Context: an optimization exercise on an open-source flow, tuned for small area. The choices shown serve that exercise and are no tape-out recipe. At most, simulation tests tie the RTL to the original design; equivalence was not proved. Not every run is shown, and edits may drop behaviour that the tests do not exercise. The RTL of run 2 was laid out without a check of its function. In runs 7 to 9 and 11 the design's own scripts or RTL, not TritonCTS, make the clock network. No driver is modelled on the clock port, so clock power and skew are understated where the tree is cut down; a real chip needs a root buffer or a tree.

[design/flow/run.sh]
#!/bin/bash
# synth_recipe.tcl (not shown) runs the flow's synth.tcl, then flattens the netlist and writes it again
# the make line also repeats each setting of config.mk as NAME=value (left out here)
make -C /OpenROAD-flow-scripts/flow DESIGN_CONFIG=/design/flow/config.mk WORK_HOME=/design/flow/orfs CLKGATE_MAP_FILE= SYNTH_SCRIPT=/design/flow/synth_recipe.tcl finish
[design/flow/config.mk]
export PLATFORM = sky130hd
export DESIGN_NAME = VM
export DESIGN_NICKNAME = VM
export VERILOG_FILES = /design/flow/design.v
export SDC_FILE = /design/flow/constraint.sdc
export NUM_CORES = 4
export LEC_CHECK = 0
export CAP_MARGIN = 20
export CORE_MARGIN = 2
export CORE_UTILIZATION = 40
export SLEW_MARGIN = 20
[design/flow/constraint.sdc]
create_clock -name core_clock -period 10.0 [get_ports {clk}]
set_input_delay 2.0000 -clock core_clock [delete_from_list [all_inputs] [get_ports {clk}]]
set_output_delay 2.0000 -clock core_clock [all_outputs]
set_load 0.01 [all_outputs]
[design/flow/design.v]
`timescale 1ns / 1ps
module divider #(
parameter N = 50000000,
	      WIDTH = 32
)
(
    input clk,
    input rst,
    output reg clk_out,
    output rise
);
reg [WIDTH-1:0]counter;
assign rise = (counter == N-1) && !clk_out;
always @(posedge clk) begin
	if (rst) begin
		counter <= 0;
	end
	else if (counter == N-1) begin
		counter <= 0;
	end
	else begin
		counter <= counter + 1;
	end
end
always @(posedge clk) begin
	if (rst) begin
		clk_out <= 0;
	end
	else if (counter == N-1) begin
		clk_out <= !clk_out;
	end
end
endmodule
`timescale 1ns / 1ps
module coin_collector(one_yuan, ten_yuan, op_start, amount_value, clk, status, counter, g1_bought, g2_bought,
cancel, rst, reset);
input one_yuan;
input ten_yuan;
input clk;
input [3:0] status;
input g1_bought;
input g2_bought;
input cancel;
input rst;
input reset;
output reg [7:0] amount_value;
output reg op_start;
output reg counter;
reg bought_lock;
always @(posedge clk) begin
if (reset) begin
    amount_value<=0;
    op_start<=0;
    counter<=0;
    bought_lock<=0;
end
else begin
if(one_yuan==1) begin
    if(counter==0) begin
    amount_value<=(amount_value+2)>30?amount_value:amount_value+2;
    counter<=1;
    end
end
else if(ten_yuan==1) begin
        if(counter==0) begin
        amount_value<=(amount_value+20)>30?amount_value:amount_value+20;
        counter<=1;
        end
        end
else begin
    counter<=0;
end
if(g1_bought==1) begin
if(bought_lock==0) begin
amount_value<=amount_value-5;
bought_lock<=1;
end
end
else if(g2_bought==1) begin
if(bought_lock==0) begin
amount_value<=amount_value-10;
bought_lock<=1;
end
end
else begin
bought_lock<=0;
end
if(amount_value!=0 && status==1) begin
  op_start<=1;
end
if(status!=1) begin
  op_start<=0;
end
if(cancel==1||rst==0) begin
amount_value<=0;
end
end
end
endmodule  
`timescale 1ns / 1ps
module VMControl(
reset, rst, clk, op_start, coin_value, cancel, buy_g1, buy_g2, on, occupy, get_good, ret_coin, ret_value, good1, good2, status, display_mode,
g1_bought, g2_bought
);
input reset;
input rst;
input clk;
input op_start;
input [7:0] coin_value;
input cancel;
input buy_g1;
input buy_g2;
output reg on;
output reg occupy;
output reg get_good;
output reg ret_coin;
output reg [7:0] ret_value;
output reg good1;
output reg good2;
output reg g1_bought;
output reg g2_bought;
output reg [3:0] status;
output reg [3:0] display_mode;
reg [7:0] amount_twopfive;
reg [7:0] amount_five;
reg buy_lock, cancel_lock, wait_type;
wire clk_n;
reg [31:0] counter;
parameter S_off=0, S0=1, S1=2, S2=3, S3=4, S4=5, S5=6, S6=7, S_wait=8;
parameter WAIT_CYCLES = 500;
always @(posedge clk) begin
if (reset) begin
  amount_twopfive<=5;
  amount_five<=5;
  status<=S_off;
  on<=0;
  occupy<=0;
  get_good<=0;
  ret_coin<=0;
  ret_value<=0;
  good1<=0;
  good2<=0;
  g1_bought<=0;
  g2_bought<=0;
  display_mode<=0;
  buy_lock<=0;
  cancel_lock<=0;
  wait_type<=0;
  counter<=0;
end
else
case (status)
  S_off : begin
    on<=0;
    occupy<=0;
    get_good<=0;
    ret_coin<=0;
    ret_value<=0;
    good1<=0;
    good2<=0;
    ret_value<=coin_value;
	if(rst==1) begin
	status<=S0;
	end
  end
  S0 : begin
    on<=1;
    occupy<=0;
    get_good<=0;
    ret_coin<=0;
    ret_value<=coin_value;
    good1<=0;
    good2<=0;
    display_mode<=0;
    if(op_start==1) begin
      status<=S1;
    end
	else if(rst==0) begin
	status<=S_off;
	end
  end
  S1: begin
    on<=1;
    occupy<=1;
    get_good<=0;
    ret_coin<=0;
    ret_value<=coin_value;
    good1<=0;
    good2<=0;
    if(coin_value<5) begin
      status<=S1;
    end
    else if(coin_value<10) begin
      if(amount_twopfive==0) begin
        status<=S1;
      end
      else begin
        status<=S2;
      end
    end
    else begin
      if(amount_twopfive==0&&amount_five==0) begin
        status<=S1;
      end
      else if(amount_twopfive!=0 && amount_five==0) begin
        status<=S2;
      end
      else if(amount_twopfive==0 && amount_five!=0) begin
        status<=S3;
      end
      else begin
        status<=S4;
      end
    end
	if(rst==0) begin
	status<=S6;
	end
	else if(cancel==1) begin
	cancel_lock<=1;
	status<=S6;
	end
  end
  S2: begin
    on<=1;
    occupy<=1;
    get_good<=0;
    ret_coin<=0;
    ret_value<=coin_value;
    good1<=1;
    good2<=0;
    if(coin_value<10) begin
      status<=S2;
    end
    else if(amount_five==0) begin
      status<=S2;
    end
    else begin
      status<=S4;
    end
	if(rst==0) begin
	status<=S6;
	end
	if(buy_g1==1 && buy_lock==0) begin
	amount_twopfive<=amount_twopfive-1;
	buy_lock<=1;
	g1_bought<=1;
	status<=S5;
	end
	if(cancel==1) begin
	cancel_lock<=1;
	status<=S6;
	end
  end
  S3: begin
    on<=1;
    occupy<=1;
    get_good<=0;
    ret_coin<=0;
    ret_value<=coin_value;
    good1<=0;
    good2<=1;
	if(rst==0) begin
	status<=S6;
	end
	if(buy_g2==1 && buy_lock==0) begin
	amount_five<=amount_five-1;
	buy_lock<=1;
	g2_bought<=1;
	status<=S5;
	end
	if(cancel==1) begin
	cancel_lock<=1;
	status<=S6;
	end
  end
  S4: begin
    on<=1;
    occupy<=1;
    get_good<=0;
    ret_coin<=0;
    ret_value<=coin_value;
    good1<=1;
    good2<=1;
	if(rst==0) begin
	status<=S6;
	end
	if(buy_g1==1 && buy_lock==0) begin
	amount_twopfive<=amount_twopfive-1;
	buy_lock<=1;
	g1_bought<=1;
	status<=S5;
	end
	if(buy_g2==1 && buy_lock==0) begin
	amount_five<=amount_five-1;
	buy_lock<=1;
	g2_bought<=1;
	status<=S5;
	end
	if(cancel==1) begin
	cancel_lock<=1;
	status<=S6;
	end
  end
  S5: begin
  on<=1;
  occupy<=1;
  ret_coin<=0;
  ret_value<=coin_value;
  get_good<=1;
  if(buy_g1==0||buy_g2==0) begin
  buy_lock<=0;
  status<=S_wait;
  wait_type<=0;
  end
  end
  S6: begin
  on<=1;
  occupy<=1;
  get_good<=0;
  ret_coin<=1;
  ret_value<=coin_value;
  good1<=0;
  good2<=0;
  cancel_lock<=0;
  status<=S_wait;
  wait_type<=1;
  end
  S_wait: begin
  if(!wait_type) begin
  if(counter!=WAIT_CYCLES) begin
    on<=1;
    occupy<=1;
    ret_coin<=0;
    ret_value<=coin_value;
      if(coin_value<5) begin
          good1<=0; good2<=0;
        end
        else if(coin_value<10) begin
          if(amount_twopfive==0) begin
            good1<=0; good2<=0;
          end
          else begin
            good1<=1; good2<=0;
          end
        end
        else begin
          if(amount_twopfive==0&&amount_five==0) begin
            good1<=0; good2<=0;
          end
          else if(amount_twopfive!=0 && amount_five==0) begin
            good1<=1; good2<=0;
          end
          else if(amount_twopfive==0 && amount_five!=0) begin
            good1<=0; good2<=1;
          end
          else begin
            good1<=1; good2<=1;
          end
        end
    get_good<=1;
    g1_bought<=0;
      g2_bought<=0;
    counter<=counter+1;
    end
  else if(counter==WAIT_CYCLES) begin
    on<=1;
    occupy<=1;
    ret_coin<=0;
    ret_value<=coin_value;
    get_good<=0;
    g1_bought<=0;
      g2_bought<=0;
    counter<=0;
    status<=S1;
    end
    end
  else begin
  if(counter!=WAIT_CYCLES) begin
      on<=1;
      occupy<=1;
      get_good<=0;
      ret_coin<=1;
      ret_value<=coin_value;
      good1<=0;
      good2<=0;
      counter<=counter+1;
      end
  else if(counter==WAIT_CYCLES) begin
      on<=1;
      occupy<=0;
      get_good<=0;
      ret_coin<=0;
      ret_value<=0;
      good1<=0;
      good2<=0;
      counter<=0;
      status<=S0;
      end
  end
  end
  default: begin
  end
endcase
end
endmodule  
`timescale 1ns / 1ps
module display(
clk,
reset,
rst,
occupy,
coin_value,
AN,
seg_out
    );
input reset;
input rst;
input clk;
input occupy;
input [7:0] coin_value;
output reg [7:0] AN;
output reg [7:0] seg_out;
reg [2:0] scan;
reg [4:0] data;
reg [7:0] temp;
parameter DIV_N = 50;
reg [4:0] data_q;
reg [7:0] seg_q;
wire clk_n;
wire scan_step;
divider #(DIV_N, 32) div(clk,reset,clk_n,scan_step);
always @(posedge clk) begin
	if(reset) begin
		scan<=0;
	end
	else if(scan_step) begin
		scan<=scan+1;
	end
end
always @(posedge clk) begin
	if(reset) begin
		data_q<=5'b11111;
		seg_q<=8'b11111111;
	end
	else begin
		data_q<=data;
		seg_q<=seg_out;
	end
end
always @* begin
if(rst==0) begin
	AN=8'b00000000;
end
else begin
if(occupy==1) begin
	case(scan)
	3'b001: AN=8'b11111110;
	3'b010: AN=8'b11111101;
	3'b011: AN=8'b11111011;
	default: AN=8'b11111111;
	endcase
end
else begin
case(scan)
	3'b001: AN=8'b11110111;
	3'b010: AN=8'b11101111;
	3'b011: AN=8'b11011111;
	3'b100: AN=8'b10111111;
	3'b101: AN=8'b01111111;
	default: AN=8'b11111111;
	endcase
	end
end
end
always @* begin
temp=coin_value>>1;
data=data_q;
if(rst==0) begin
	data=31;
end
else begin
	if(occupy==0) begin
		case(AN)
		8'b11110111: data=0;
		8'b11101111: data=1;
		8'b11011111: data=2;
		8'b10111111: data=3;
		8'b01111111: data=4;
		endcase
	end
	else begin
	if(coin_value<20) begin
				if((coin_value-(temp<<1))==1) begin
		case(AN)
		8'b11111110: data=5'b10101;
		8'b11111101: data=temp[4:0];
		8'b11111011: data=5'b11111;
		endcase
		end
		else begin
		case(AN)
		8'b11111110: data=5'b10000;
		8'b11111101: data=temp[4:0];
		8'b11111011: data=5'b11111;
		endcase
		end
	end
	else begin
				if((coin_value-(temp<<1))==1) begin
		case(AN)
		8'b11111110: data=5'b10101;
		8'b11111101: data=temp[4:0]-10;
		8'b11111011: data=5'b10001;
		endcase
		end
		else begin
		case(AN)
		8'b11111110: data=5'b10000;
		8'b11111101: data=temp[4:0]-10;
		8'b11111011: data=5'b10001;
		endcase
		end
	end
	end
end
end
always @* begin
seg_out=seg_q;
if(occupy==1) begin
	case(data) 
	5'b00000: seg_out=8'b01000000;   
	5'b00001: seg_out=8'b01111001;   
	5'b00010: seg_out=8'b00100100;   
	5'b00011: seg_out=8'b00110000;   
	5'b00100: seg_out=8'b00011001;   
	5'b00101: seg_out=8'b00010010;   
	5'b00110: seg_out=8'b00000010;   
	5'b00111: seg_out=8'b01111000;   
	5'b01000: seg_out=8'b00000000;   
	5'b01001: seg_out=8'b00010000;   
	5'b10000: seg_out=8'b11000000;   
	5'b10001: seg_out=8'b11111001;   
	5'b10010: seg_out=8'b10100100;   
	5'b10011: seg_out=8'b10110000;   
	5'b10100: seg_out=8'b10011001;   
	5'b10101: seg_out=8'b10010010;   
	5'b10110: seg_out=8'b10000010;   
	5'b10111: seg_out=8'b11111000;   
	5'b11000: seg_out=8'b10000000;   
	5'b11001: seg_out=8'b10010000;   
	5'b11111: seg_out=8'b11111111;
	endcase
	end
	else begin
	case(data) 
	5'b00000: seg_out=8'b11000000;   
	5'b00001: seg_out=8'b11000111;   
	5'b00010: seg_out=8'b11000111;   
	5'b00011: seg_out=8'b10000110;   
	5'b00100: seg_out=8'b10001001;   
	default:  seg_out=8'b11111111;
	endcase
	end
end
endmodule
`timescale 1ns / 1ps
module VM(one_yuan, ten_yuan, clk, rst, cancel, buy_g1, buy_g2, on , occupy, get_good, ret_coin, good1, good2, AN, seg_out,status, reset);
input one_yuan;
input ten_yuan;
input clk;
input rst;
input cancel;
input buy_g1;
input buy_g2;
input reset;
output on;
output occupy;
output get_good;
output ret_coin;
output good1;
output good2;
output [7:0] AN;
output [7:0] seg_out;
output wire [3:0] status;
wire op_start;
wire [7:0] amount_value;
wire [7:0] ret_value;
wire [3:0] display_mode;
wire g1_bought, g2_bought;
wire counter;
coin_collector cc(one_yuan, ten_yuan, op_start, amount_value, clk, status, counter, g1_bought, g2_bought, cancel, rst, reset);
VMControl control(reset, rst, clk, op_start, amount_value, cancel, buy_g1, buy_g2, on, occupy, get_good, ret_coin, ret_value, good1, good2, status, display_mode, g1_bought, g2_bought);
display dis(clk, reset, rst, occupy, amount_value, AN, seg_out);
endmodule
run_1/m2.png
Drawn at 4 px/µm.
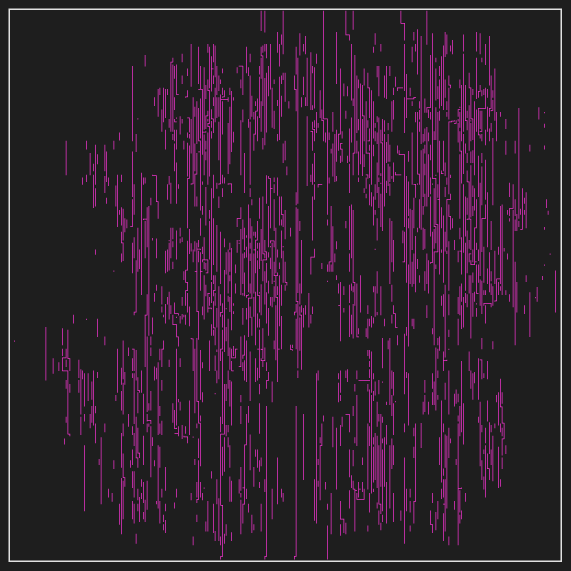
longest straight run: 37.6 µm
main direction: vertical
wire length on this layer: 7570 µm
nets with wire on the layer: 746
share of all routed wire: 45%

run_1/class_map.png
Drawn at 4 px/µm.
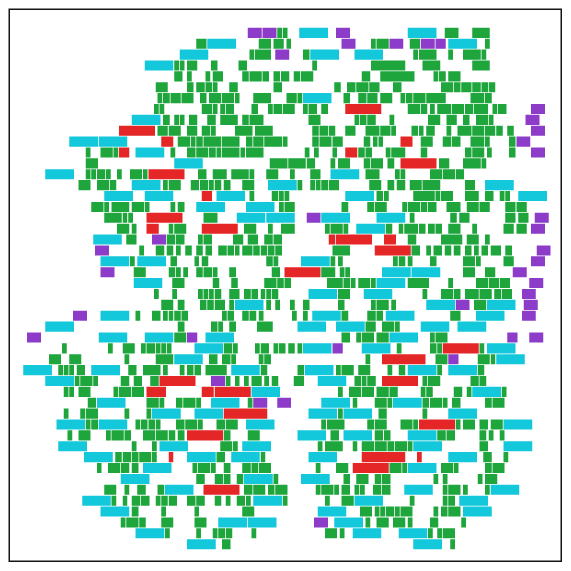
legend:
  remaining buffers and delay cells:
    colour: purple
    cells: 38
    share_of_their_area: 4.6%
  clock drivers and dummy loads:
    colour: red
    cells: 32
    share_of_their_area: 7.7%
  registers:
    colour: cyan
    cells: 122
    share_of_their_area: 31%
  remaining logic cells:
    colour: green
    cells: 742
    share_of_their_area: 57%

run_1/placed.png
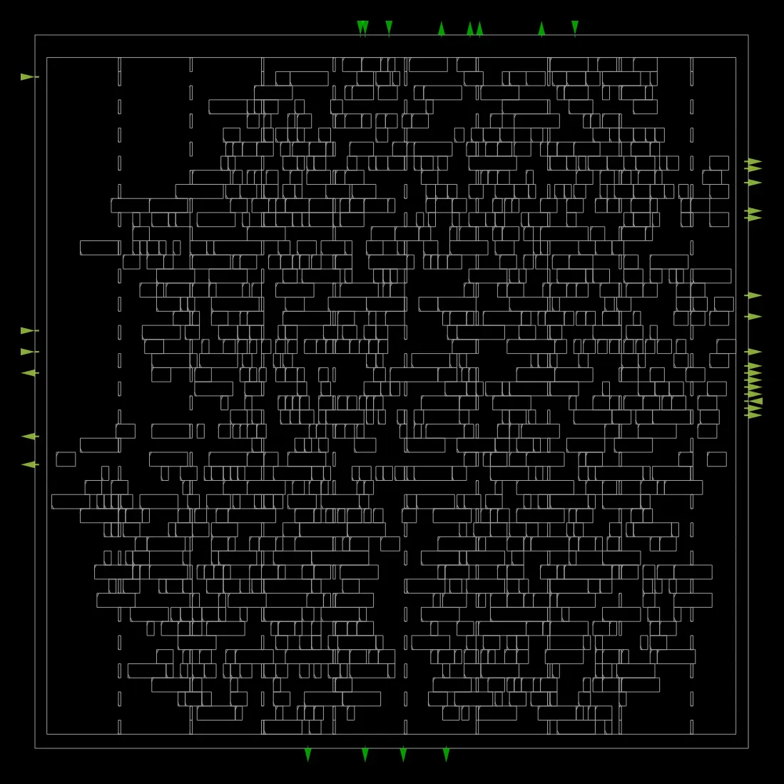
well-tap cell count: 225
Final Instance Count excl. Fillers: 1159
filler cell count in the final layout: 1687
num sequential: 122
count of standard-cell rows: 48

==> impl_metrics.env, run 1 <==
export IMPL_n_antenna_cell=0
export IMPL_worstHoldStart="dis.div.counter[0]"
export IMPL_grt_pass1_wl_mm=28.6
export IMPL_most_common_cell_in_the_netlist="sky130_fd_sc_hd__nor2_1"
export IMPL_syn_mean_instance_area_um2=7.88
export IMPL_number_of_storage_elements_in_the_synthesis_netlist=122
export IMPL_detailed_place_area_um2=7610
export IMPL_height_of_the_die_um=138
export IMPL_critical_path_n_buffers_inverters=3
export IMPL_crit_path_start_kind="primary input"
export IMPL_compound_gate_fraction_of_synth_area_pct=19.0
export IMPL_grt_usage_pct=18.9
export IMPL_syn_to_final_growth_pct=15.1
export IMPL_maximum_number_of_pins_on_one_net_before_global_route_repair=36
export IMPL_cp_num_cells=11
export IMPL_cts_max_path_buffers=2
export IMPL_outcome="no timing/DRC/antenna violations"
export IMPL_tritoncts="yes"
export IMPL_setup_reg_to_reg_worst_slack_ns=5.48
export IMPL_routed_wire_length_per_instance_um=14.7
export IMPL_holdBufCountCts=0
export IMPL_drc=0
export IMPL_reg2regPathDepth=10
export IMPL_io_pins=34
export IMPL_unrepaired_setup_endpoints_after_global_routing="no"
export IMPL_overflow=0
export IMPL_most_frequent_cells_in_the_layout="147 x sky130_fd_sc_hd__nor2_1, 122 x sky130_fd_sc_hd__dfxtp_1, 80 x sky130_fd_sc_hd__nand2_1"
export IMPL_area_share_sequential_pct=29.7
export IMPL_numCtsBuffers=17
export IMPL_detailedRoute_firstIterationViolations=561
export IMPL_cts_num_sinks=122
export IMPL_dominantRegCellSynth="sky130_fd_sc_hd__dfxtp_1"
export IMPL_setup_violating_endpoint_count_in_the_final_report=0
export IMPL_crit_path_top_delay_cell="sky130_fd_sc_hd__o31ai_2"
export IMPL_ys_async_sr_fraction_pct=0
export IMPL_number_of_global_route_vias_before_repair=5720
export IMPL_count_of_inverters_not_on_the_clock_network_in_the_layout=29
export IMPL_routed_via_count=6349
export IMPL_portBuffers=33
export IMPL_whs_ns=0.464
export IMPL_yosysUniqueCellTypes=79
export IMPL_yosys_area_share_xor_xnor_pct=9.93
export IMPL_die_w_um=138
==> run 1: state kept, by name, summed over array words and instances (netlist names), 3 cells and up <==
name / cells
dis.seg_q: 8
cc.amount_value: 8
control.status: 4
dis.data_q: 5
control.counter: 32
control.amount_twopfive: 8
dis.scan: 3
dis.div.counter: 32
control.amount_five: 8
==> run 1: cells by family (layout without fill, tap and decap cells) <==
logic type	after synthesis	in the layout
xor+xnor	81	81
flops	122	122
buf+inv	72	99
simple gates	405	405
compound gates	198	198
mux	5	5
fa+ha+maj	24	24
==> run 1: per-layer routing <==
| layer | global-route usage (%) | up-vias | share of wire, % |
|---|---|---|---|
| li1 | - | 3268 | - |
| met1 | 26.2 | 2931 | 50 |
| met2 | 29.0 | 128 | 45 |
| met3 | 4.01 | 22 | 4.4 |
| met4 | 6.59 | 0 | 1.4 |
| met5 | 0 | - | 0 |
## Run 2: files that changed since run 1, shown whole
removed: design/flow/run.sh
==> design/flow/design.v <==
module VM(one_yuan, ten_yuan, clk, rst, cancel, buy_g1, buy_g2, on, occupy, get_good, ret_coin, good1, good2, AN, seg_out, status, reset);
input one_yuan;
input ten_yuan;
input clk;
input rst;
input cancel;
input buy_g1;
input buy_g2;
input reset;
output on;
output occupy;
output get_good;
output ret_coin;
output reg good1;
output reg good2;
output reg [7:0] AN;
output reg [7:0] seg_out;
output [3:0] status;
localparam S_off=4'd0, S0=4'd1, S1=4'd2, S2=4'd3, S3=4'd4, S4=4'd5, S5=4'd6, S6=4'd7, S_wait=4'd8;
reg [3:0] st;
reg v;
reg [2:0] s1, s2;         
reg jam;                  
reg pend, ptype;          
reg op_start;
reg [8:0] cnt;            
reg [7:0] amt;            
reg ce;                   
assign status = st;
wire in_off = (st == S_off);
wire in_s0 = (st == S0);
wire in_s1 = (st == S1);
wire in_s2 = (st == S2);
wire in_s3 = (st == S3);
wire in_s4 = (st == S4);
wire in_s5 = (st == S5);
wire in_s6 = (st == S6);
wire in_w = (st == S_wait);
assign on = ~(in_off | in_s0) | v;
assign occupy = ~(in_off | in_s0 | in_s1) | (in_s1 & v);
assign get_good = (in_s5 & v) | (in_w & ~v);
assign ret_coin = in_w & v;
wire s1z = (s1 == 0);
wire s2z = (s2 == 0);
wire ok1 = (amt >= 5) & ~s1z;
wire ok2 = (amt >= 10) & ~s2z;
wire done = cnt[8] & cnt[7] & cnt[5] & cnt[4] & cnt[3] & cnt[1] & cnt[0];
wire [8:0] cnt_step = {cnt[7:0], ~(cnt[8] ^ cnt[3])};
wire buy1 = ~jam & buy_g1 & (in_s2 | in_s4);
wire buy2 = ~jam & buy_g2 & (in_s3 | in_s4);
reg [3:0] nst;
reg nv;
always @* begin
  nst = st;
  nv = 1'b1;
  case (st)
    S_off: begin nst = rst ? S0 : S_off; nv = 1'b0; end
    S0: begin
      if (op_start) begin nst = S1; nv = 1'b0; end
      else if (!rst) nst = S_off;
    end
    S1: begin
      if (!rst || cancel) nst = S6;
      else if (ok1 && ok2) nst = S4;
      else if (ok1) nst = S2;
      else if (ok2) nst = S3;
    end
    S2: begin
      if (cancel) nst = S6;
      else if (buy1) begin nst = S5; nv = 1'b0; end
      else if (!rst) nst = S6;
      else if (ok2) nst = S4;
    end
    S3: begin
      if (cancel) nst = S6;
      else if (buy2) begin nst = S5; nv = 1'b0; end
      else if (!rst) nst = S6;
    end
    S4: begin
      if (cancel) nst = S6;
      else if (buy1 || buy2) begin nst = S5; nv = 1'b0; end
      else if (!rst) nst = S6;
    end
    S5: if (!buy_g1 || !buy_g2) begin nst = S_wait; nv = 1'b0; end
    S6: nst = S_wait;
    S_wait: if (done) nst = v ? S0 : S1;
             else nv = v;
    default: ;
  endcase
end
always @(posedge clk) begin
  if (reset) begin
    st <= S_off;
    v <= 1'b0;
    s1 <= 3'd5;
    s2 <= 3'd5;
    jam <= 1'b0;
    pend <= 1'b0;
    ptype <= 1'b0;
    op_start <= 1'b0;
    cnt <= 9'd238;
    good1 <= 1'b0;
    good2 <= 1'b0;
  end else begin
    st <= nst;
    v <= nv;
    s1 <= s1 - buy1;
    s2 <= s2 - buy2;
    if ((buy1 || buy2) && cancel) jam <= 1'b1;
    pend <= buy1 | buy2;
    ptype <= buy1;
    op_start <= in_s0 & (op_start | (amt != 0));
    cnt <= (in_w && !done) ? cnt_step : 9'd238;
    if (in_s2 || in_s4) good1 <= 1'b1;
    else if (in_w && !v && !done) good1 <= ok1;
    else if (!in_s5 && !in_w) good1 <= 1'b0;
    else if (in_w && v) good1 <= 1'b0;
    if (in_s3 || in_s4) good2 <= 1'b1;
    else if (in_w && !v && !done) good2 <= ok2;
    else if (!in_s5 && !in_w) good2 <= 1'b0;
    else if (in_w && v) good2 <= 1'b0;
  end
end
wire add_en = pend | (!ce && one_yuan && amt <= 8'd28) | (!ce && !one_yuan && ten_yuan && amt <= 8'd10);
wire [7:0] add_k = pend ? (ptype ? 8'd251 : 8'd246) : (one_yuan ? 8'd2 : 8'd20);
always @(posedge clk) begin
  if (reset) begin
    amt <= 8'd0;
    ce <= 1'b0;
  end else begin
    ce <= one_yuan | ten_yuan;
    if (!rst || cancel) amt <= 8'd0;
    else if (add_en) amt <= amt + add_k;
  end
end
reg [6:0] div;            
wire div_jump = (div[5:0] == 6'b011100);
reg [2:0] scan;
reg [4:0] data_q;
reg [7:0] seg_q;
reg [4:0] data;
always @(posedge clk) begin
  if (reset) begin
    div <= 7'd115;
    scan <= 3'd0;
    data_q <= 5'b11111;
    seg_q <= 8'hff;
  end else begin
    div <= {div[5:0], ~(div[6] ^ div[0]) ^ div_jump};
    if (div_jump) scan <= scan + 3'd1;
    data_q <= data;
    seg_q <= seg_out;
  end
end
wire hi = (amt >= 8'd20);
always @* begin
  if (!rst) AN = 8'h00;
  else if (occupy)
    case (scan)
      3'd1: AN = 8'b11111110;
      3'd2: AN = 8'b11111101;
      3'd3: AN = 8'b11111011;
      default: AN = 8'hff;
    endcase
  else
    case (scan)
      3'd1: AN = 8'b11110111;
      3'd2: AN = 8'b11101111;
      3'd3: AN = 8'b11011111;
      3'd4: AN = 8'b10111111;
      3'd5: AN = 8'b01111111;
      default: AN = 8'hff;
    endcase
end
always @* begin
  data = data_q;
  if (!rst) data = 5'd31;
  else if (!occupy) begin
    if (scan >= 3'd1 && scan <= 3'd5) data = {2'b00, scan - 3'd1};
  end else
    case (scan)
      3'd1: data = amt[0] ? 5'b10101 : 5'b10000;
      3'd2: data = hi ? amt[5:1] - 5'd10 : amt[5:1];
      3'd3: data = hi ? 5'b10001 : 5'b11111;
      default: ;
    endcase
end
always @* begin
  seg_out = seg_q;
  if (occupy)
    case (data)
      5'b00000: seg_out = 8'b01000000;
      5'b00001: seg_out = 8'b01111001;
      5'b00010: seg_out = 8'b00100100;
      5'b00011: seg_out = 8'b00110000;
      5'b00100: seg_out = 8'b00011001;
      5'b00101: seg_out = 8'b00010010;
      5'b00110: seg_out = 8'b00000010;
      5'b00111: seg_out = 8'b01111000;
      5'b01000: seg_out = 8'b00000000;
      5'b01001: seg_out = 8'b00010000;
      5'b10000: seg_out = 8'b11000000;
      5'b10001: seg_out = 8'b11111001;
      5'b10010: seg_out = 8'b10100100;
      5'b10011: seg_out = 8'b10110000;
      5'b10100: seg_out = 8'b10011001;
      5'b10101: seg_out = 8'b10010010;
      5'b10110: seg_out = 8'b10000010;
      5'b10111: seg_out = 8'b11111000;
      5'b11000: seg_out = 8'b10000000;
      5'b11001: seg_out = 8'b10010000;
      5'b11111: seg_out = 8'b11111111;
      default: ;
    endcase
  else
    case (data)
      5'b00000: seg_out = 8'b11000000;
      5'b00001: seg_out = 8'b11000111;
      5'b00010: seg_out = 8'b11000111;
      5'b00011: seg_out = 8'b10000110;
      5'b00100: seg_out = 8'b10001001;
      default: seg_out = 8'b11111111;
    endcase
end
endmodule
==> design/flow/flow/run.sh <==
#!/bin/bash
# Standard ORFS layout (standard.sh, synthesis unchanged) with two changes:
# the port buffers use the smallest buffer, and the clock tree is built from
# one cluster without dummy loads.
set -euo pipefail
bash standard.sh \
  "BUFFER_PORTS_ARGS=-buffer_cell sky130_fd_sc_hd__buf_1" \
  "CTS_ARGS=-sink_clustering_enable -repair_clock_nets -sink_clustering_size 100 -sink_clustering_max_diameter 500 -buf_list {sky130_fd_sc_hd__clkbuf_4 sky130_fd_sc_hd__clkbuf_8 sky130_fd_sc_hd__clkbuf_16} -dont_use_dummy_load" \
  finish > flow_make.log 2>&1
==> design/flow/standard.sh <==
#!/bin/bash
# synth_recipe.tcl (not shown) runs the flow's synth.tcl, then flattens the netlist and writes it again
# the make line also repeats each setting of config.mk as NAME=value (left out here)
make -C /OpenROAD-flow-scripts/flow DESIGN_CONFIG=/design/flow/config.mk WORK_HOME=/design/flow/orfs CLKGATE_MAP_FILE= SYNTH_SCRIPT=/design/flow/synth_recipe.tcl "${@:-finish}"
==> design/flow/config.mk <==
export PLATFORM = sky130hd
export DESIGN_NAME = VM
export DESIGN_NICKNAME = VM
export VERILOG_FILES = /design/flow/design.v
export SDC_FILE = /design/flow/constraint.sdc
export NUM_CORES = 4
export LEC_CHECK = 0
export ABC_AREA = 1
export CAP_MARGIN = 20
export CORE_MARGIN = 2
export CORE_UTILIZATION = 60
export SLEW_MARGIN = 20
run_2/placed.png
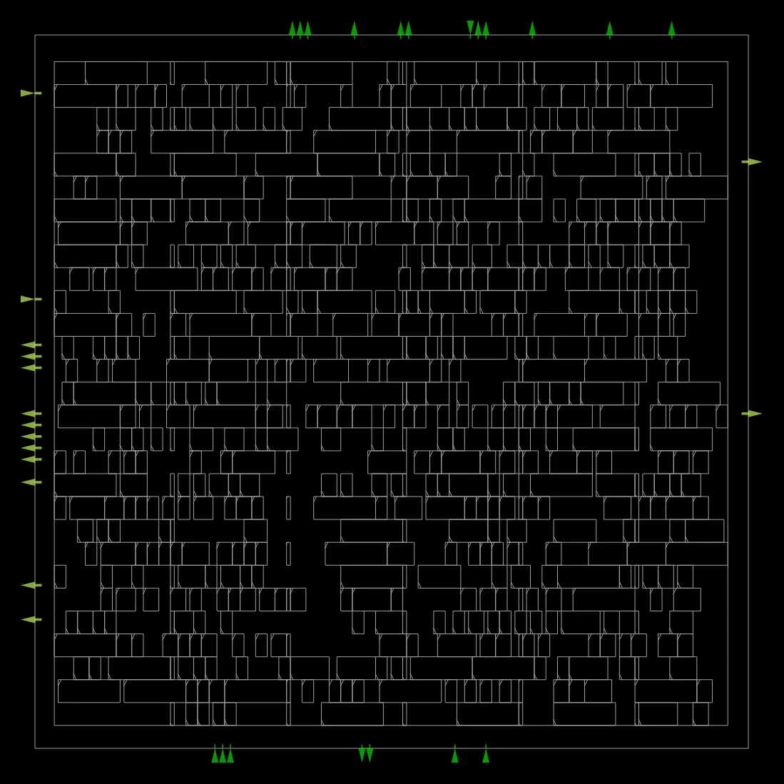
num sequential: 58
well-tap cell count: 77
share of the core filled with cells in the final layout: 66.4%
count of standard-cell rows: 29

run_2/class_map.png
Drawn at 8 px/µm.
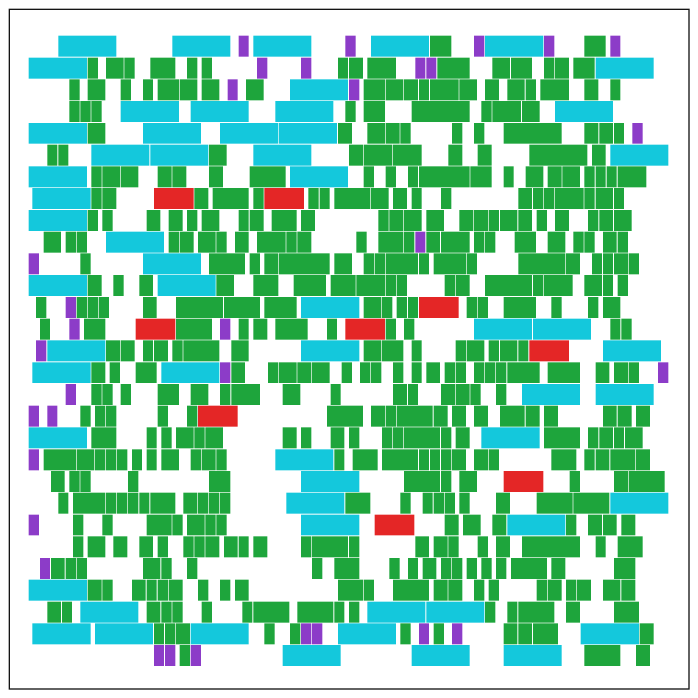
legend:
  remaining logic cells:
    colour: green
    cells: 474
    share_of_their_area: 66%
  remaining buffers and delay cells:
    colour: purple
    cells: 33
    share_of_their_area: 3.0%
  clock-net drivers:
    colour: red
    cells: 9
    share_of_their_area: 3.0%
  registers:
    colour: cyan
    cells: 58
    share_of_their_area: 28%

==> run 2 against run 1 <==
Against the previous run: clock-buffer cell count fell by 11; clock skew increased by 0.0095 ns; final cell count fell by 44%; global-route usage is 7.1 points higher; maximum frequency up 38%; critical path depth up 3; setup slack better by 2.2 ns; design area is 49% lower; worst hold slack got worse by 0.050 ns; non-clock buffer count fell by 5.
==> impl_metrics.env, run 2 <==
export IMPL_fillCellCount=599
export IMPL_met2RoutedLength_mm=4.35
export IMPL_routed_wire_length_per_instance_um=13.8
export IMPL_crit_path_start_kind="primary input"
export IMPL_holdBufCountCts=0
export IMPL_regMostFlops="cnt"
export IMPL_final_instance_count_excl_fill=651
export IMPL_syn_to_final_growth_pct=7.09
export IMPL_met1_length_mm=4.16
export IMPL_most_common_cell_in_the_netlist="sky130_fd_sc_hd__nand2_1"
export IMPL_maximum_number_of_pins_on_one_net_before_global_route_repair=26
export IMPL_maxCapViolCount=0
export IMPL_setup_violating_endpoint_count_in_the_final_report=0
export IMPL_most_frequent_cells_in_the_layout="98 x sky130_fd_sc_hd__nand2_1, 65 x sky130_fd_sc_hd__inv_1, 58 x sky130_fd_sc_hd__dfxtp_1"
export IMPL_portBuffers=33
export IMPL_io_pins=34
export IMPL_syn_mean_instance_area_um2=7.20
export IMPL_number_of_global_route_vias_before_repair=3356
export IMPL_whs_ns=0.413
export IMPL_ys_async_sr_fraction_pct=0
export IMPL_unrepaired_setup_endpoints_after_global_routing="no"
export IMPL_met1_usage_pct=33.8
export IMPL_routed_via_count=3549
export IMPL_numCtsBuffers=9
export IMPL_outcome="no timing/DRC/antenna violations"
export IMPL_grtUsageMet2_pct=42.7
export IMPL_crit_path_top_delay_cell="sky130_fd_sc_hd__inv_1"
export IMPL_dominantRegCellSynth="sky130_fd_sc_hd__dfxtp_1"
export IMPL_critical_path_n_buffers_inverters=4
export IMPL_detailedRoute_firstIterationViolations=178
export IMPL_yosysUniqueCellTypes=47
export IMPL_die_w_um=84.8
export IMPL_met3_wire_length_um=390
export IMPL_dr_max_layer_used="met4"
export IMPL_grt_use_met3_pct=7.18
export IMPL_drc=0
export IMPL_cts_num_sinks=58
export IMPL_cp_arrival_ns=3.71
export IMPL_top_regs="cnt x9, amt x8, seg_q x8"
export IMPL_n_antenna_cell=0
export IMPL_tritoncts="yes"
export IMPL_number_of_storage_elements_in_the_synthesis_netlist=58
export IMPL_grt_usage_pct=26.0
export IMPL_height_of_the_die_um=84.8
run_2/sizing.png
Drawn at 4 px/µm.
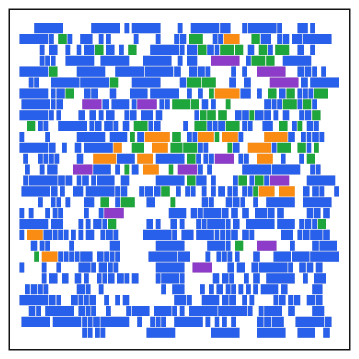
legend:
  x6 and larger:
    colour: purple
    cells: 12
    share: 2.1%
  x2:
    colour: green
    cells: 63
    share: 11%
  x1 and smaller:
    colour: blue
    cells: 482
    share: 84%
  x3 and x4:
    colour: orange
    cells: 17
    share: 3.0%

run 2: cells by family after synthesis:
kind of cell	Yosys count	synth area share, %
XOR/XNOR	10	2.24
AND/OR/NAND/NOR	272	37.1
flip-flops	58	29.7
adder cells (fa/ha/maj)	23	7.54
AO/OA/AOI/OAI	89	14.0
buffers and inverters	92	9.46
run 2: cell type report:
type,count,area share (%)
sequential,58,27.7
timing repair buffer,33,2.95
clock buffer,9,2.95
inverter,80,7.25
tap,77,2.30
multi-input combinational,394,56.8
run 2: path summary, 6_finish.rpt:
| kind | startpoint | depth (start not counted) | endpoint | slack [ns] |
|---|---|---|---|---|
| hold / removal | cnt[6] | 1 | cnt[7] | 0.41 |
| hold reg to reg | cnt[6] | 1 | cnt[7] | 0.41 |
| setup / recovery | rst | 14 | seg_out[5] | 4.29 |
| setup reg to reg | scan[1] | 20 | seg_q[2] | 7.18 |
==> run 3, diff against run 2 <==
--- a/design/flow/design.v
+++ b/design/flow/design.v
@@ -44,8 +44,7 @@
 wire s2z = (s2 == 0);
 wire ok1 = (amt >= 5) & ~s1z;
 wire ok2 = (amt >= 10) & ~s2z;
-wire done = cnt[8] & cnt[7] & cnt[5] & cnt[4] & cnt[3] & cnt[1] & cnt[0];
-wire [8:0] cnt_step = {cnt[7:0], ~(cnt[8] ^ cnt[3])};
+wire done = (cnt == 9'd500);
 wire buy1 = ~jam & buy_g1 & (in_s2 | in_s4);
 wire buy2 = ~jam & buy_g2 & (in_s3 | in_s4);
 reg [3:0] nst;
@@ -98,7 +97,7 @@
     pend <= 1'b0;
     ptype <= 1'b0;
     op_start <= 1'b0;
-    cnt <= 9'd238;
+    cnt <= 9'd0;
     good1 <= 1'b0;
     good2 <= 1'b0;
   end else begin
@@ -110,7 +109,7 @@
     pend <= buy1 | buy2;
     ptype <= buy1;
     op_start <= in_s0 & (op_start | (amt != 0));
-    cnt <= (in_w && !done) ? cnt_step : 9'd238;
+    cnt <= (in_w && !done) ? cnt + 9'd1 : 9'd0;
     if (in_s2 || in_s4) good1 <= 1'b1;
     else if (in_w && !v && !done) good1 <= ok1;
     else if (!in_s5 && !in_w) good1 <= 1'b0;
@@ -121,8 +120,6 @@
     else if (in_w && v) good2 <= 1'b0;
   end
 end
-wire add_en = pend | (!ce && one_yuan && amt <= 8'd28) | (!ce && !one_yuan && ten_yuan && amt <= 8'd10);
-wire [7:0] add_k = pend ? (ptype ? 8'd251 : 8'd246) : (one_yuan ? 8'd2 : 8'd20);
 always @(posedge clk) begin
   if (reset) begin
     amt <= 8'd0;
@@ -130,24 +127,25 @@
   end else begin
     ce <= one_yuan | ten_yuan;
     if (!rst || cancel) amt <= 8'd0;
-    else if (add_en) amt <= amt + add_k;
+    else if (pend) amt <= amt - (ptype ? 8'd5 : 8'd10);
+    else if (!ce && one_yuan) begin if (amt <= 8'd28) amt <= amt + 8'd2; end
+    else if (!ce && ten_yuan) begin if (amt <= 8'd10) amt <= amt + 8'd20; end
   end
 end
 reg [6:0] div;            
-wire div_jump = (div[5:0] == 6'b011100);
 reg [2:0] scan;
 reg [4:0] data_q;
 reg [7:0] seg_q;
 reg [4:0] data;
 always @(posedge clk) begin
   if (reset) begin
-    div <= 7'd115;
+    div <= 7'd0;
     scan <= 3'd0;
     data_q <= 5'b11111;
     seg_q <= 8'hff;
   end else begin
-    div <= {div[5:0], ~(div[6] ^ div[0]) ^ div_jump};
-    if (div_jump) scan <= scan + 3'd1;
+    div <= (div == 7'd99) ? 7'd0 : div + 7'd1;
+    if (div == 7'd49) scan <= scan + 3'd1;
     data_q <= data;
     seg_q <= seg_out;
   end
==> design/flow/run.sh (new file) <==
#!/bin/bash
# synth_recipe.tcl (not shown) runs the flow's synth.tcl, then flattens the netlist and writes it again
# the make line also repeats each setting of config.mk as NAME=value (left out here)
make -C /OpenROAD-flow-scripts/flow DESIGN_CONFIG=/design/flow/config.mk WORK_HOME=/design/flow/orfs CLKGATE_MAP_FILE= SYNTH_SCRIPT=/design/flow/synth_recipe.tcl finish
removed: design/flow/flow/run.sh
removed: design/flow/standard.sh
run_3/clock_wires.png
Drawn at 6 px/µm.
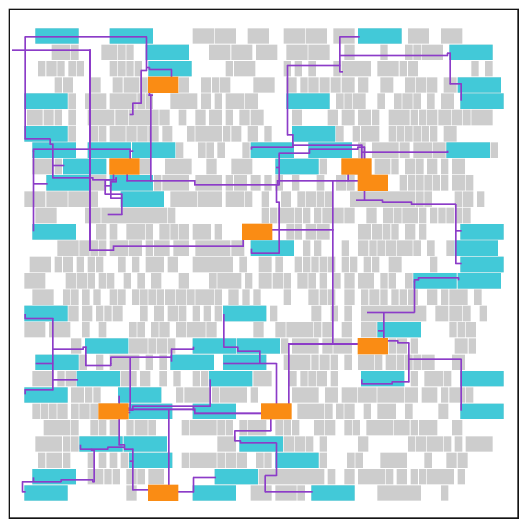
legend:
  clock wires:
    colour: purple
    length: 866 µm
  flip-flops:
    colour: cyan
    count: 58
  clock-net drivers:
    colour: orange
    count: 9
routed clock nets: 10
flops lie: spread over the die

run_3/m2.png
Drawn at 8 px/µm.
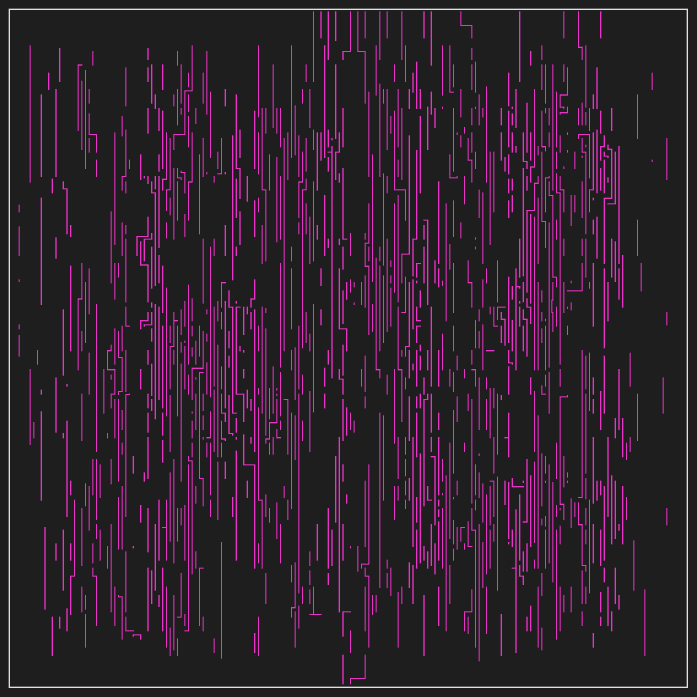
nets with wire on the layer: 539
wire length on this layer: 4350 µm
share of all routed wire: 46%

==> run 3 against run 2 <==
Against the previous run: largest cell class unchanged; critical path depth unchanged; utilization increased by 5.6 points; highest routed layer unchanged; design area increased by 8.5%; via count increased by 13%; clock skew decreased by 0.0074 ns; register-to-register slack got worse by 0.44 ns; synthesized cell count increased by 8.1%.
==> impl_metrics.env, run 3 <==
export IMPL_crit_path_top_delay_cell="sky130_fd_sc_hd__clkdlybuf4s50_1"
export IMPL_largest_register_ff_count=9
export IMPL_layout_clock_buffers=12
export IMPL_number_of_storage_elements_in_the_synthesis_netlist=58
export IMPL_grt_use_met3_pct=6.00
export IMPL_cp_num_cells=14
export IMPL_flops_and_latches=58
export IMPL_portBuffers=33
export IMPL_grt_pass1_wl_mm=16.1
export IMPL_num_multi_input_gates=421
export IMPL_synth_adder_area_share_pct=8.54
export IMPL_io_pins=34
export IMPL_outcome="no timing/DRC/antenna violations"
export IMPL_fraction_of_standard_cell_area_in_multi_input_logic_pct=50.7
export IMPL_unrepaired_setup_endpoints_after_global_routing="no"
export IMPL_setup_violating_endpoint_count_in_the_final_report=0
export IMPL_clkCellAreaFrac_pct=6.27
export IMPL_maxCapViolCount=0
export IMPL_height_of_the_die_um=84.6
export IMPL_holdBufCountCts=0
export IMPL_critical_path_n_buffers_inverters=4
export IMPL_cts_num_sinks=58
export IMPL_yosys_area_share_xor_xnor_pct=1.57
export IMPL_maximum_number_of_pins_on_one_net_before_global_route_repair=27
export IMPL_die_w_um=84.6
export IMPL_cp_arrival_ns=5.19
export IMPL_syn_to_final_growth_pct=16.8
export IMPL_bufAreaShareNonClock_pct=7.26
export IMPL_reg2regPathDepth=18
export IMPL_numCtsBuffers=9
export IMPL_syn_mean_instance_area_um2=6.62
export IMPL_setup_reg_to_reg_worst_slack_ns=6.74
export IMPL_overflow=0
export IMPL_critical_path_endpoint="seg_out[4]"
export IMPL_most_frequent_cells_in_the_layout="112 x sky130_fd_sc_hd__nand2_1, 92 x sky130_fd_sc_hd__inv_1, 82 x sky130_fd_sc_hd__nor2_1"
export IMPL_grt_most_used_layer="met2"
export IMPL_dominantRegCellSynth="sky130_fd_sc_hd__dfxtp_1"
export IMPL_synth_mux_area_fraction_pct=0
export IMPL_r2r_start="scan[1]"
export IMPL_crit_path_start_kind="primary input"
export IMPL_met2RoutedLength_mm=4.35
export IMPL_nonClockBufferCount=33
export IMPL_worstReg2RegEnd="seg_q[4]"
export IMPL_most_common_cell_in_the_netlist="sky130_fd_sc_hd__nand2_1"
export IMPL_tritoncts="yes"
export IMPL_critical_path_startpoint="rst"
export IMPL_synth_top_family_by_area="simple AND/OR/NAND/NOR gates"
export IMPL_top_regs="cnt x9, amt x8, seg_q x8"
export IMPL_met1_length_mm=4.22
export IMPL_routed_via_count=4022
run_3/placed.png
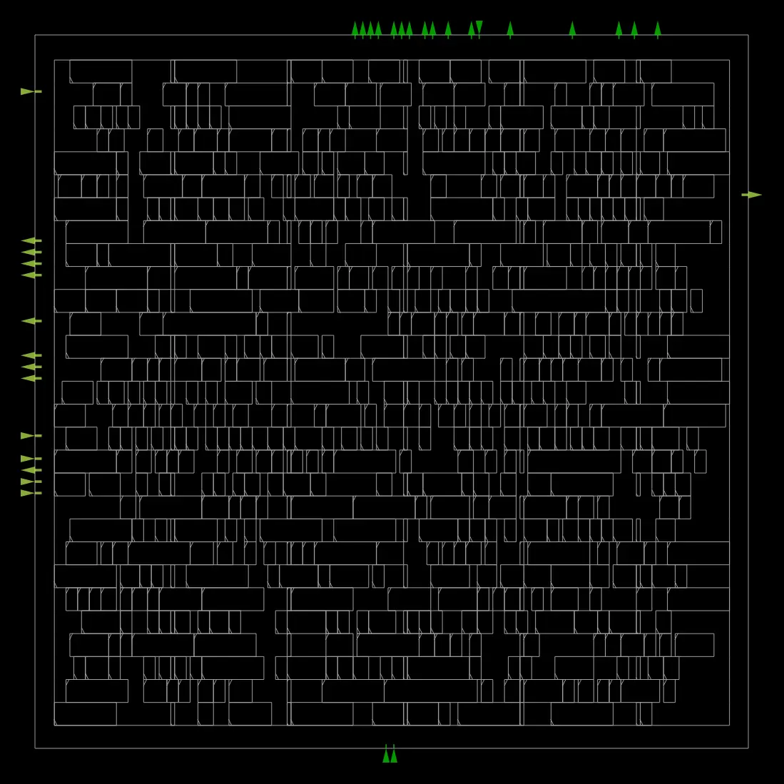
share of the final layout cell area in sequential cells: 25.5%
share of the core filled with cells in the final layout: 72.0%
area of the core region: 6310 µm²
Final Instance Count excl. Fillers: 703
filler cell count in the final layout: 546

## run 3: cell count changes after synthesis, moves of 6 or more
| cell | change |
|---|---|
| sky130_fd_sc_hd__inv_1 | +27 |
| sky130_fd_sc_hd__nand2_1 | +14 |
| sky130_fd_sc_hd__nor2_1 | +35 |
| sky130_fd_sc_hd__nand3_1 | +6 |
| sky130_fd_sc_hd__nand4_1 | +6 |
| sky130_fd_sc_hd__inv_2 | -7 |
| sky130_fd_sc_hd__nand3_2 | -10 |
| sky130_fd_sc_hd__nand2_2 | -11 |
| sky130_fd_sc_hd__or2_2 | -7 |
## run 3: worst min-delay path by stage
stage | from | endpoint | slack (ns) | depth (start not counted)
floorplan | cnt[0] | cnt[0] | 0.42 | 1
global placement | cnt[0] | cnt[0] | 0.43 | 1
detailed placement | cnt[0] | cnt[0] | 0.46 | 1
CTS | cnt[8] | cnt[8] | 0.47 | 2
global route | cnt[0] | cnt[0] | 0.49 | 1
finish | cnt[0] | cnt[0] | 0.46 | 1
--- run 4 (changed files replaced; the others as in run 3) ---
removed: design/flow/run.sh
==> design/flow/design.v <==
module VM(one_yuan, ten_yuan, clk, rst, cancel, buy_g1, buy_g2, on, occupy, get_good, ret_coin, good1, good2, AN, seg_out, status, reset);
input one_yuan;
input ten_yuan;
input clk;
input rst;
input cancel;
input buy_g1;
input buy_g2;
input reset;
output on;
output occupy;
output get_good;
output ret_coin;
output reg good1;
output reg good2;
output reg [7:0] AN;
output reg [7:0] seg_out;
output [3:0] status;
localparam S_off=4'd0, S0=4'd1, S1=4'd2, S2=4'd3, S3=4'd4, S4=4'd5, S5=4'd6, S6=4'd7, S_wait=4'd8;
reg [3:0] st;
reg v;
reg [2:0] s1, s2;         
reg jam;                  
reg pend, ptype;          
reg op_start;
reg [8:0] cnt;            
reg [7:0] amt;            
reg ce;                   
assign status = st;
wire in_off = (st == S_off);
wire in_s0 = (st == S0);
wire in_s1 = (st == S1);
wire in_s2 = (st == S2);
wire in_s3 = (st == S3);
wire in_s4 = (st == S4);
wire in_s5 = (st == S5);
wire in_s6 = (st == S6);
wire in_w = (st == S_wait);
assign on = ~(in_off | in_s0) | v;
assign occupy = ~(in_off | in_s0 | in_s1) | (in_s1 & v);
assign get_good = (in_s5 & v) | (in_w & ~v);
assign ret_coin = in_w & v;
wire s1z = (s1 == 0);
wire s2z = (s2 == 0);
wire ge5 = (|amt[7:3]) | (amt[2] & (amt[1] | amt[0]));
wire ge10 = (|amt[7:4]) | (amt[3] & (amt[2] | amt[1]));
wire ok1 = ge5 & ~s1z;
wire ok2 = ge10 & ~s2z;
wire done = cnt[8] & cnt[7] & cnt[5] & cnt[4] & cnt[3] & cnt[1] & cnt[0];
wire [8:0] cnt_step = {cnt[7:0], ~(cnt[8] ^ cnt[3])};
wire buy1 = ~jam & buy_g1 & (in_s2 | in_s4);
wire buy2 = ~jam & buy_g2 & (in_s3 | in_s4);
reg [3:0] nst;
reg nv;
always @* begin
  nst = st;
  nv = 1'b1;
  case (st)
    S_off: begin nst = rst ? S0 : S_off; nv = 1'b0; end
    S0: begin
      if (op_start) begin nst = S1; nv = 1'b0; end
      else if (!rst) nst = S_off;
    end
    S1: begin
      if (!rst || cancel) nst = S6;
      else if (ok1 && ok2) nst = S4;
      else if (ok1) nst = S2;
      else if (ok2) nst = S3;
    end
    S2: begin
      if (cancel) nst = S6;
      else if (buy1) begin nst = S5; nv = 1'b0; end
      else if (!rst) nst = S6;
      else if (ok2) nst = S4;
    end
    S3: begin
      if (cancel) nst = S6;
      else if (buy2) begin nst = S5; nv = 1'b0; end
      else if (!rst) nst = S6;
    end
    S4: begin
      if (cancel) nst = S6;
      else if (buy1 || buy2) begin nst = S5; nv = 1'b0; end
      else if (!rst) nst = S6;
    end
    S5: if (!buy_g1 || !buy_g2) begin nst = S_wait; nv = 1'b0; end
    S6: nst = S_wait;
    S_wait: if (done) nst = v ? S0 : S1;
             else nv = v;
    default: ;
  endcase
end
always @(posedge clk) begin
  if (reset) begin
    st <= S_off;
    v <= 1'b0;
    s1 <= 3'd5;
    s2 <= 3'd5;
    jam <= 1'b0;
    pend <= 1'b0;
    ptype <= 1'b0;
    op_start <= 1'b0;
    cnt <= 9'd238;
    good1 <= 1'b0;
    good2 <= 1'b0;
  end else begin
    st <= nst;
    v <= nv;
    s1 <= s1 - buy1;
    s2 <= s2 - buy2;
    if ((buy1 || buy2) && cancel) jam <= 1'b1;
    pend <= buy1 | buy2;
    ptype <= buy1;
    op_start <= in_s0 & (op_start | (amt != 0));
    cnt <= (in_w && !done) ? cnt_step : 9'd238;
    if (in_s2 || in_s4) good1 <= 1'b1;
    else if (in_w && !v && !done) good1 <= ok1;
    else if (!in_s5 && !in_w) good1 <= 1'b0;
    else if (in_w && v) good1 <= 1'b0;
    if (in_s3 || in_s4) good2 <= 1'b1;
    else if (in_w && !v && !done) good2 <= ok2;
    else if (!in_s5 && !in_w) good2 <= 1'b0;
    else if (in_w && v) good2 <= 1'b0;
  end
end
wire le28 = ~(|amt[7:5]) & ~(amt[4] & amt[3] & amt[2] & (amt[1] | amt[0]));
wire le10 = ~(|amt[7:4]) & ~(amt[3] & (amt[2] | (amt[1] & amt[0])));
wire add_en = pend | (!ce && one_yuan && le28) | (!ce && !one_yuan && ten_yuan && le10);
wire [7:0] add_k = pend ? (ptype ? 8'd251 : 8'd246) : (one_yuan ? 8'd2 : 8'd20);
always @(posedge clk) begin
  if (reset) begin
    amt <= 8'd0;
    ce <= 1'b0;
  end else begin
    ce <= one_yuan | ten_yuan;
    if (!rst || cancel) amt <= 8'd0;
    else if (add_en) amt <= amt + add_k;
  end
end
reg [6:0] div;            
wire div_jump = (div[5:0] == 6'b011100);
reg [2:0] sp;
reg [4:0] data_q;
reg [4:0] cq;
reg [4:0] d;
reg [4:0] code;
always @(posedge clk) begin
  if (reset) begin
    div <= 7'd115;
    sp <= 3'd7;
    data_q <= 5'b11111;
    cq <= 5'b11111;
  end else begin
    div <= {div[5:0], ~(div[6] ^ div[0]) ^ div_jump};
    if (div_jump) sp <= sp + 3'd1;
    data_q <= d;
    cq <= code;
  end
end
wire hi = (|amt[7:5]) | (amt[4] & (amt[3] | amt[2]));
wire [4:0] dig = hi ? amt[5:1] - 5'd10 : amt[5:1];
always @* begin
  if (!rst) AN = 8'h00;
  else if (occupy)
    case (sp)
      3'd0: AN = 8'b11111110;
      3'd1: AN = 8'b11111101;
      3'd2: AN = 8'b11111011;
      default: AN = 8'hff;
    endcase
  else
    case (sp)
      3'd0: AN = 8'b11110111;
      3'd1: AN = 8'b11101111;
      3'd2: AN = 8'b11011111;
      3'd3: AN = 8'b10111111;
      3'd4: AN = 8'b01111111;
      default: AN = 8'hff;
    endcase
end
always @* begin
  d = data_q;
  if (!rst) d = 5'd31;
  else if (!occupy) begin
    if (sp <= 3'd4) d = {2'b00, sp};
  end else
    case (sp)
      3'd0: d = {2'b10, amt[0], 1'b0, amt[0]};
      3'd1: d = dig;
      3'd2: d = {hi ? 4'b1000 : 4'b1111, 1'b1};
      default: ;
    endcase
end
wire valid = ~d[3] | ~(d[2] | d[1]) | (&d);
always @* begin
  if (occupy) code = valid ? d : cq;
  else if (d[4:3] != 2'b00) code = 5'b11111;
  else case (d[2:0])
    3'd0: code = 5'b10000;
    3'd1: code = 5'b11010;
    3'd2: code = 5'b11010;
    3'd3: code = 5'b11011;
    3'd4: code = 5'b11100;
    default: code = 5'b11111;
  endcase
end
always @* begin
  seg_out[7] = code[4];
  case (code[3:0])
    4'd0: seg_out[6:0] = 7'b1000000;
    4'd1: seg_out[6:0] = 7'b1111001;
    4'd2: seg_out[6:0] = 7'b0100100;
    4'd3: seg_out[6:0] = 7'b0110000;
    4'd4: seg_out[6:0] = 7'b0011001;
    4'd5: seg_out[6:0] = 7'b0010010;
    4'd6: seg_out[6:0] = 7'b0000010;
    4'd7: seg_out[6:0] = 7'b1111000;
    4'd8: seg_out[6:0] = 7'b0000000;
    4'd9: seg_out[6:0] = 7'b0010000;
    4'd10: seg_out[6:0] = 7'b1000111;
    4'd11: seg_out[6:0] = 7'b0000110;
    4'd12: seg_out[6:0] = 7'b0001001;
    default: seg_out[6:0] = 7'b1111111;
  endcase
end
endmodule
==> design/flow/flow/run.sh <==
#!/bin/bash
# Layout flow: the standard synthesis, then the combinational logic between
# the registers is mapped again by ABC for area (registers, their names and cell
# types are untouched), then the standard ORFS layout with the smallest port
# buffers and a clock tree built without dummy loads.
set -euo pipefail
W=$(pwd)
R=$W/orfs/results/$FLOW_PLATFORM/VM/base
L=$W/orfs/logs/$FLOW_PLATFORM/VM/base
LIB=$FLOW_HOME/platforms/sky130hd/lib/sky130_fd_sc_hd__tt_025C_1v80.lib

# 1. standard synthesis
bash standard.sh synth > $W/log_1_synth.log 2>&1

# 2. remap the combinational logic
cp $R/1_2_yosys.v $W/std_synth.v
python3 $W/flow/mkcells.py $LIB $W/std_synth.v $W/cells.v
DONTUSE=$(grep -o -- '-dont_use [A-Za-z0-9_]*' $L/1_2_yosys.log | sort -u | tr '\n' ' ')
cat > $W/resynth.ys <<EOT
read_verilog $W/cells.v
read_verilog $W/std_synth.v
hierarchy -top $FLOW_TOP
flatten
hierarchy -top $FLOW_TOP
rename -hide w:*.*
techmap
opt -fast
opt_clean -purge
stat -liberty $LIB
abc -liberty $LIB $DONTUSE -script $W/flow/abc.script
splitnets
opt_clean -purge
hilomap -singleton -hicell sky130_fd_sc_hd__conb_1 HI -locell sky130_fd_sc_hd__conb_1 LO
insbuf -buf sky130_fd_sc_hd__buf_4 A X
stat -liberty $LIB
check
write_verilog -noattr -noexpr -nohex -nodec $W/resynth.v
EOT
yosys -l $W/log_2_resynth.log $W/resynth.ys > /dev/null 2>&1
cp $W/resynth.v $R/1_2_yosys.v
rm -f $R/1_synth.odb $R/1_synth.sdc
touch $R/1_2_yosys.v

# 3. layout
bash standard.sh \
  "BUFFER_PORTS_ARGS=-buffer_cell sky130_fd_sc_hd__buf_1" \
  "CTS_ARGS=-sink_clustering_enable -repair_clock_nets -sink_clustering_size 100 -sink_clustering_max_diameter 500 -buf_list {sky130_fd_sc_hd__clkbuf_4 sky130_fd_sc_hd__clkbuf_8 sky130_fd_sc_hd__clkbuf_16} -dont_use_dummy_load" \
  finish > $W/log_3_layout.log 2>&1
==> design/flow/flow/abc.script <==
&get -n
&deepsyn -T 120
&put
dch -f
amap
==> design/flow/flow/mkcells.py <==
# Emit Verilog models of the sky130hd combinational cells used in a netlist,
# and blackbox stubs for its flip-flops, from the Liberty file.
import re, sys
lib = open(sys.argv[1]).read()
net = open(sys.argv[2]).read()
used = sorted(set(re.findall(r'\b(sky130_fd_sc_hd__\w+)\s+\S+\s*\(', net)))
def cellblock(name):
    i = lib.index('cell ("%s")' % name) if ('cell ("%s")' % name) in lib else lib.index('cell (%s)' % name)
    depth = 0; j = lib.index('{', i)
    k = j
    while True:
        if lib[k] == '{': depth += 1
        elif lib[k] == '}':
            depth -= 1
            if depth == 0: break
        k += 1
    return lib[j:k]
def conv(f):
    f = f.replace('!', '~').replace('+', '|').replace('*', '&')
    # implicit AND by space between operands
    f = re.sub(r'(?<=[\w)])\s+(?=[\w(~])', ' & ', f.strip())
    return f
out = []
for c in used:
    b = cellblock(c)
    pins = re.findall(r'pin\s*\(\s*"?(\w+)"?\s*\)\s*\{(.*?)\n\s{8}\}', b, re.S)
    if 'ff (' in b or 'ff(' in b or 'latch' in b:
        ins = []; outs = []
        for p, body in re.findall(r'pin\s*\(\s*"?(\w+)"?\s*\)\s*\{(.*?)direction\s*:\s*"?(\w+)', b, re.S) and [] or []:
            pass
        dirs = re.findall(r'pin\s*\(\s*"?(\w+)"?\s*\)\s*\{[^{}]*?direction\s*:\s*"?(\w+)"?', b, re.S)
        ports = [p for p, d in dirs]
        decl = ''.join(f"  {'input' if d=='input' else 'output'} {p};\n" for p, d in dirs)
        out.append(f"(* blackbox *)\nmodule {c}({', '.join(ports)});\n{decl}endmodule\n")
        continue
    dirs = re.findall(r'pin\s*\(\s*"?(\w+)"?\s*\)\s*\{[^{}]*?direction\s*:\s*"?(\w+)"?', b, re.S)
    funcs = dict(re.findall(r'pin\s*\(\s*"?(\w+)"?\s*\)\s*\{[^{}]*?function\s*:\s*"([^"]*)"', b, re.S))
    ports = [p for p, d in dirs]
    body = ''
    for p, d in dirs:
        body += f"  {'input' if d=='input' else 'output'} {p};\n"
    for p, d in dirs:
        if d == 'output':
            body += f"  assign {p} = {conv(funcs[p])};\n"
    out.append(f"module {c}({', '.join(ports)});\n{body}endmodule\n")
open(sys.argv[3], 'w').write('\n'.join(out))
==> design/flow/standard.sh <==
#!/bin/bash
# synth_recipe.tcl (not shown) runs the flow's synth.tcl, then flattens the netlist and writes it again
# the make line also repeats each setting of config.mk as NAME=value (left out here)
make -C /OpenROAD-flow-scripts/flow DESIGN_CONFIG=/design/flow/config.mk WORK_HOME=/design/flow/orfs CLKGATE_MAP_FILE= SYNTH_SCRIPT=/design/flow/synth_recipe.tcl "${@:-finish}"
run_4/placed.png
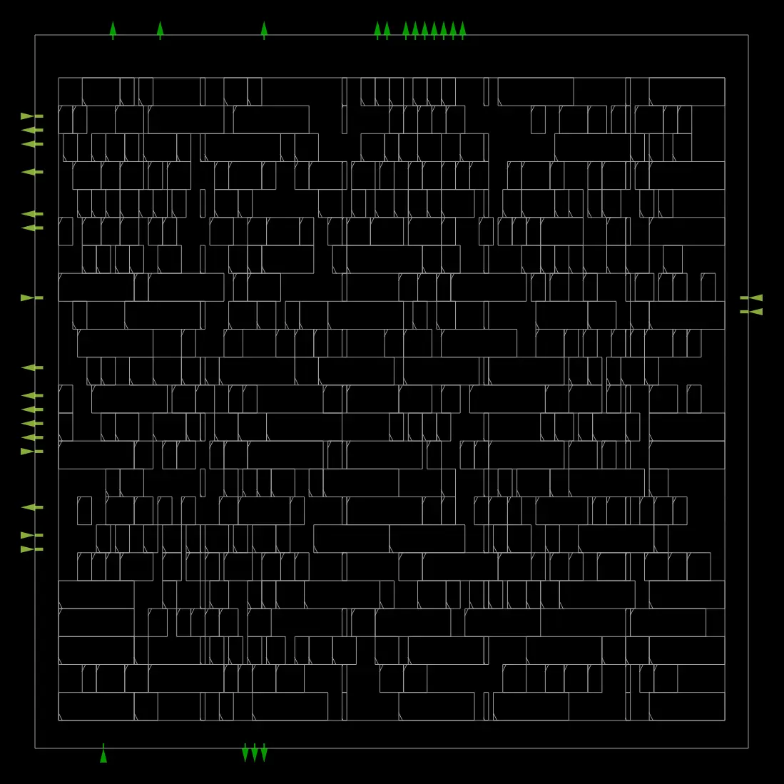
area of the core region: 4060 µm²
well-tap cell count: 50
share of the core filled with cells in the final layout: 69.8%
count of standard-cell rows: 23
Final Instance Count excl. Fillers: 437

run_4/m2.png
Drawn at 10 px/µm.
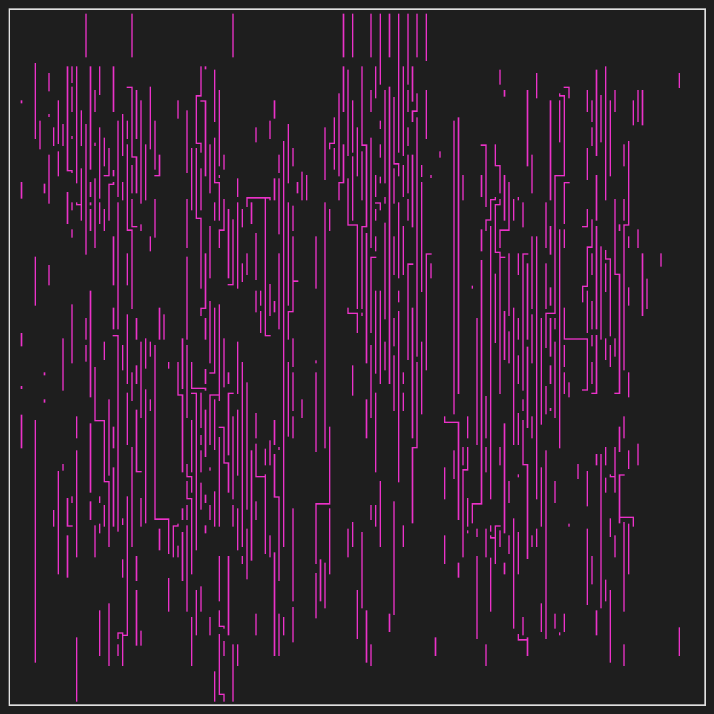
longest straight run: 40.5 µm
share of all routed wire: 45%
wire length on this layer: 2700 µm
main direction: vertical

==> run 4 against run 3 <==
Against the previous run: synthesized cell count fell by 41%; non-clock buffer count increased by 1; via count down 37%; highest routed layer unchanged.
==> impl_metrics.env, run 4 <==
export IMPL_most_frequent_cells_in_the_layout="66 x sky130_fd_sc_hd__nor2_1, 55 x sky130_fd_sc_hd__dfxtp_1, 53 x sky130_fd_sc_hd__clkinv_1"
export IMPL_hold_end="cnt[7]"
export IMPL_worst_hold_path_num_cells=1
export IMPL_grt_most_used_layer="met2"
export IMPL_crit_path_top_delay_cell="sky130_fd_sc_hd__nor2_1"
export IMPL_tritoncts="yes"
export IMPL_setup_reg_to_reg_worst_slack_ns=5.13
export IMPL_cts_max_path_buffers=2
export IMPL_worstHoldStart="cnt[6]"
export IMPL_portBuffers=33
export IMPL_holdBufCountCts=0
export IMPL_maximum_number_of_pins_on_one_net_before_global_route_repair=30
export IMPL_worstReg2RegEnd="cq[0]"
export IMPL_met3_wire_length_um=363
export IMPL_whs_ns=0.426
export IMPL_crit_path_capture_type="primary output"
export IMPL_n_antenna_cell=0
export IMPL_met1_usage_pct=35.2
export IMPL_routed_via_count=2529
export IMPL_syn_to_final_growth_pct=10.2
export IMPL_grt_use_met3_pct=4.80
export IMPL_fillCellCount=358
export IMPL_grt_usage_pct=25.9
export IMPL_number_of_global_route_vias_before_repair=2273
export IMPL_antenna_left=0
export IMPL_height_of_the_die_um=69.4
export IMPL_detailed_place_area_um2=2760
export IMPL_drc=0
export IMPL_reg2regPathDepth=16
export IMPL_io_pins=34
export IMPL_detailedRoute_firstIterationViolations=162
export IMPL_met1_length_mm=2.85
export IMPL_critical_path_startpoint="rst"
export IMPL_post_route_clock_period_utilization_pct=74.3
export IMPL_setup_violating_endpoint_count_in_the_final_report=0
export IMPL_crit_path_start_kind="primary input"
export IMPL_grt_pass1_wl_mm=10.2
export IMPL_critical_path_endpoint="seg_out[0]"
export IMPL_grtUsageMet2_pct=41.1
export IMPL_dr_max_layer_used="met4"
export IMPL_regMostFlops="cnt"
export IMPL_maxCapViolCount=0
export IMPL_cp_num_cells=17
export IMPL_outcome="no timing/DRC/antenna violations"
export IMPL_cts_num_sinks=55
export IMPL_critical_path_n_buffers_inverters=7
export IMPL_layout_nets=397
export IMPL_routed_wire_length_per_instance_um=13.8
export IMPL_cp_arrival_ns=5.43
export IMPL_overflow=0
export IMPL_path_max_fanout=11
export IMPL_top_regs="cnt x9, amt x8, div x7"
export IMPL_unrepaired_setup_endpoints_after_global_routing="no"
export IMPL_syn_mean_instance_area_um2=7.38
export IMPL_largest_register_ff_count=9
run_4/class_map.png
Drawn at 10 px/µm.
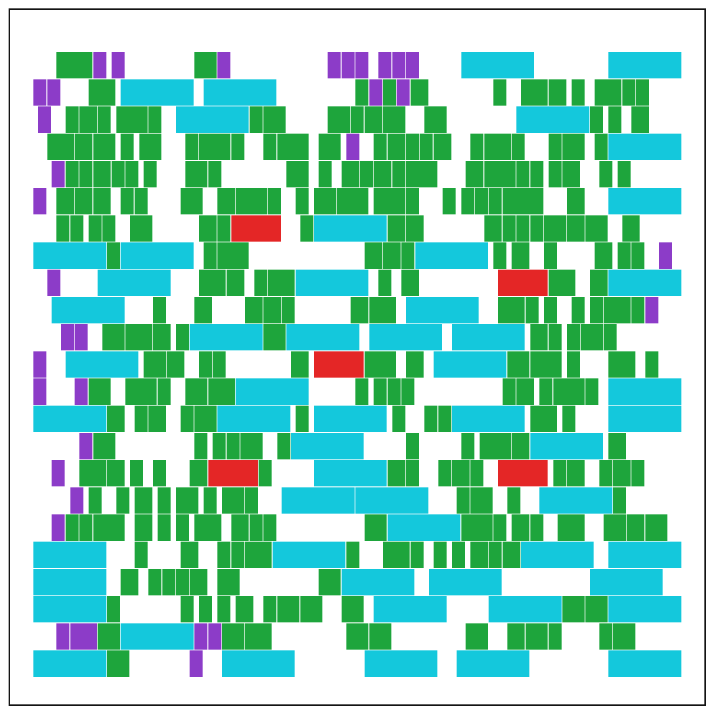
legend:
  registers:
    colour: cyan
    cells: 55
    share_of_their_area: 40%
  clock-net drivers:
    colour: red
    cells: 5
    share_of_their_area: 2.5%
  remaining buffers and delay cells:
    colour: purple
    cells: 34
    share_of_their_area: 4.7%
  remaining logic cells:
    colour: green
    cells: 293
    share_of_their_area: 53%

[run 4: cell count changes in the layout (fill, tap and decap cells not counted), moves of 14 or more]
cell / before / now
sky130_fd_sc_hd__inv_1: 92 / 0
sky130_fd_sc_hd__nand2_1: 112 / 25
sky130_fd_sc_hd__clkinv_1: 0 / 53
sky130_fd_sc_hd__nand3_1: 44 / 7
sky130_fd_sc_hd__buf_1: 0 / 33
sky130_fd_sc_hd__clkdlybuf4s50_1: 33 / 0
sky130_fd_sc_hd__ha_1: 25 / 0
sky130_fd_sc_hd__nor2_1: 82 / 66
sky130_fd_sc_hd__a21oi_1: 32 / 18
[run 4: layout make-up]
class / instances / share of cell area, %
repair buffers: 34 / 4.64
clock buffers: 5 / 2.43
multi-input cells: 240 / 44.8
well taps: 50 / 2.21
flip-flops and latches: 55 / 38.9
inverters: 53 / 7.02
==> run 5, diff against run 4 <==
--- a/design/flow/design.v
+++ b/design/flow/design.v
@@ -21,9 +21,9 @@
 reg v;
 reg [2:0] s1, s2;         
 reg jam;                  
-reg pend, ptype;          
-reg op_start;
-reg [8:0] cnt;            
+reg [8:0] cnt;
+wire op_start = cnt[0];
+wire ptype = cnt[4];
 reg [7:0] amt;            
 reg ce;                   
 assign status = st;
@@ -50,6 +50,7 @@
 wire [8:0] cnt_step = {cnt[7:0], ~(cnt[8] ^ cnt[3])};
 wire buy1 = ~jam & buy_g1 & (in_s2 | in_s4);
 wire buy2 = ~jam & buy_g2 & (in_s3 | in_s4);
+wire pend = (in_s5 & ~v) | (in_s6 & v);
 reg [3:0] nst;
 reg nv;
 always @* begin
@@ -62,26 +63,26 @@
       else if (!rst) nst = S_off;
     end
     S1: begin
-      if (!rst || cancel) nst = S6;
+      if (!rst || cancel) begin nst = S6; nv = 1'b0; end
       else if (ok1 && ok2) nst = S4;
       else if (ok1) nst = S2;
       else if (ok2) nst = S3;
     end
     S2: begin
-      if (cancel) nst = S6;
+      if (cancel) begin nst = S6; nv = buy1; end
       else if (buy1) begin nst = S5; nv = 1'b0; end
-      else if (!rst) nst = S6;
+      else if (!rst) begin nst = S6; nv = 1'b0; end
       else if (ok2) nst = S4;
     end
     S3: begin
-      if (cancel) nst = S6;
+      if (cancel) begin nst = S6; nv = buy2; end
       else if (buy2) begin nst = S5; nv = 1'b0; end
-      else if (!rst) nst = S6;
+      else if (!rst) begin nst = S6; nv = 1'b0; end
     end
     S4: begin
-      if (cancel) nst = S6;
+      if (cancel) begin nst = S6; nv = buy1 | buy2; end
       else if (buy1 || buy2) begin nst = S5; nv = 1'b0; end
-      else if (!rst) nst = S6;
+      else if (!rst) begin nst = S6; nv = 1'b0; end
     end
     S5: if (!buy_g1 || !buy_g2) begin nst = S_wait; nv = 1'b0; end
     S6: nst = S_wait;
@@ -97,9 +98,6 @@
     s1 <= 3'd5;
     s2 <= 3'd5;
     jam <= 1'b0;
-    pend <= 1'b0;
-    ptype <= 1'b0;
-    op_start <= 1'b0;
     cnt <= 9'd238;
     good1 <= 1'b0;
     good2 <= 1'b0;
@@ -109,10 +107,7 @@
     s1 <= s1 - buy1;
     s2 <= s2 - buy2;
     if ((buy1 || buy2) && cancel) jam <= 1'b1;
-    pend <= buy1 | buy2;
-    ptype <= buy1;
-    op_start <= in_s0 & (op_start | (amt != 0));
-    cnt <= (in_w && !done) ? cnt_step : 9'd238;
+    cnt <= (in_w && !done) ? cnt_step : {4'b0111, buy1, 3'b111, in_s0 & (op_start | (amt != 0))};
     if (in_s2 || in_s4) good1 <= 1'b1;
     else if (in_w && !v && !done) good1 <= ok1;
     else if (!in_s5 && !in_w) good1 <= 1'b0;
run_5/m2.png
Drawn at 10 px/µm.
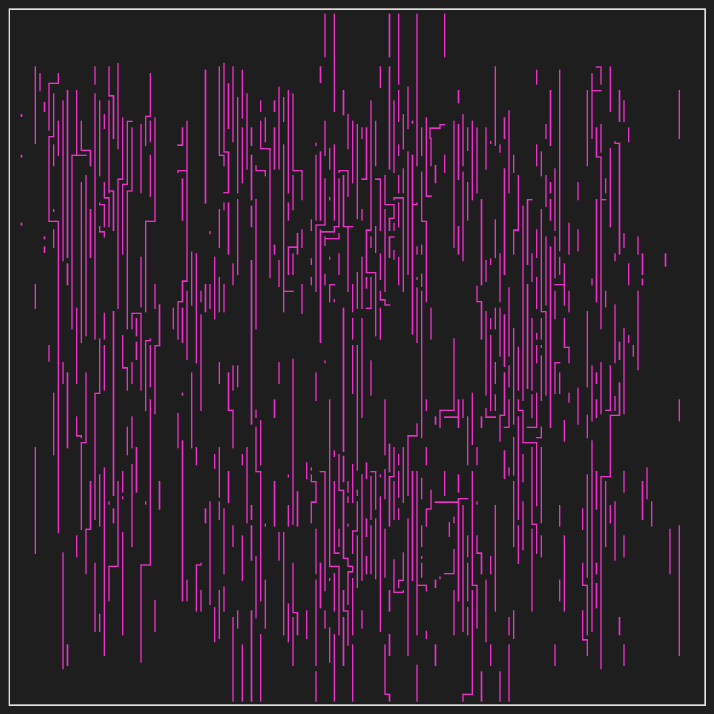
nets with wire on the layer: 345
wire length on this layer: 2850 µm
main direction: vertical
longest straight run: 31.1 µm

run_5/placed.png
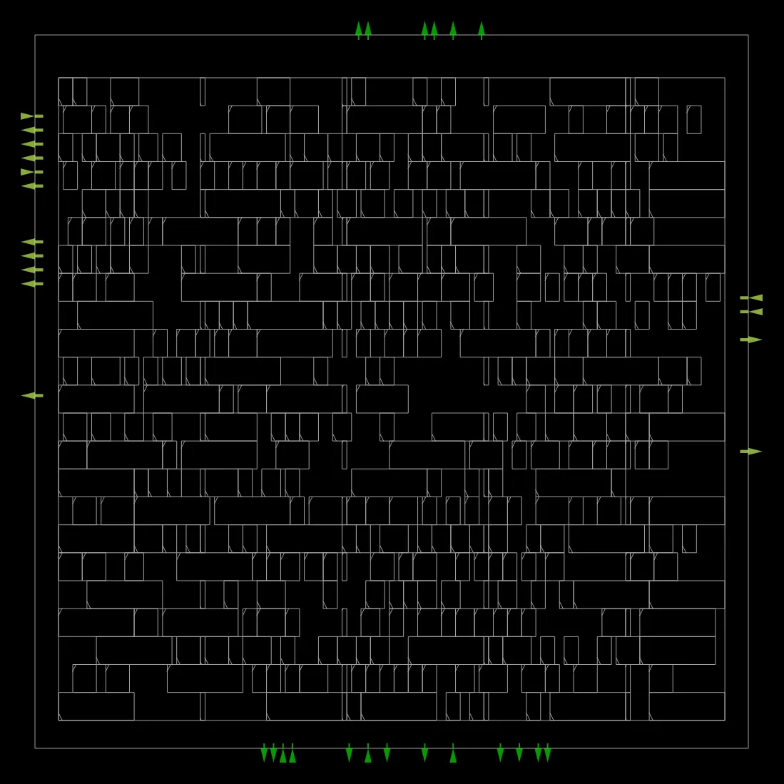
share of the final layout cell area in sequential cells: 36.9%
share of the core filled with cells in the final layout: 69.4%
num sequential: 52

==> run 5 against run 4 <==
Against the previous run: global-route usage up 0.43 points; worst hold slack better by 0.0035 ns; utilization down 0.37 points; first-iteration DRC count up 48%; setup slack worse by 0.37 ns; non-clock buffer count unchanged; via count up 2.9%; still clean; largest cell class unchanged.
==> impl_metrics.env, run 5 <==
export IMPL_fillCellCount=367
export IMPL_routed_via_count=2602
export IMPL_crit_path_capture_type="primary output"
export IMPL_detailed_place_area_um2=2750
export IMPL_fraction_of_standard_cell_area_in_multi_input_logic_pct=47.3
export IMPL_maxCapViolCount=0
export IMPL_unrepaired_setup_endpoints_after_global_routing="no"
export IMPL_count_of_inverters_not_on_the_clock_network_in_the_layout=48
export IMPL_top_regs="cnt x9, amt x8, div x7"
export IMPL_area_taken_by_multi_input_logic_gates_um2=1330
export IMPL_routed_wire_length_per_instance_um=14.0
export IMPL_largest_register_ff_count=9
export IMPL_die_w_um=69.4
export IMPL_io_pins=34
export IMPL_layout_nets=404
export IMPL_cts_max_path_buffers=2
export IMPL_num_multi_input_gates=255
export IMPL_numCtsBuffers=5
export IMPL_r2r_start="st[2]"
export IMPL_grt_usage_pct=26.3
export IMPL_tapcell_inserted=50
export IMPL_number_of_global_route_vias_before_repair=2269
export IMPL_height_of_the_die_um=69.4
export IMPL_most_frequent_cells_in_the_layout="63 x sky130_fd_sc_hd__nor2_1, 52 x sky130_fd_sc_hd__dfxtp_1, 48 x sky130_fd_sc_hd__clkinv_1"
export IMPL_path_max_fanout=15
export IMPL_holdBufCountCts=0
export IMPL_detailedRoute_firstIterationViolations=239
export IMPL_floorplan_rows=23
export IMPL_post_route_clock_period_utilization_pct=78.0
export IMPL_tritoncts="yes"
export IMPL_detail_route_vias_per_cell=5.86
export IMPL_portBuffers=33
export IMPL_overflow=0
export IMPL_drc=0
export IMPL_antenna_left=0
export IMPL_syn_to_final_growth_pct=9.64
export IMPL_syn_mean_instance_area_um2=7.20
export IMPL_whs_ns=0.430
export IMPL_cts_num_sinks=52
export IMPL_n_antenna_cell=0
export IMPL_timing_hold_worst_class="reg -> reg"
export IMPL_regMostFlops="cnt"
export IMPL_final_critical_path_setup_slack_ns=2.20
export IMPL_layout_cells_largest_class="multi-input combinational cells"
export IMPL_grt_pass1_wl_mm=10.4
export IMPL_crit_path_start_kind="primary input"
export IMPL_final_instance_count_excl_fill=444
export IMPL_coreArea_um2=4060
export IMPL_maximum_number_of_pins_on_one_net_before_global_route_repair=25
export IMPL_cp_arrival_ns=5.80
export IMPL_critical_path_n_buffers_inverters=5
export IMPL_layout_clock_buffers=5
export IMPL_clkCellAreaFrac_pct=2.44
export IMPL_setup_violating_endpoint_count_in_the_final_report=0
export IMPL_nonClockBufferCount=34
export IMPL_outcome="no timing/DRC/antenna violations"
run_5/class_map.png
Drawn at 10 px/µm.
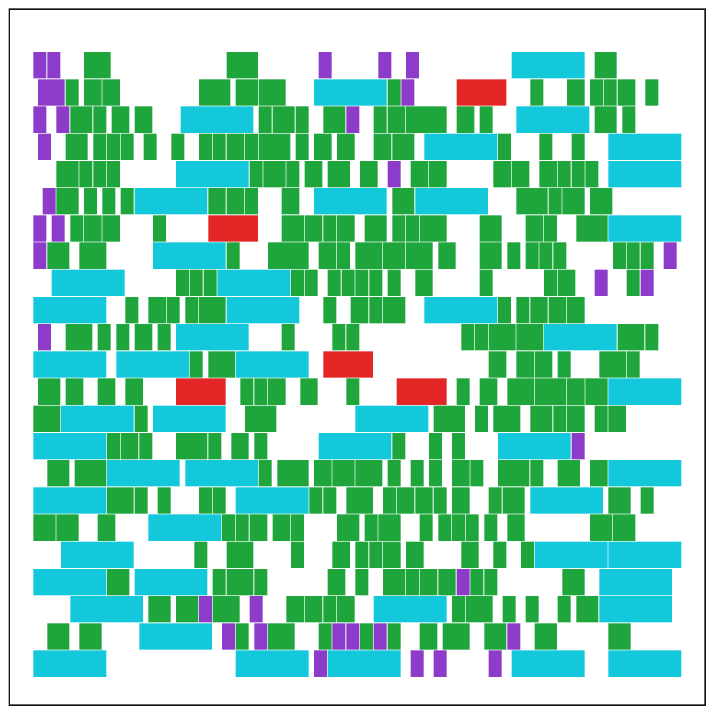
legend:
  remaining logic cells:
    colour: green
    cells: 303
    share_of_their_area: 55%
  clock-net drivers:
    colour: red
    cells: 5
    share_of_their_area: 2.5%
  registers:
    colour: cyan
    cells: 52
    share_of_their_area: 38%
  remaining buffers and delay cells:
    colour: purple
    cells: 34
    share_of_their_area: 4.8%

## run 5: routing by layer
| metal | share of wire [%] | wire length, µm | vias up |
|---|---|---|---|
| met5 | 0 | 0 | - |
| met4 | 1.7 | 105 | 0 |
| met3 | 6.4 | 397 | 15 |
| met2 | 46 | 2850 | 104 |
| met1 | 46 | 2850 | 1168 |
| li1 | - | - | 1315 |
## run 5: final timing paths
check                             endpoint  slack, ns  cells past startpoint
worst max-delay path            seg_out[1]       2.20                     17
worst min-delay path                cnt[3]       0.43                      1
worst max register to register       cq[0]       6.28                     14
worst min register to register      cnt[3]       0.43                      1
## run 5: worst register-to-register path, delay by kind of cell, from the launching register on
| family | cells | cell delay (ns) |
|---|---|---|
| AO/OA/AOI/OAI | 6 | 1.51 |
| buffers and inverters | 2 | 0.52 |
| flip-flops | 1 | 0.36 |
| AND/OR/NAND/NOR | 6 | 1.18 |
==> run 6, diff against run 5 <==
--- a/design/flow/design.v
+++ b/design/flow/design.v
@@ -135,7 +135,8 @@
 reg [6:0] div;            
 wire div_jump = (div[5:0] == 6'b011100);
 reg [2:0] sp;
-reg [4:0] data_q;
+reg [2:0] dq;
+wire [4:0] data_q = {dq[2], dq[2] & dq[1], dq[1], ~(dq[2] ^ dq[1]), dq[0]};
 reg [4:0] cq;
 reg [4:0] d;
 reg [4:0] code;
@@ -143,12 +144,12 @@
   if (reset) begin
     div <= 7'd115;
     sp <= 3'd7;
-    data_q <= 5'b11111;
+    dq <= 3'b111;
     cq <= 5'b11111;
   end else begin
     div <= {div[5:0], ~(div[6] ^ div[0]) ^ div_jump};
     if (div_jump) sp <= sp + 3'd1;
-    data_q <= d;
+    dq <= {d[4], d[2], d[0]};
     cq <= code;
   end
 end
--- a/design/flow/flow/run.sh
+++ b/design/flow/flow/run.sh
@@ -2,7 +2,7 @@
 # Layout flow: the standard synthesis, then the combinational logic between
 # the registers is mapped again by ABC for area (registers, their names and cell
 # types are untouched), then the standard ORFS layout with the smallest port
-# buffers and a clock tree built without dummy loads.
+# buffers and a clock tree of one buffer (flow/cts_pre.tcl).
 set -euo pipefail
 W=$(pwd)
 R=$W/orfs/results/$FLOW_PLATFORM/VM/base
@@ -42,7 +42,8 @@
 touch $R/1_2_yosys.v
 
 # 3. layout
+export FLOW_CLOCK_BUFFER=sky130_fd_sc_hd__clkbuf_16
 bash standard.sh \
   "BUFFER_PORTS_ARGS=-buffer_cell sky130_fd_sc_hd__buf_1" \
-  "CTS_ARGS=-sink_clustering_enable -repair_clock_nets -sink_clustering_size 100 -sink_clustering_max_diameter 500 -buf_list {sky130_fd_sc_hd__clkbuf_4 sky130_fd_sc_hd__clkbuf_8 sky130_fd_sc_hd__clkbuf_16} -dont_use_dummy_load" \
+  "PRE_CTS_TCL=$W/flow/cts_pre.tcl" \
   finish > $W/log_3_layout.log 2>&1
==> design/flow/flow/cts_pre.tcl (new file) <==
# Clock tree: the clock port drives a single clock buffer, placed at the centre
# of the registers, which drives every register clock pin. This replaces
# clock_tree_synthesis for this small design (about 50 registers).
proc clock_tree_synthesis { args } {
  set block [ord::get_db_block]
  set sx 0
  set sy 0
  set n 0
  foreach iterm [[$block findNet clk] getITerms] {
    set inst [$iterm getInst]
    set box [$inst getBBox]
    set sx [expr { $sx + ([$box xMin] + [$box xMax]) / 2 }]
    set sy [expr { $sy + ([$box yMin] + [$box yMax]) / 2 }]
    incr n
  }
  set dbu [$block getDbUnitsPerMicron]
  set x [expr { double($sx) / $n / $dbu }]
  set y [expr { double($sy) / $n / $dbu }]
  puts "clock buffer for $n clock pins at ($x, $y)"
  insert_buffer -buffer_cell $::env(FLOW_CLOCK_BUFFER) -net clk \
    -location [list $x $y] -buffer_name clkbuf_root -net_name clknet_root
  [$block findNet clknet_root] setSigType CLOCK
  [$block findNet clk] setSigType CLOCK
  set_propagated_clock [all_clocks]
}
==> run 6 against run 5 <==
Against the previous run: the flow now stops in clock tree synthesis (4_1_cts); synthesized cell count down 3.9%; synthesized area fell by 3.3%.
==> impl_metrics.env, run 6 <==
export IMPL_start_util_pct=62.1
export IMPL_setup_slack_after_placement_ns=3.02
export IMPL_portBuffers=33
export IMPL_die_w_um=68.4
export IMPL_finalWeightedCongestion=0.934
export IMPL_syn_mean_instance_area_um2=7.24
export IMPL_floorplan_rows=23
export IMPL_detailed_place_area_um2=2670
export IMPL_haltStage="clock tree synthesis (4_1_cts)"
export IMPL_height_of_the_die_um=68.4
export IMPL_place_detailed_hpwl_mm=4.62
export IMPL_synth_warning_count=1
export IMPL_tool_error="Error: cts.tcl, 36 invalid command name \"NULL\""
export IMPL_netlist_area_um2=2480
export IMPL_syn_instance_count=343
export IMPL_outcome="aborted with a tool error"
export IMPL_io_pins=34
export IMPL_mappedNetlistNets=351
run 6: how the worst max path moves through the flow:
stage | start | endpoint | slack [ns] | depth (start not counted)
2_1_floorplan | rst | seg_out[2] | 3.82 | 12
3_3_place_gp | rst | seg_out[6] | 3.20 | 15
3_5_place_dp | rst | seg_out[0] | 3.02 | 16
run 6: per-stage QoR:
stage	utilization (%)	instances
global placement	66.8	426
floorplan	-	343
detailed placement	66.8	426
==> run 7, diff against run 6 <==
--- a/design/flow/flow/run.sh
+++ b/design/flow/flow/run.sh
@@ -2,7 +2,7 @@
 # Layout flow: the standard synthesis, then the combinational logic between
 # the registers is mapped again by ABC for area (registers, their names and cell
 # types are untouched), then the standard ORFS layout with the smallest port
-# buffers and a clock tree of one buffer (flow/cts_pre.tcl).
+# buffers and a clock tree of one level of buffers (flow/cts_pre.tcl).
 set -euo pipefail
 W=$(pwd)
 R=$W/orfs/results/$FLOW_PLATFORM/VM/base
@@ -42,7 +42,8 @@
 touch $R/1_2_yosys.v
 
 # 3. layout
-export FLOW_CLOCK_BUFFER=sky130_fd_sc_hd__clkbuf_16
+export FLOW_CLOCK_BUFFER=sky130_fd_sc_hd__clkbuf_8
+export FLOW_CLOCK_GROUPS=3
 bash standard.sh \
   "BUFFER_PORTS_ARGS=-buffer_cell sky130_fd_sc_hd__buf_1" \
   "PRE_CTS_TCL=$W/flow/cts_pre.tcl" \
==> design/flow/flow/cts_pre.tcl (replaced) <==
# Clock tree for this small design: the registers are split by position into
# FLOW_CLOCK_GROUPS groups (k-means on their locations) and the clock port
# drives one clock buffer per group, placed at the group's centre, which drives
# that group's register clock pins. This replaces clock_tree_synthesis.
proc clock_tree_synthesis { args } {
  set block [ord::get_db_block]
  set dbu [$block getDbUnitsPerMicron]
  set k $::env(FLOW_CLOCK_GROUPS)
  set pins {}
  foreach iterm [[$block findNet clk] getITerms] {
    set box [[$iterm getInst] getBBox]
    lappend pins [list $iterm [expr { ([$box xMin] + [$box xMax]) / 2.0 / $dbu }] \
      [expr { ([$box yMin] + [$box yMax]) / 2.0 / $dbu }]]
  }
  set pins [lsort -real -index 1 $pins]
  set n [llength $pins]
  # start from k slices along x, then refine with k-means
  set cent {}
  for { set g 0 } { $g < $k } { incr g } {
    set p [lindex $pins [expr { int(($g + 0.5) * $n / $k) }]]
    lappend cent [list [lindex $p 1] [lindex $p 2]]
  }
  for { set it 0 } { $it < 20 } { incr it } {
    set assign {}
    foreach p $pins {
      set best 0
      set bd 1e30
      for { set g 0 } { $g < $k } { incr g } {
        set c [lindex $cent $g]
        set d [expr { abs([lindex $p 1] - [lindex $c 0]) + abs([lindex $p 2] - [lindex $c 1]) }]
        if { $d < $bd } { set bd $d; set best $g }
      }
      lappend assign $best
    }
    set newc {}
    for { set g 0 } { $g < $k } { incr g } {
      set sx 0; set sy 0; set m 0
      foreach p $pins a $assign {
        if { $a == $g } { set sx [expr { $sx + [lindex $p 1] }]; set sy [expr { $sy + [lindex $p 2] }]; incr m }
      }
      if { $m > 0 } { lappend newc [list [expr { $sx / $m }] [expr { $sy / $m }]] } else { lappend newc [lindex $cent $g] }
    }
    set cent $newc
  }
  for { set g 0 } { $g < $k } { incr g } {
    set loads {}
    foreach p $pins a $assign {
      if { $a == $g } {
        set iterm [lindex $p 0]
        lappend loads [get_pins "[[$iterm getInst] getName]/[[$iterm getMTerm] getName]"]
      }
    }
    if { [llength $loads] == 0 } { continue }
    set c [lindex $cent $g]
    puts "clock buffer $g: [llength $loads] clock pins at ($c)"
    insert_buffer -buffer_cell $::env(FLOW_CLOCK_BUFFER) -net clk -load_pins $loads \
      -location $c -buffer_name clkbuf_$g -net_name clknet_$g
  }
  set clk_net [$block findNet clk]
  $clk_net setSigType CLOCK
  foreach iterm [$clk_net getITerms] {
    foreach o [[$iterm getInst] getITerms] {
      if { [$o isOutputSignal] } { [$o getNet] setSigType CLOCK }
    }
  }
  set_propagated_clock [all_clocks]
}
run_7/class_map.png
Drawn at 10 px/µm.
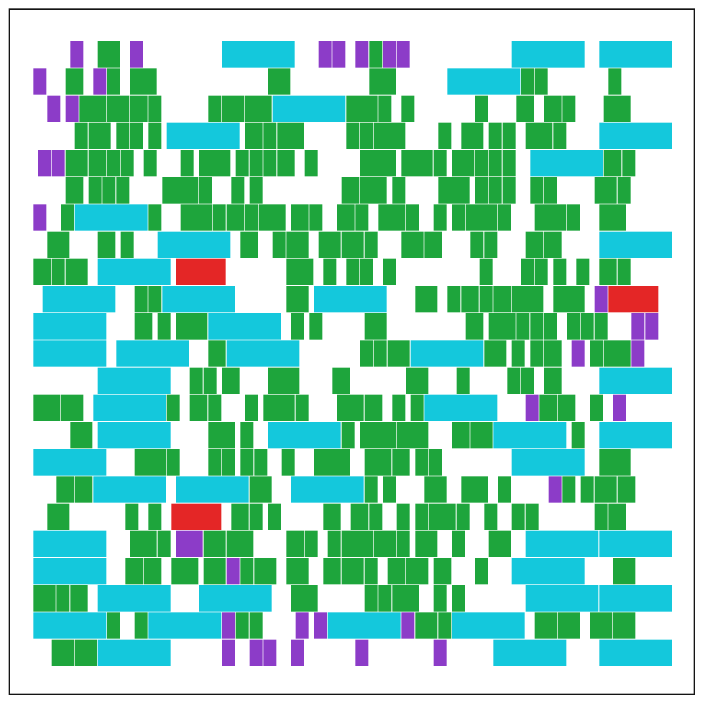
legend:
  registers:
    colour: cyan
    cells: 50
    share_of_their_area: 38%
  clock-net drivers:
    colour: red
    cells: 3
    share_of_their_area: 1.6%
  remaining logic cells:
    colour: green
    cells: 292
    share_of_their_area: 56%
  remaining buffers and delay cells:
    colour: purple
    cells: 34
    share_of_their_area: 5.0%

run_7/clock_wires.png
Drawn at 6 px/µm.
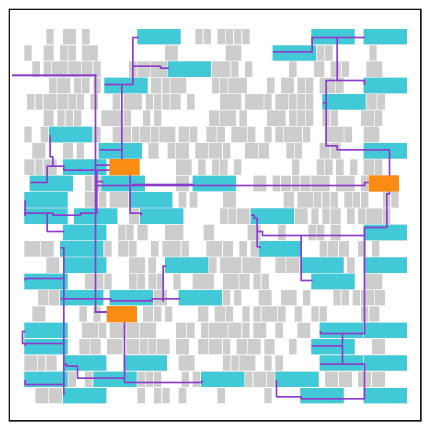
legend:
  clock-net drivers:
    colour: orange
    count: 3
  clock wires:
    colour: purple
    length: 505 µm
  flip-flops:
    colour: cyan
    count: 50
flops lie: spread over the die
routed clock nets: 4

==> run 7 against run 6 <==
Against the previous run: now clean on timing, DRC and antenna; synthesized area unchanged; synthesized cell count unchanged.
==> impl_metrics.env, run 7 <==
export IMPL_antenna_left=0
export IMPL_area_share_sequential_pct=36.9
export IMPL_die_w_um=68.4
export IMPL_detail_route_vias_per_cell=5.77
export IMPL_height_of_the_die_um=68.4
export IMPL_final_critical_path_setup_slack_ns=2.87
export IMPL_finalCoreUtilization_pct=67.8
export IMPL_n_antenna_cell=0
export IMPL_io_pins=34
export IMPL_outcome="no timing/DRC/antenna violations"
export IMPL_whs_ns=0.434
export IMPL_met2RoutedLength_mm=2.66
export IMPL_maxCapViolCount=0
export IMPL_regMostFlops="cnt"
export IMPL_final_instance_count_excl_fill=429
export IMPL_path_max_fanout=12
export IMPL_mappedNetlistNets=351
export IMPL_syn_to_final_growth_pct=9.16
export IMPL_grt_pass1_wl_mm=9.84
export IMPL_detailed_place_area_um2=2670
export IMPL_overflow=0
export IMPL_syn_mean_instance_area_um2=7.24
export IMPL_setup_violating_endpoint_count_in_the_final_report=0
export IMPL_fraction_of_standard_cell_area_in_multi_input_logic_pct=47.8
export IMPL_synth_warning_count=1
export IMPL_drc=0
export IMPL_routed_via_count=2477
export IMPL_post_route_clock_period_utilization_pct=71.3
export IMPL_top_regs="cnt x9, amt x8, div x7"
export IMPL_start_util_pct=62.1
export IMPL_portBuffers=33
export IMPL_met3_wire_length_um=365
export IMPL_crit_path_capture_type="primary output"
export IMPL_setup_slack_after_placement_ns=3.02
export IMPL_syn_instance_count=343
export IMPL_count_of_inverters_not_on_the_clock_network_in_the_layout=48
export IMPL_fillCellCount=368
export IMPL_layout_cells_largest_class="multi-input combinational cells"
export IMPL_holdBufCountCts=0
export IMPL_unrepaired_setup_endpoints_after_global_routing="no"
export IMPL_num_multi_input_gates=244
export IMPL_met1_length_mm=2.78
export IMPL_grt_use_met3_pct=3.62
export IMPL_netlist_area_um2=2480
export IMPL_grt_usage_pct=26.6
export IMPL_floorplan_rows=23
export IMPL_tapcell_inserted=50
run_7/m2.png
Drawn at 10 px/µm.
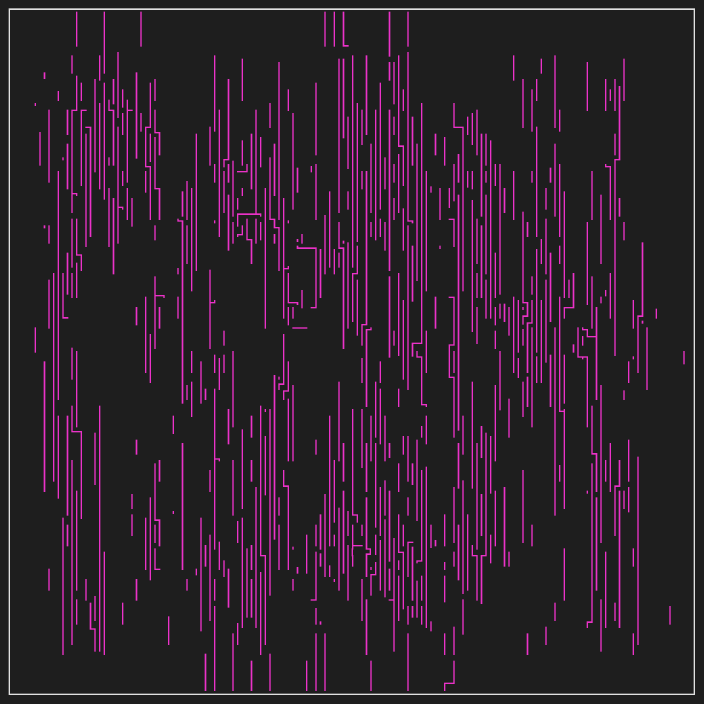
longest straight run: 24.5 µm
share of all routed wire: 45%
main direction: vertical

run 7: path summary, 6_finish.rpt:
path	from	to	slack [ns]	depth (start not counted)
worst min-delay path	cnt[2]	cnt[3]	0.43	1
worst max register to register	st[3]	cq[1]	6.17	11
worst max-delay path	rst	seg_out[0]	2.87	16
worst min register to register	cnt[2]	cnt[3]	0.43	1
run 7: worst max-delay path: stages:
cell	delay, ns
sky130_fd_sc_hd__buf_1	0.24
sky130_fd_sc_hd__clkinv_1	0.34
sky130_fd_sc_hd__a31oi_1	0.38
sky130_fd_sc_hd__a21oi_1	0.15
sky130_fd_sc_hd__nand3_1	0.11
sky130_fd_sc_hd__nand2_1	0.07
sky130_fd_sc_hd__nor2_1	0.27
sky130_fd_sc_hd__nand2_1	0.08
sky130_fd_sc_hd__o21ai_0	0.22
sky130_fd_sc_hd__clkinv_1	0.21
sky130_fd_sc_hd__o21ai_0	0.29
sky130_fd_sc_hd__nor2_1	0.14
sky130_fd_sc_hd__o31ai_1	0.30
sky130_fd_sc_hd__nand2_1	0.10
sky130_fd_sc_hd__nand2_1	0.08
sky130_fd_sc_hd__buf_1	0.15
==> run 8, diff against run 7 <==
--- a/design/flow/flow/run.sh
+++ b/design/flow/flow/run.sh
@@ -42,8 +42,8 @@
 touch $R/1_2_yosys.v
 
 # 3. layout
-export FLOW_CLOCK_BUFFER=sky130_fd_sc_hd__clkbuf_8
-export FLOW_CLOCK_GROUPS=3
+export FLOW_CLOCK_BUFFER=sky130_fd_sc_hd__clkbuf_16
+export FLOW_CLOCK_GROUPS=2
 bash standard.sh \
   "BUFFER_PORTS_ARGS=-buffer_cell sky130_fd_sc_hd__buf_1" \
   "PRE_CTS_TCL=$W/flow/cts_pre.tcl" \
==> design/flow/flow/abc.script (replaced) <==
&get -n
&deepsyn -T 60
&put
dch -f
amap
&get -n
&deepsyn -T 60
&put
dch -f
amap
&get -n
&deepsyn -T 60
&put
dch -f
amap
run_8/m2.png
Drawn at 10 px/µm.
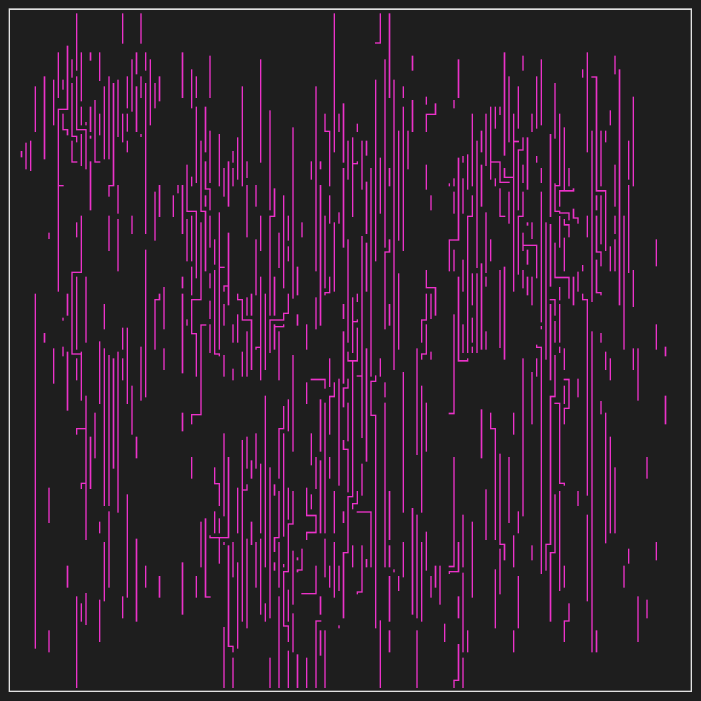
nets with wire on the layer: 320
wire length on this layer: 2710 µm

run_8/sizing.png
Drawn at 6 px/µm.
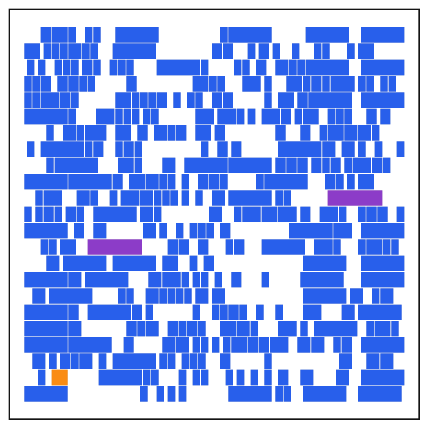
legend:
  x1 and smaller:
    colour: blue
    cells: 373
    share: 99%
  x3 and x4:
    colour: orange
    cells: 1
    share: 0.27%
  x6 and larger:
    colour: purple
    cells: 2
    share: 0.53%

==> run 8 against run 7 <==
Against the previous run: maximum frequency grew 2.7%; wire length is 0.22% lower; setup slack gained 0.19 ns; clock skew down 0.0096 ns; first-iteration DRC count is 3.6% lower; critical endpoint unchanged.
==> impl_metrics.env, run 8 <==
export IMPL_syn_instance_count=341
export IMPL_regMostFlops="cnt"
export IMPL_cp_num_cells=15
export IMPL_top_regs="cnt x9, amt x8, div x7"
export IMPL_grt_use_met3_pct=1.15
export IMPL_maxCapViolCount=0
export IMPL_die_w_um=68.1
export IMPL_grt_usage_pct=25.7
export IMPL_cp_arrival_ns=4.94
export IMPL_largest_register_ff_count=9
export IMPL_syn_to_final_growth_pct=9.60
export IMPL_detail_route_vias_per_cell=5.77
export IMPL_floorplan_rows=23
export IMPL_reg2regPathDepth=15
export IMPL_crit_path_top_delay_cell="sky130_fd_sc_hd__a31oi_1"
export IMPL_place_detailed_hpwl_mm=4.57
export IMPL_met2RoutedLength_mm=2.71
export IMPL_detailedRoute_firstIterationViolations=161
export IMPL_overflow=0
export IMPL_path_delay_family="compound AO/OA/AOI/OAI gates"
export IMPL_syn_mean_instance_area_um2=7.22
export IMPL_grt_pass1_wl_mm=9.40
export IMPL_critical_path_cell_list="buf_1 > clkinv_1 > a31oi_1 > o31ai_1 > nand3_1 > nand2_1 > nor2_1 > clkinv_1 > o32ai_1 > clkinv_1 > o22ai_1 > o21ai_0 > o21ai_0 > o22a_1 > buf_1"
export IMPL_synth_warning_count=1
export IMPL_mappedNetlistNets=349
export IMPL_met1_length_mm=2.90
export IMPL_number_of_global_route_vias_before_repair=2046
export IMPL_path_common_cell="sky130_fd_sc_hd__clkinv_1"
export IMPL_max_stage_delay_on_crit_path_ns=0.37
export IMPL_setup_violating_endpoint_count_in_the_final_report=0
export IMPL_portBuffers=33
export IMPL_outcome="no timing/DRC/antenna violations"
export IMPL_worst_hold_path_num_cells=2
export IMPL_dr_max_layer_used="met4"
export IMPL_grt_most_used_layer="met2"
export IMPL_most_frequent_cells_in_the_layout="67 x sky130_fd_sc_hd__nor2_1, 50 x sky130_fd_sc_hd__dfxtp_1, 49 x sky130_fd_sc_hd__clkinv_1"
export IMPL_post_place_cells=424
export IMPL_final_critical_path_setup_slack_ns=3.06
export IMPL_timing_hold_worst_class="reg -> reg"
export IMPL_setup_slack_after_placement_ns=3.12
export IMPL_n_antenna_cell=0
export IMPL_final_instance_count_excl_fill=426
export IMPL_antenna_left=0
run_8/clock_wires.png
Drawn at 6 px/µm.
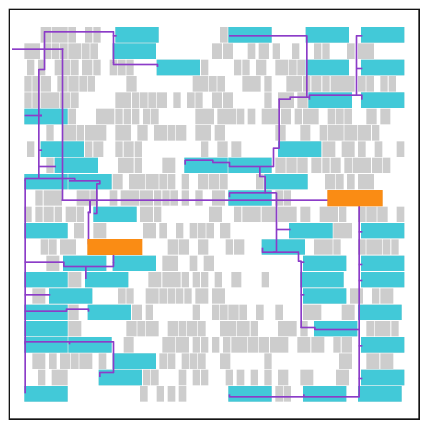
legend:
  flip-flops:
    colour: cyan
    count: 50
  clock wires:
    colour: purple
    length: 453 µm
  clock-net drivers:
    colour: orange
    count: 2
routed clock nets: 3

## run 8: area by class of cell, clock buffers not listed
cell class	count	area [µm²]
Inverter	49	184
Tap cell	50	62.6
Sequential cell	50	1000
Multi-Input combinational cell	241	1270
Timing Repair Buffer	34	131
Fill cell	376	1270
## run 8: final timing paths
kind	end	startpoint	slack, ns
max	seg_out[0]	rst	3.06
min	div[3]	div[2]	0.43
max reg2reg	cq[3]	st[3]	6.08
min reg2reg	div[3]	div[2]	0.43
## run 8: metrics by stage
step | hold slack (ns) | util (%)
floorplan | 0.394 | -
global placement | 0.405 | 66.7
detailed placement | 0.410 | 66.7
CTS | 0.437 | 68.0
global route | 0.453 | 68.0
finish | 0.432 | 68.0
## run 8: worst min-delay path: stages (launching register included)
cell and delay [ns]:
sky130_fd_sc_hd__dfxtp_1 0.31, sky130_fd_sc_hd__clkinv_1 0.05, sky130_fd_sc_hd__nor2_1 0.04
==> run 9, diff against run 8 <==
--- a/design/flow/design.v
+++ b/design/flow/design.v
@@ -91,6 +91,8 @@
     default: ;
   endcase
 end
+always @(posedge clk)
+  cnt <= (in_w && !done) ? cnt_step : {4'b0111, buy1, 3'b111, in_s0 & (op_start | (amt != 0))};
 always @(posedge clk) begin
   if (reset) begin
     st <= S_off;
@@ -98,7 +100,6 @@
     s1 <= 3'd5;
     s2 <= 3'd5;
     jam <= 1'b0;
-    cnt <= 9'd238;
     good1 <= 1'b0;
     good2 <= 1'b0;
   end else begin
@@ -107,7 +108,6 @@
     s1 <= s1 - buy1;
     s2 <= s2 - buy2;
     if ((buy1 || buy2) && cancel) jam <= 1'b1;
-    cnt <= (in_w && !done) ? cnt_step : {4'b0111, buy1, 3'b111, in_s0 & (op_start | (amt != 0))};
     if (in_s2 || in_s4) good1 <= 1'b1;
     else if (in_w && !v && !done) good1 <= ok1;
     else if (!in_s5 && !in_w) good1 <= 1'b0;
@@ -140,17 +140,17 @@
 reg [4:0] cq;
 reg [4:0] d;
 reg [4:0] code;
+always @(posedge clk)
+  cq <= code;
 always @(posedge clk) begin
   if (reset) begin
     div <= 7'd115;
     sp <= 3'd7;
     dq <= 3'b111;
-    cq <= 5'b11111;
   end else begin
     div <= {div[5:0], ~(div[6] ^ div[0]) ^ div_jump};
     if (div_jump) sp <= sp + 3'd1;
     dq <= {d[4], d[2], d[0]};
-    cq <= code;
   end
 end
 wire hi = (|amt[7:5]) | (amt[4] & (amt[3] | amt[2]));
run_9/m2.png
Drawn at 10 px/µm.
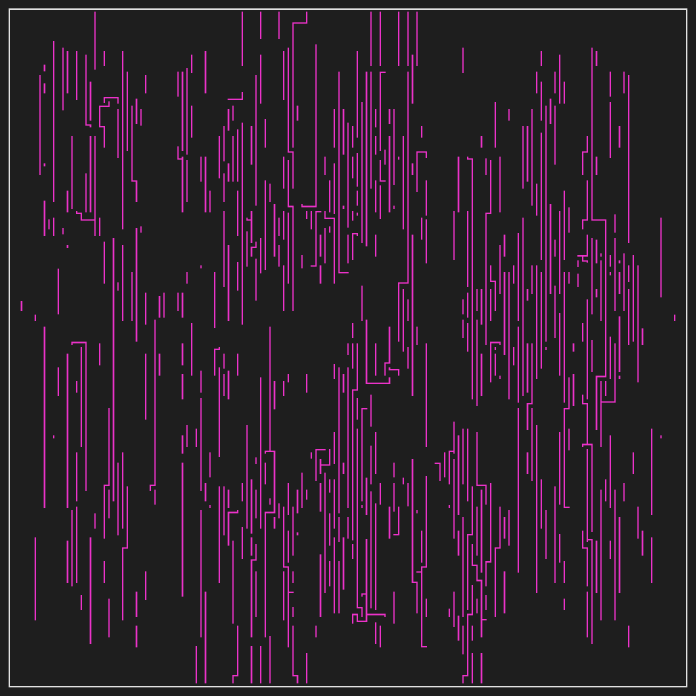
share of all routed wire: 46%
nets with wire on the layer: 323
main direction: vertical
wire length on this layer: 2510 µm
longest straight run: 26.2 µm

run_9/clock_wires.png
Drawn at 6 px/µm.
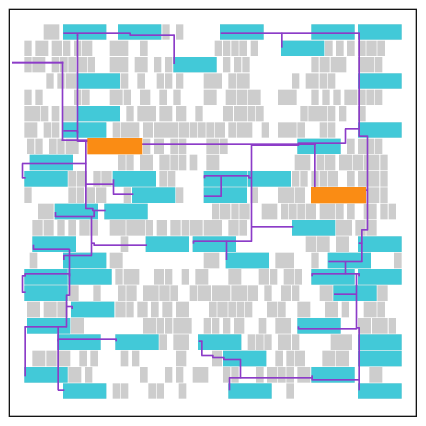
legend:
  flip-flops:
    colour: cyan
    count: 50
  clock-net drivers:
    colour: orange
    count: 2
  clock wires:
    colour: purple
    length: 490 µm
routed clock nets: 3

==> run 9 against run 8 <==
Against the previous run: setup slack lost 0.24 ns; sequential share of layout area grew 0.51 points; utilization is 0.42 points lower; maximum frequency is 3.4% lower; die area is 1.4% lower; critical endpoint is now seg_out[3]; highest routed layer unchanged.
==> impl_metrics.env, run 9 <==
export IMPL_crit_path_capture_type="primary output"
export IMPL_timing_hold_worst_class="reg -> reg"
export IMPL_detail_route_vias_per_cell=5.64
export IMPL_place_detailed_hpwl_mm=4.19
export IMPL_layout_nets=381
export IMPL_critical_path_n_buffers_inverters=4
export IMPL_whs_ns=0.420
export IMPL_post_route_clock_period_utilization_pct=71.9
export IMPL_grt_pass1_wl_mm=8.69
export IMPL_die_w_um=67.6
export IMPL_antenna_left=0
export IMPL_critical_path_cell_list="buf_1 > clkinv_1 > a31oi_1 > o31a_1 > o41ai_1 > nor2_1 > clkinv_1 > a221oi_1 > nor3_1 > a211oi_1 > nor2_1 > o21a_1 > or2_0 > buf_1"
export IMPL_outcome="no timing/DRC/antenna violations"
export IMPL_holdBufCountCts=0
export IMPL_finalWeightedCongestion=0.882
export IMPL_setup_violating_endpoint_count_in_the_final_report=0
export IMPL_syn_instance_count=336
export IMPL_crit_path_start_kind="primary input"
export IMPL_io_pins=34
export IMPL_regMostFlops="cnt"
export IMPL_cp_arrival_ns=5.19
export IMPL_syn_to_final_growth_pct=9.75
export IMPL_portBuffers=33
export IMPL_synth_warning_count=1
export IMPL_grt_usage_pct=23.6
export IMPL_top_regs="cnt x9, amt x8, div x7"
export IMPL_maximum_number_of_pins_on_one_net_before_global_route_repair=27
export IMPL_detailedRoute_firstIterationViolations=178
export IMPL_number_of_global_route_vias_before_repair=1921
run_9/placed.png
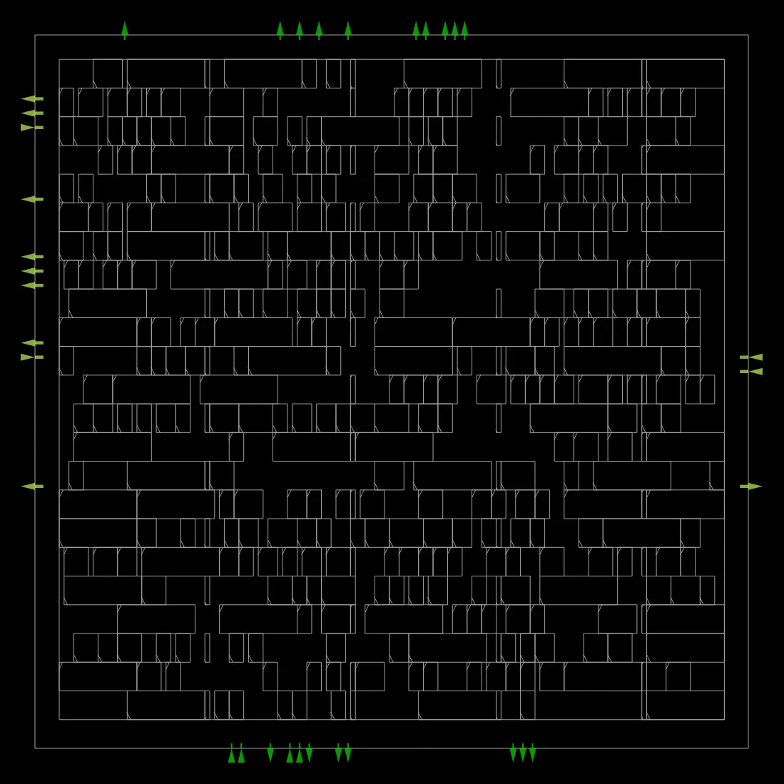
num sequential: 50
area of the core region: 3940 µm²
filler cell count in the final layout: 373
share of the final layout cell area in sequential cells: 37.6%
Final Instance Count excl. Fillers: 421

-- run 9: cell type report, clock buffers not listed --
class | instances | area (µm²)
Fill cell | 373 | 1280
Multi-Input combinational cell | 233 | 1220
Sequential cell | 50 | 1000
Inverter | 52 | 195
Timing Repair Buffer | 34 | 131
Tap cell | 50 | 62.6
-- run 9: worst min-delay path: stages (launching register included) --
cell	delay, ns
sky130_fd_sc_hd__dfxtp_1	0.31
sky130_fd_sc_hd__clkinv_1	0.05
sky130_fd_sc_hd__nor2_1	0.03
-- run 9: metal layers --
layer,global-route usage (%),part of all wire (%)
met4,0.765,0.22
met1,36.1,49
met5,0,0
met2,38.4,46
met3,1.17,4.5
-- run 9: final timing paths --
path,startpoint,endpoint,slack (ns),cells past startpoint
max,rst,seg_out[3],2.81,14
max reg2reg,v,cq[2],6.55,12
min reg2reg,div[2],div[3],0.42,2
min,div[2],div[3],0.42,2
==> run 10, diff against run 9 <==
--- a/design/flow/flow/run.sh
+++ b/design/flow/flow/run.sh
@@ -42,8 +42,8 @@
 touch $R/1_2_yosys.v
 
 # 3. layout
-export FLOW_CLOCK_BUFFER=sky130_fd_sc_hd__clkbuf_16
-export FLOW_CLOCK_GROUPS=2
+export FLOW_CLOCK_BUFFER=sky130_fd_sc_hd__clkbuf_4
+export FLOW_CLOCK_GROUPS=4
 bash standard.sh \
   "BUFFER_PORTS_ARGS=-buffer_cell sky130_fd_sc_hd__buf_1" \
   "PRE_CTS_TCL=$W/flow/cts_pre.tcl" \
--- a/design/flow/config.mk
+++ b/design/flow/config.mk
@@ -8,5 +8,5 @@
 export ABC_AREA = 1
 export CAP_MARGIN = 20
 export CORE_MARGIN = 2
-export CORE_UTILIZATION = 60
+export CORE_UTILIZATION = 80
 export SLEW_MARGIN = 20
==> run 10 against run 9 <==
Against the previous run: the flow now stops in global placement (3_3_place_gp); synthesized cell count did not move; synthesized area did not move.
==> impl_metrics.env, run 10 <==
export IMPL_io_pins=34
export IMPL_syn_instance_count=336
export IMPL_tool_error="[ERROR GPL-0301] Utilization 103.816 % exceeds 100%."
export IMPL_portBuffers=33
export IMPL_synth_warning_count=1
export IMPL_haltStage="global placement (3_3_place_gp)"
export IMPL_die_w_um=59.1
export IMPL_start_util_pct=85.8
export IMPL_syn_mean_instance_area_um2=7.22
export IMPL_floorplan_rows=19
export IMPL_netlist_area_um2=2430
export IMPL_outcome="aborted with a tool error"
export IMPL_height_of_the_die_um=59.1
export IMPL_mappedNetlistNets=344
==> run 11, diff against run 10 <==
--- a/design/flow/design.v
+++ b/design/flow/design.v
@@ -135,22 +135,20 @@
 reg [6:0] div;            
 wire div_jump = (div[5:0] == 6'b011100);
 reg [2:0] sp;
-reg [2:0] dq;
-wire [4:0] data_q = {dq[2], dq[2] & dq[1], dq[1], ~(dq[2] ^ dq[1]), dq[0]};
-reg [4:0] cq;
+reg [3:0] r;
+wire [4:0] data_q = {r[0] & ~(r[1] ^ r[2]), r[2] & r[1], r[2:0]};
+wire [4:0] cq = {r[3], r[2] & r[1], r[2:0]};
 reg [4:0] d;
 reg [4:0] code;
-always @(posedge clk)
-  cq <= code;
 always @(posedge clk) begin
   if (reset) begin
     div <= 7'd115;
     sp <= 3'd7;
-    dq <= 3'b111;
+    r <= 4'b1111;
   end else begin
     div <= {div[5:0], ~(div[6] ^ div[0]) ^ div_jump};
     if (div_jump) sp <= sp + 3'd1;
-    dq <= {d[4], d[2], d[0]};
+    r <= {code[4], (sp <= 3'd1) ? code[2:0] : d[2:0]};
   end
 end
 wire hi = (|amt[7:5]) | (amt[4] & (amt[3] | amt[2]));
@@ -193,8 +191,8 @@
   else if (d[4:3] != 2'b00) code = 5'b11111;
   else case (d[2:0])
     3'd0: code = 5'b10000;
-    3'd1: code = 5'b11010;
-    3'd2: code = 5'b11010;
+    3'd1: code = 5'b11110;
+    3'd2: code = 5'b11110;
     3'd3: code = 5'b11011;
     3'd4: code = 5'b11100;
     default: code = 5'b11111;
@@ -213,9 +211,11 @@
     4'd7: seg_out[6:0] = 7'b1111000;
     4'd8: seg_out[6:0] = 7'b0000000;
     4'd9: seg_out[6:0] = 7'b0010000;
-    4'd10: seg_out[6:0] = 7'b1000111;
+    4'd10: seg_out[6:0] = 7'b0000110;    
     4'd11: seg_out[6:0] = 7'b0000110;
     4'd12: seg_out[6:0] = 7'b0001001;
+    4'd13: seg_out[6:0] = 7'b0010011;
+    4'd14: seg_out[6:0] = 7'b1000111;
     default: seg_out[6:0] = 7'b1111111;
   endcase
 end
--- a/design/flow/flow/run.sh
+++ b/design/flow/flow/run.sh
@@ -42,8 +42,8 @@
 touch $R/1_2_yosys.v
 
 # 3. layout
-export FLOW_CLOCK_BUFFER=sky130_fd_sc_hd__clkbuf_4
-export FLOW_CLOCK_GROUPS=4
+export FLOW_CLOCK_BUFFER=sky130_fd_sc_hd__clkbuf_16
+export FLOW_CLOCK_GROUPS=2
 bash standard.sh \
   "BUFFER_PORTS_ARGS=-buffer_cell sky130_fd_sc_hd__buf_1" \
   "PRE_CTS_TCL=$W/flow/cts_pre.tcl" \
--- a/design/flow/config.mk
+++ b/design/flow/config.mk
@@ -8,5 +8,5 @@
 export ABC_AREA = 1
 export CAP_MARGIN = 20
 export CORE_MARGIN = 2
-export CORE_UTILIZATION = 80
+export CORE_UTILIZATION = 60
 export SLEW_MARGIN = 20
run_11/clock_wires.png
Drawn at 8 px/µm.
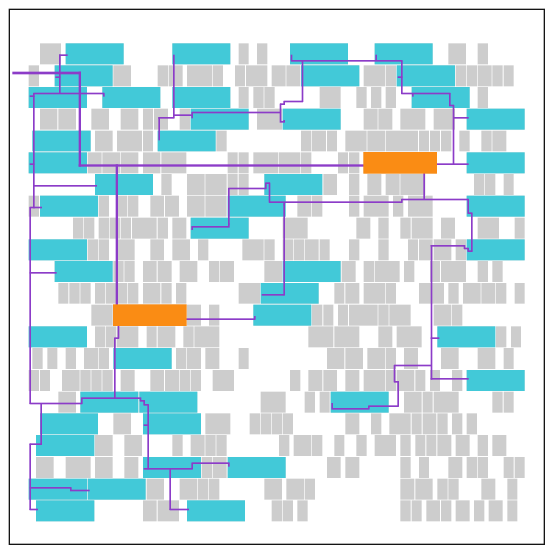
legend:
  flip-flops:
    colour: cyan
    count: 46
  clock-net drivers:
    colour: orange
    count: 2
  clock wires:
    colour: purple
    length: 432 µm
flops lie: spread over the die

run_11/class_map.png
Drawn at 10 px/µm.
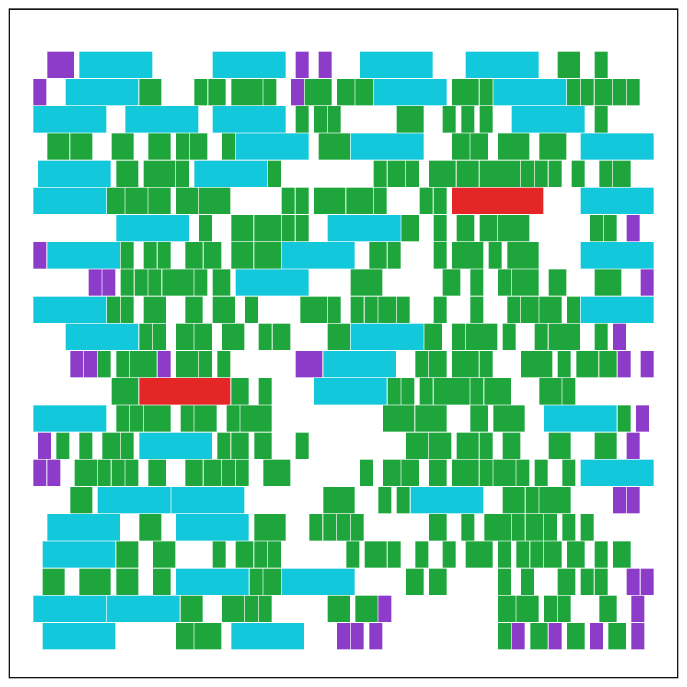
legend:
  registers:
    colour: cyan
    cells: 46
    share_of_their_area: 36%
  clock-net drivers:
    colour: red
    cells: 2
    share_of_their_area: 2.0%
  remaining buffers and delay cells:
    colour: purple
    cells: 35
    share_of_their_area: 5.5%
  remaining logic cells:
    colour: green
    cells: 278
    share_of_their_area: 56%

==> run 11 against run 10 <==
Against the previous run: the run now finishes clean; synthesized cell count down 3.0%; synthesized area down 2.8%.
==> impl_metrics.env, run 11 <==
export IMPL_grt_usage_pct=26.9
export IMPL_syn_mean_instance_area_um2=7.23
export IMPL_finalCoreUtilization_pct=69.8
export IMPL_start_util_pct=63.5
export IMPL_dr_max_layer_used="met4"
export IMPL_most_frequent_cells_in_the_layout="66 x sky130_fd_sc_hd__nor2_1, 53 x sky130_fd_sc_hd__clkinv_1, 46 x sky130_fd_sc_hd__dfxtp_1"
export IMPL_routed_wire_length_per_instance_um=14.2
export IMPL_place_detailed_hpwl_mm=4.49
export IMPL_setup_violating_endpoint_count_in_the_final_report=0
export IMPL_grt_pass1_wl_mm=9.58
export IMPL_outcome="no timing/DRC/antenna violations"
export IMPL_grtUsageMet2_pct=47.5
export IMPL_path_max_fanout=6
export IMPL_top_regs="cnt x9, amt x8, div x7"
export IMPL_regArea_um2=921
export IMPL_final_critical_path_setup_slack_ns=2.73
export IMPL_met2RoutedLength_mm=2.69
export IMPL_met1_usage_pct=35.7
export IMPL_crit_path_capture_type="primary output"
export IMPL_detail_route_vias_per_cell=5.95
export IMPL_timing_hold_worst_class="reg -> reg"
export IMPL_max_stage_delay_on_crit_path_ns=0.35
export IMPL_post_route_clock_period_utilization_pct=72.7
export IMPL_area_taken_by_multi_input_logic_gates_um2=1220
export IMPL_setup_reg_to_reg_worst_slack_ns=6.11
export IMPL_crit_path_top_delay_cell="sky130_fd_sc_hd__a31oi_1"
export IMPL_drc=0
export IMPL_unrepaired_setup_endpoints_after_global_routing="no"
export IMPL_portBuffers=33
export IMPL_maxCapViolCount=0
export IMPL_finalWeightedCongestion=0.980
export IMPL_crit_path_start_kind="primary input"
export IMPL_floorplan_rows=22
export IMPL_mappedNetlistNets=334
export IMPL_critical_path_cell_list="buf_1 > o41ai_1 > a31oi_1 > clkinv_1 > o21ai_0 > nor2_1 > nor2_1 > nor2_1 > nor2_1 > clkinv_1 > o22ai_1 > clkinv_1 > nor2_1 > o21ai_0 > o31a_1 > o21ai_0 > clkinv_1 > o21ai_0 > o21ai_0 > buf_1"
export IMPL_layout_nets=371
export IMPL_height_of_the_die_um=66.7
export IMPL_final_instance_count_excl_fill=409
export IMPL_setup_slack_after_placement_ns=2.89
export IMPL_reg2regPathDepth=16
export IMPL_worstReg2RegEnd="r[0]"
export IMPL_cp_arrival_ns=5.27
export IMPL_antenna_left=0
export IMPL_die_w_um=66.7
export IMPL_r2r_start="st[1]"
export IMPL_critical_path_endpoint="seg_out[1]"
run_11/sizing.png
Drawn at 6 px/µm.
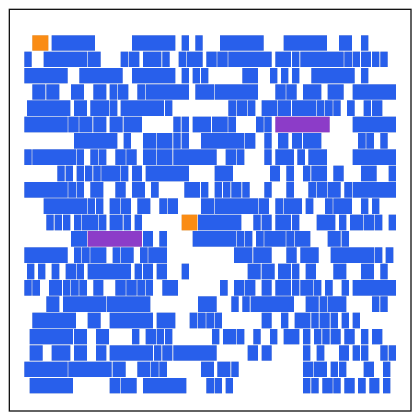
legend:
  x3 and x4:
    colour: orange
    cells: 2
    share: 0.55%
  x6 and larger:
    colour: purple
    cells: 2
    share: 0.55%
  x1 and smaller:
    colour: blue
    cells: 357
    share: 99%

run 11: worst min path at each step:
stage / depth (start not counted) / from / endpoint / slack [ns]
global route: 1 / cnt[6] / cnt[7] / 0.46
detailed placement: 1 / cnt[6] / cnt[7] / 0.42
finish: 1 / cnt[6] / cnt[7] / 0.43
floorplan: 1 / cnt[2] / cnt[3] / 0.39
global placement: 1 / cnt[2] / cnt[3] / 0.39
CTS: 1 / cnt[6] / cnt[7] / 0.44
run 11: area by class of cell, clock buffers not listed:
| type | instances | area share (%) |
|---|---|---|
| multi-input cells | 225 | 47.2 |
| well taps | 48 | 2.32 |
| flip-flops and latches | 46 | 35.5 |
| inverters | 53 | 7.67 |
| repair buffers | 35 | 5.36 |

==> separate check: timing with driven ports <==
The results above use ideal ports. As a check the final layouts listed here were re-extracted and re-timed, cells and wires unchanged. Step 1 assumes that a clkbuf_16 drives the clock port and a buf_2 every other input. Step 2 times the ports against the registers' clock, not the clock port: input delays grow and output delays shrink by t, the midpoint of the rising clock arrivals with the driver on. Three values: ideal ports, drivers, drivers and shift; two values: the first two.
run | shift t [ns] | setup slack, ns | worst setup path at the end | latest minus earliest clock arrival (ns) | worst data-port slew with drivers (ns)
run 1 | 0.463 | 2.105 / 2.079 / 2.079 | input to output | 0.011 / 0.011 | 0.04
run 2 | 0.354 | 4.285 / 4.244 / 4.244 | input to output | 0.022 / 0.022 | 0.04
run 3 | 0.370 | 2.811 / 2.785 / 2.785 | input to output | 0.012 / 0.013 | 0.03
run 4 | 0.331 | 2.574 / 2.551 / 2.551 | input to output | 0.008 / 0.009 | 0.03
run 5 | 0.325 | 2.199 / 2.178 / 2.178 | input to output | 0.023 / 0.023 | 0.03
run 7 | 0.208 | 2.869 / 2.847 / 2.847 | input to output | 0.025 / 0.024 | 0.04
run 8 | 0.204 | 3.057 / 3.033 / 3.033 | input to output | 0.015 / 0.015 | 0.03
run 9 | 0.202 | 2.815 / 2.793 / 2.793 | input to output | 0.011 / 0.011 | 0.03
run 11 | 0.198 | 2.727 / 2.701 / 2.701 | input to output | 0.008 / 0.008 | 0.04
After both steps every run listed still meets setup and hold. For run 2, which loses most, drivers alone change the setup slack by -0.041 ns; drivers and shift together by -0.041 ns.
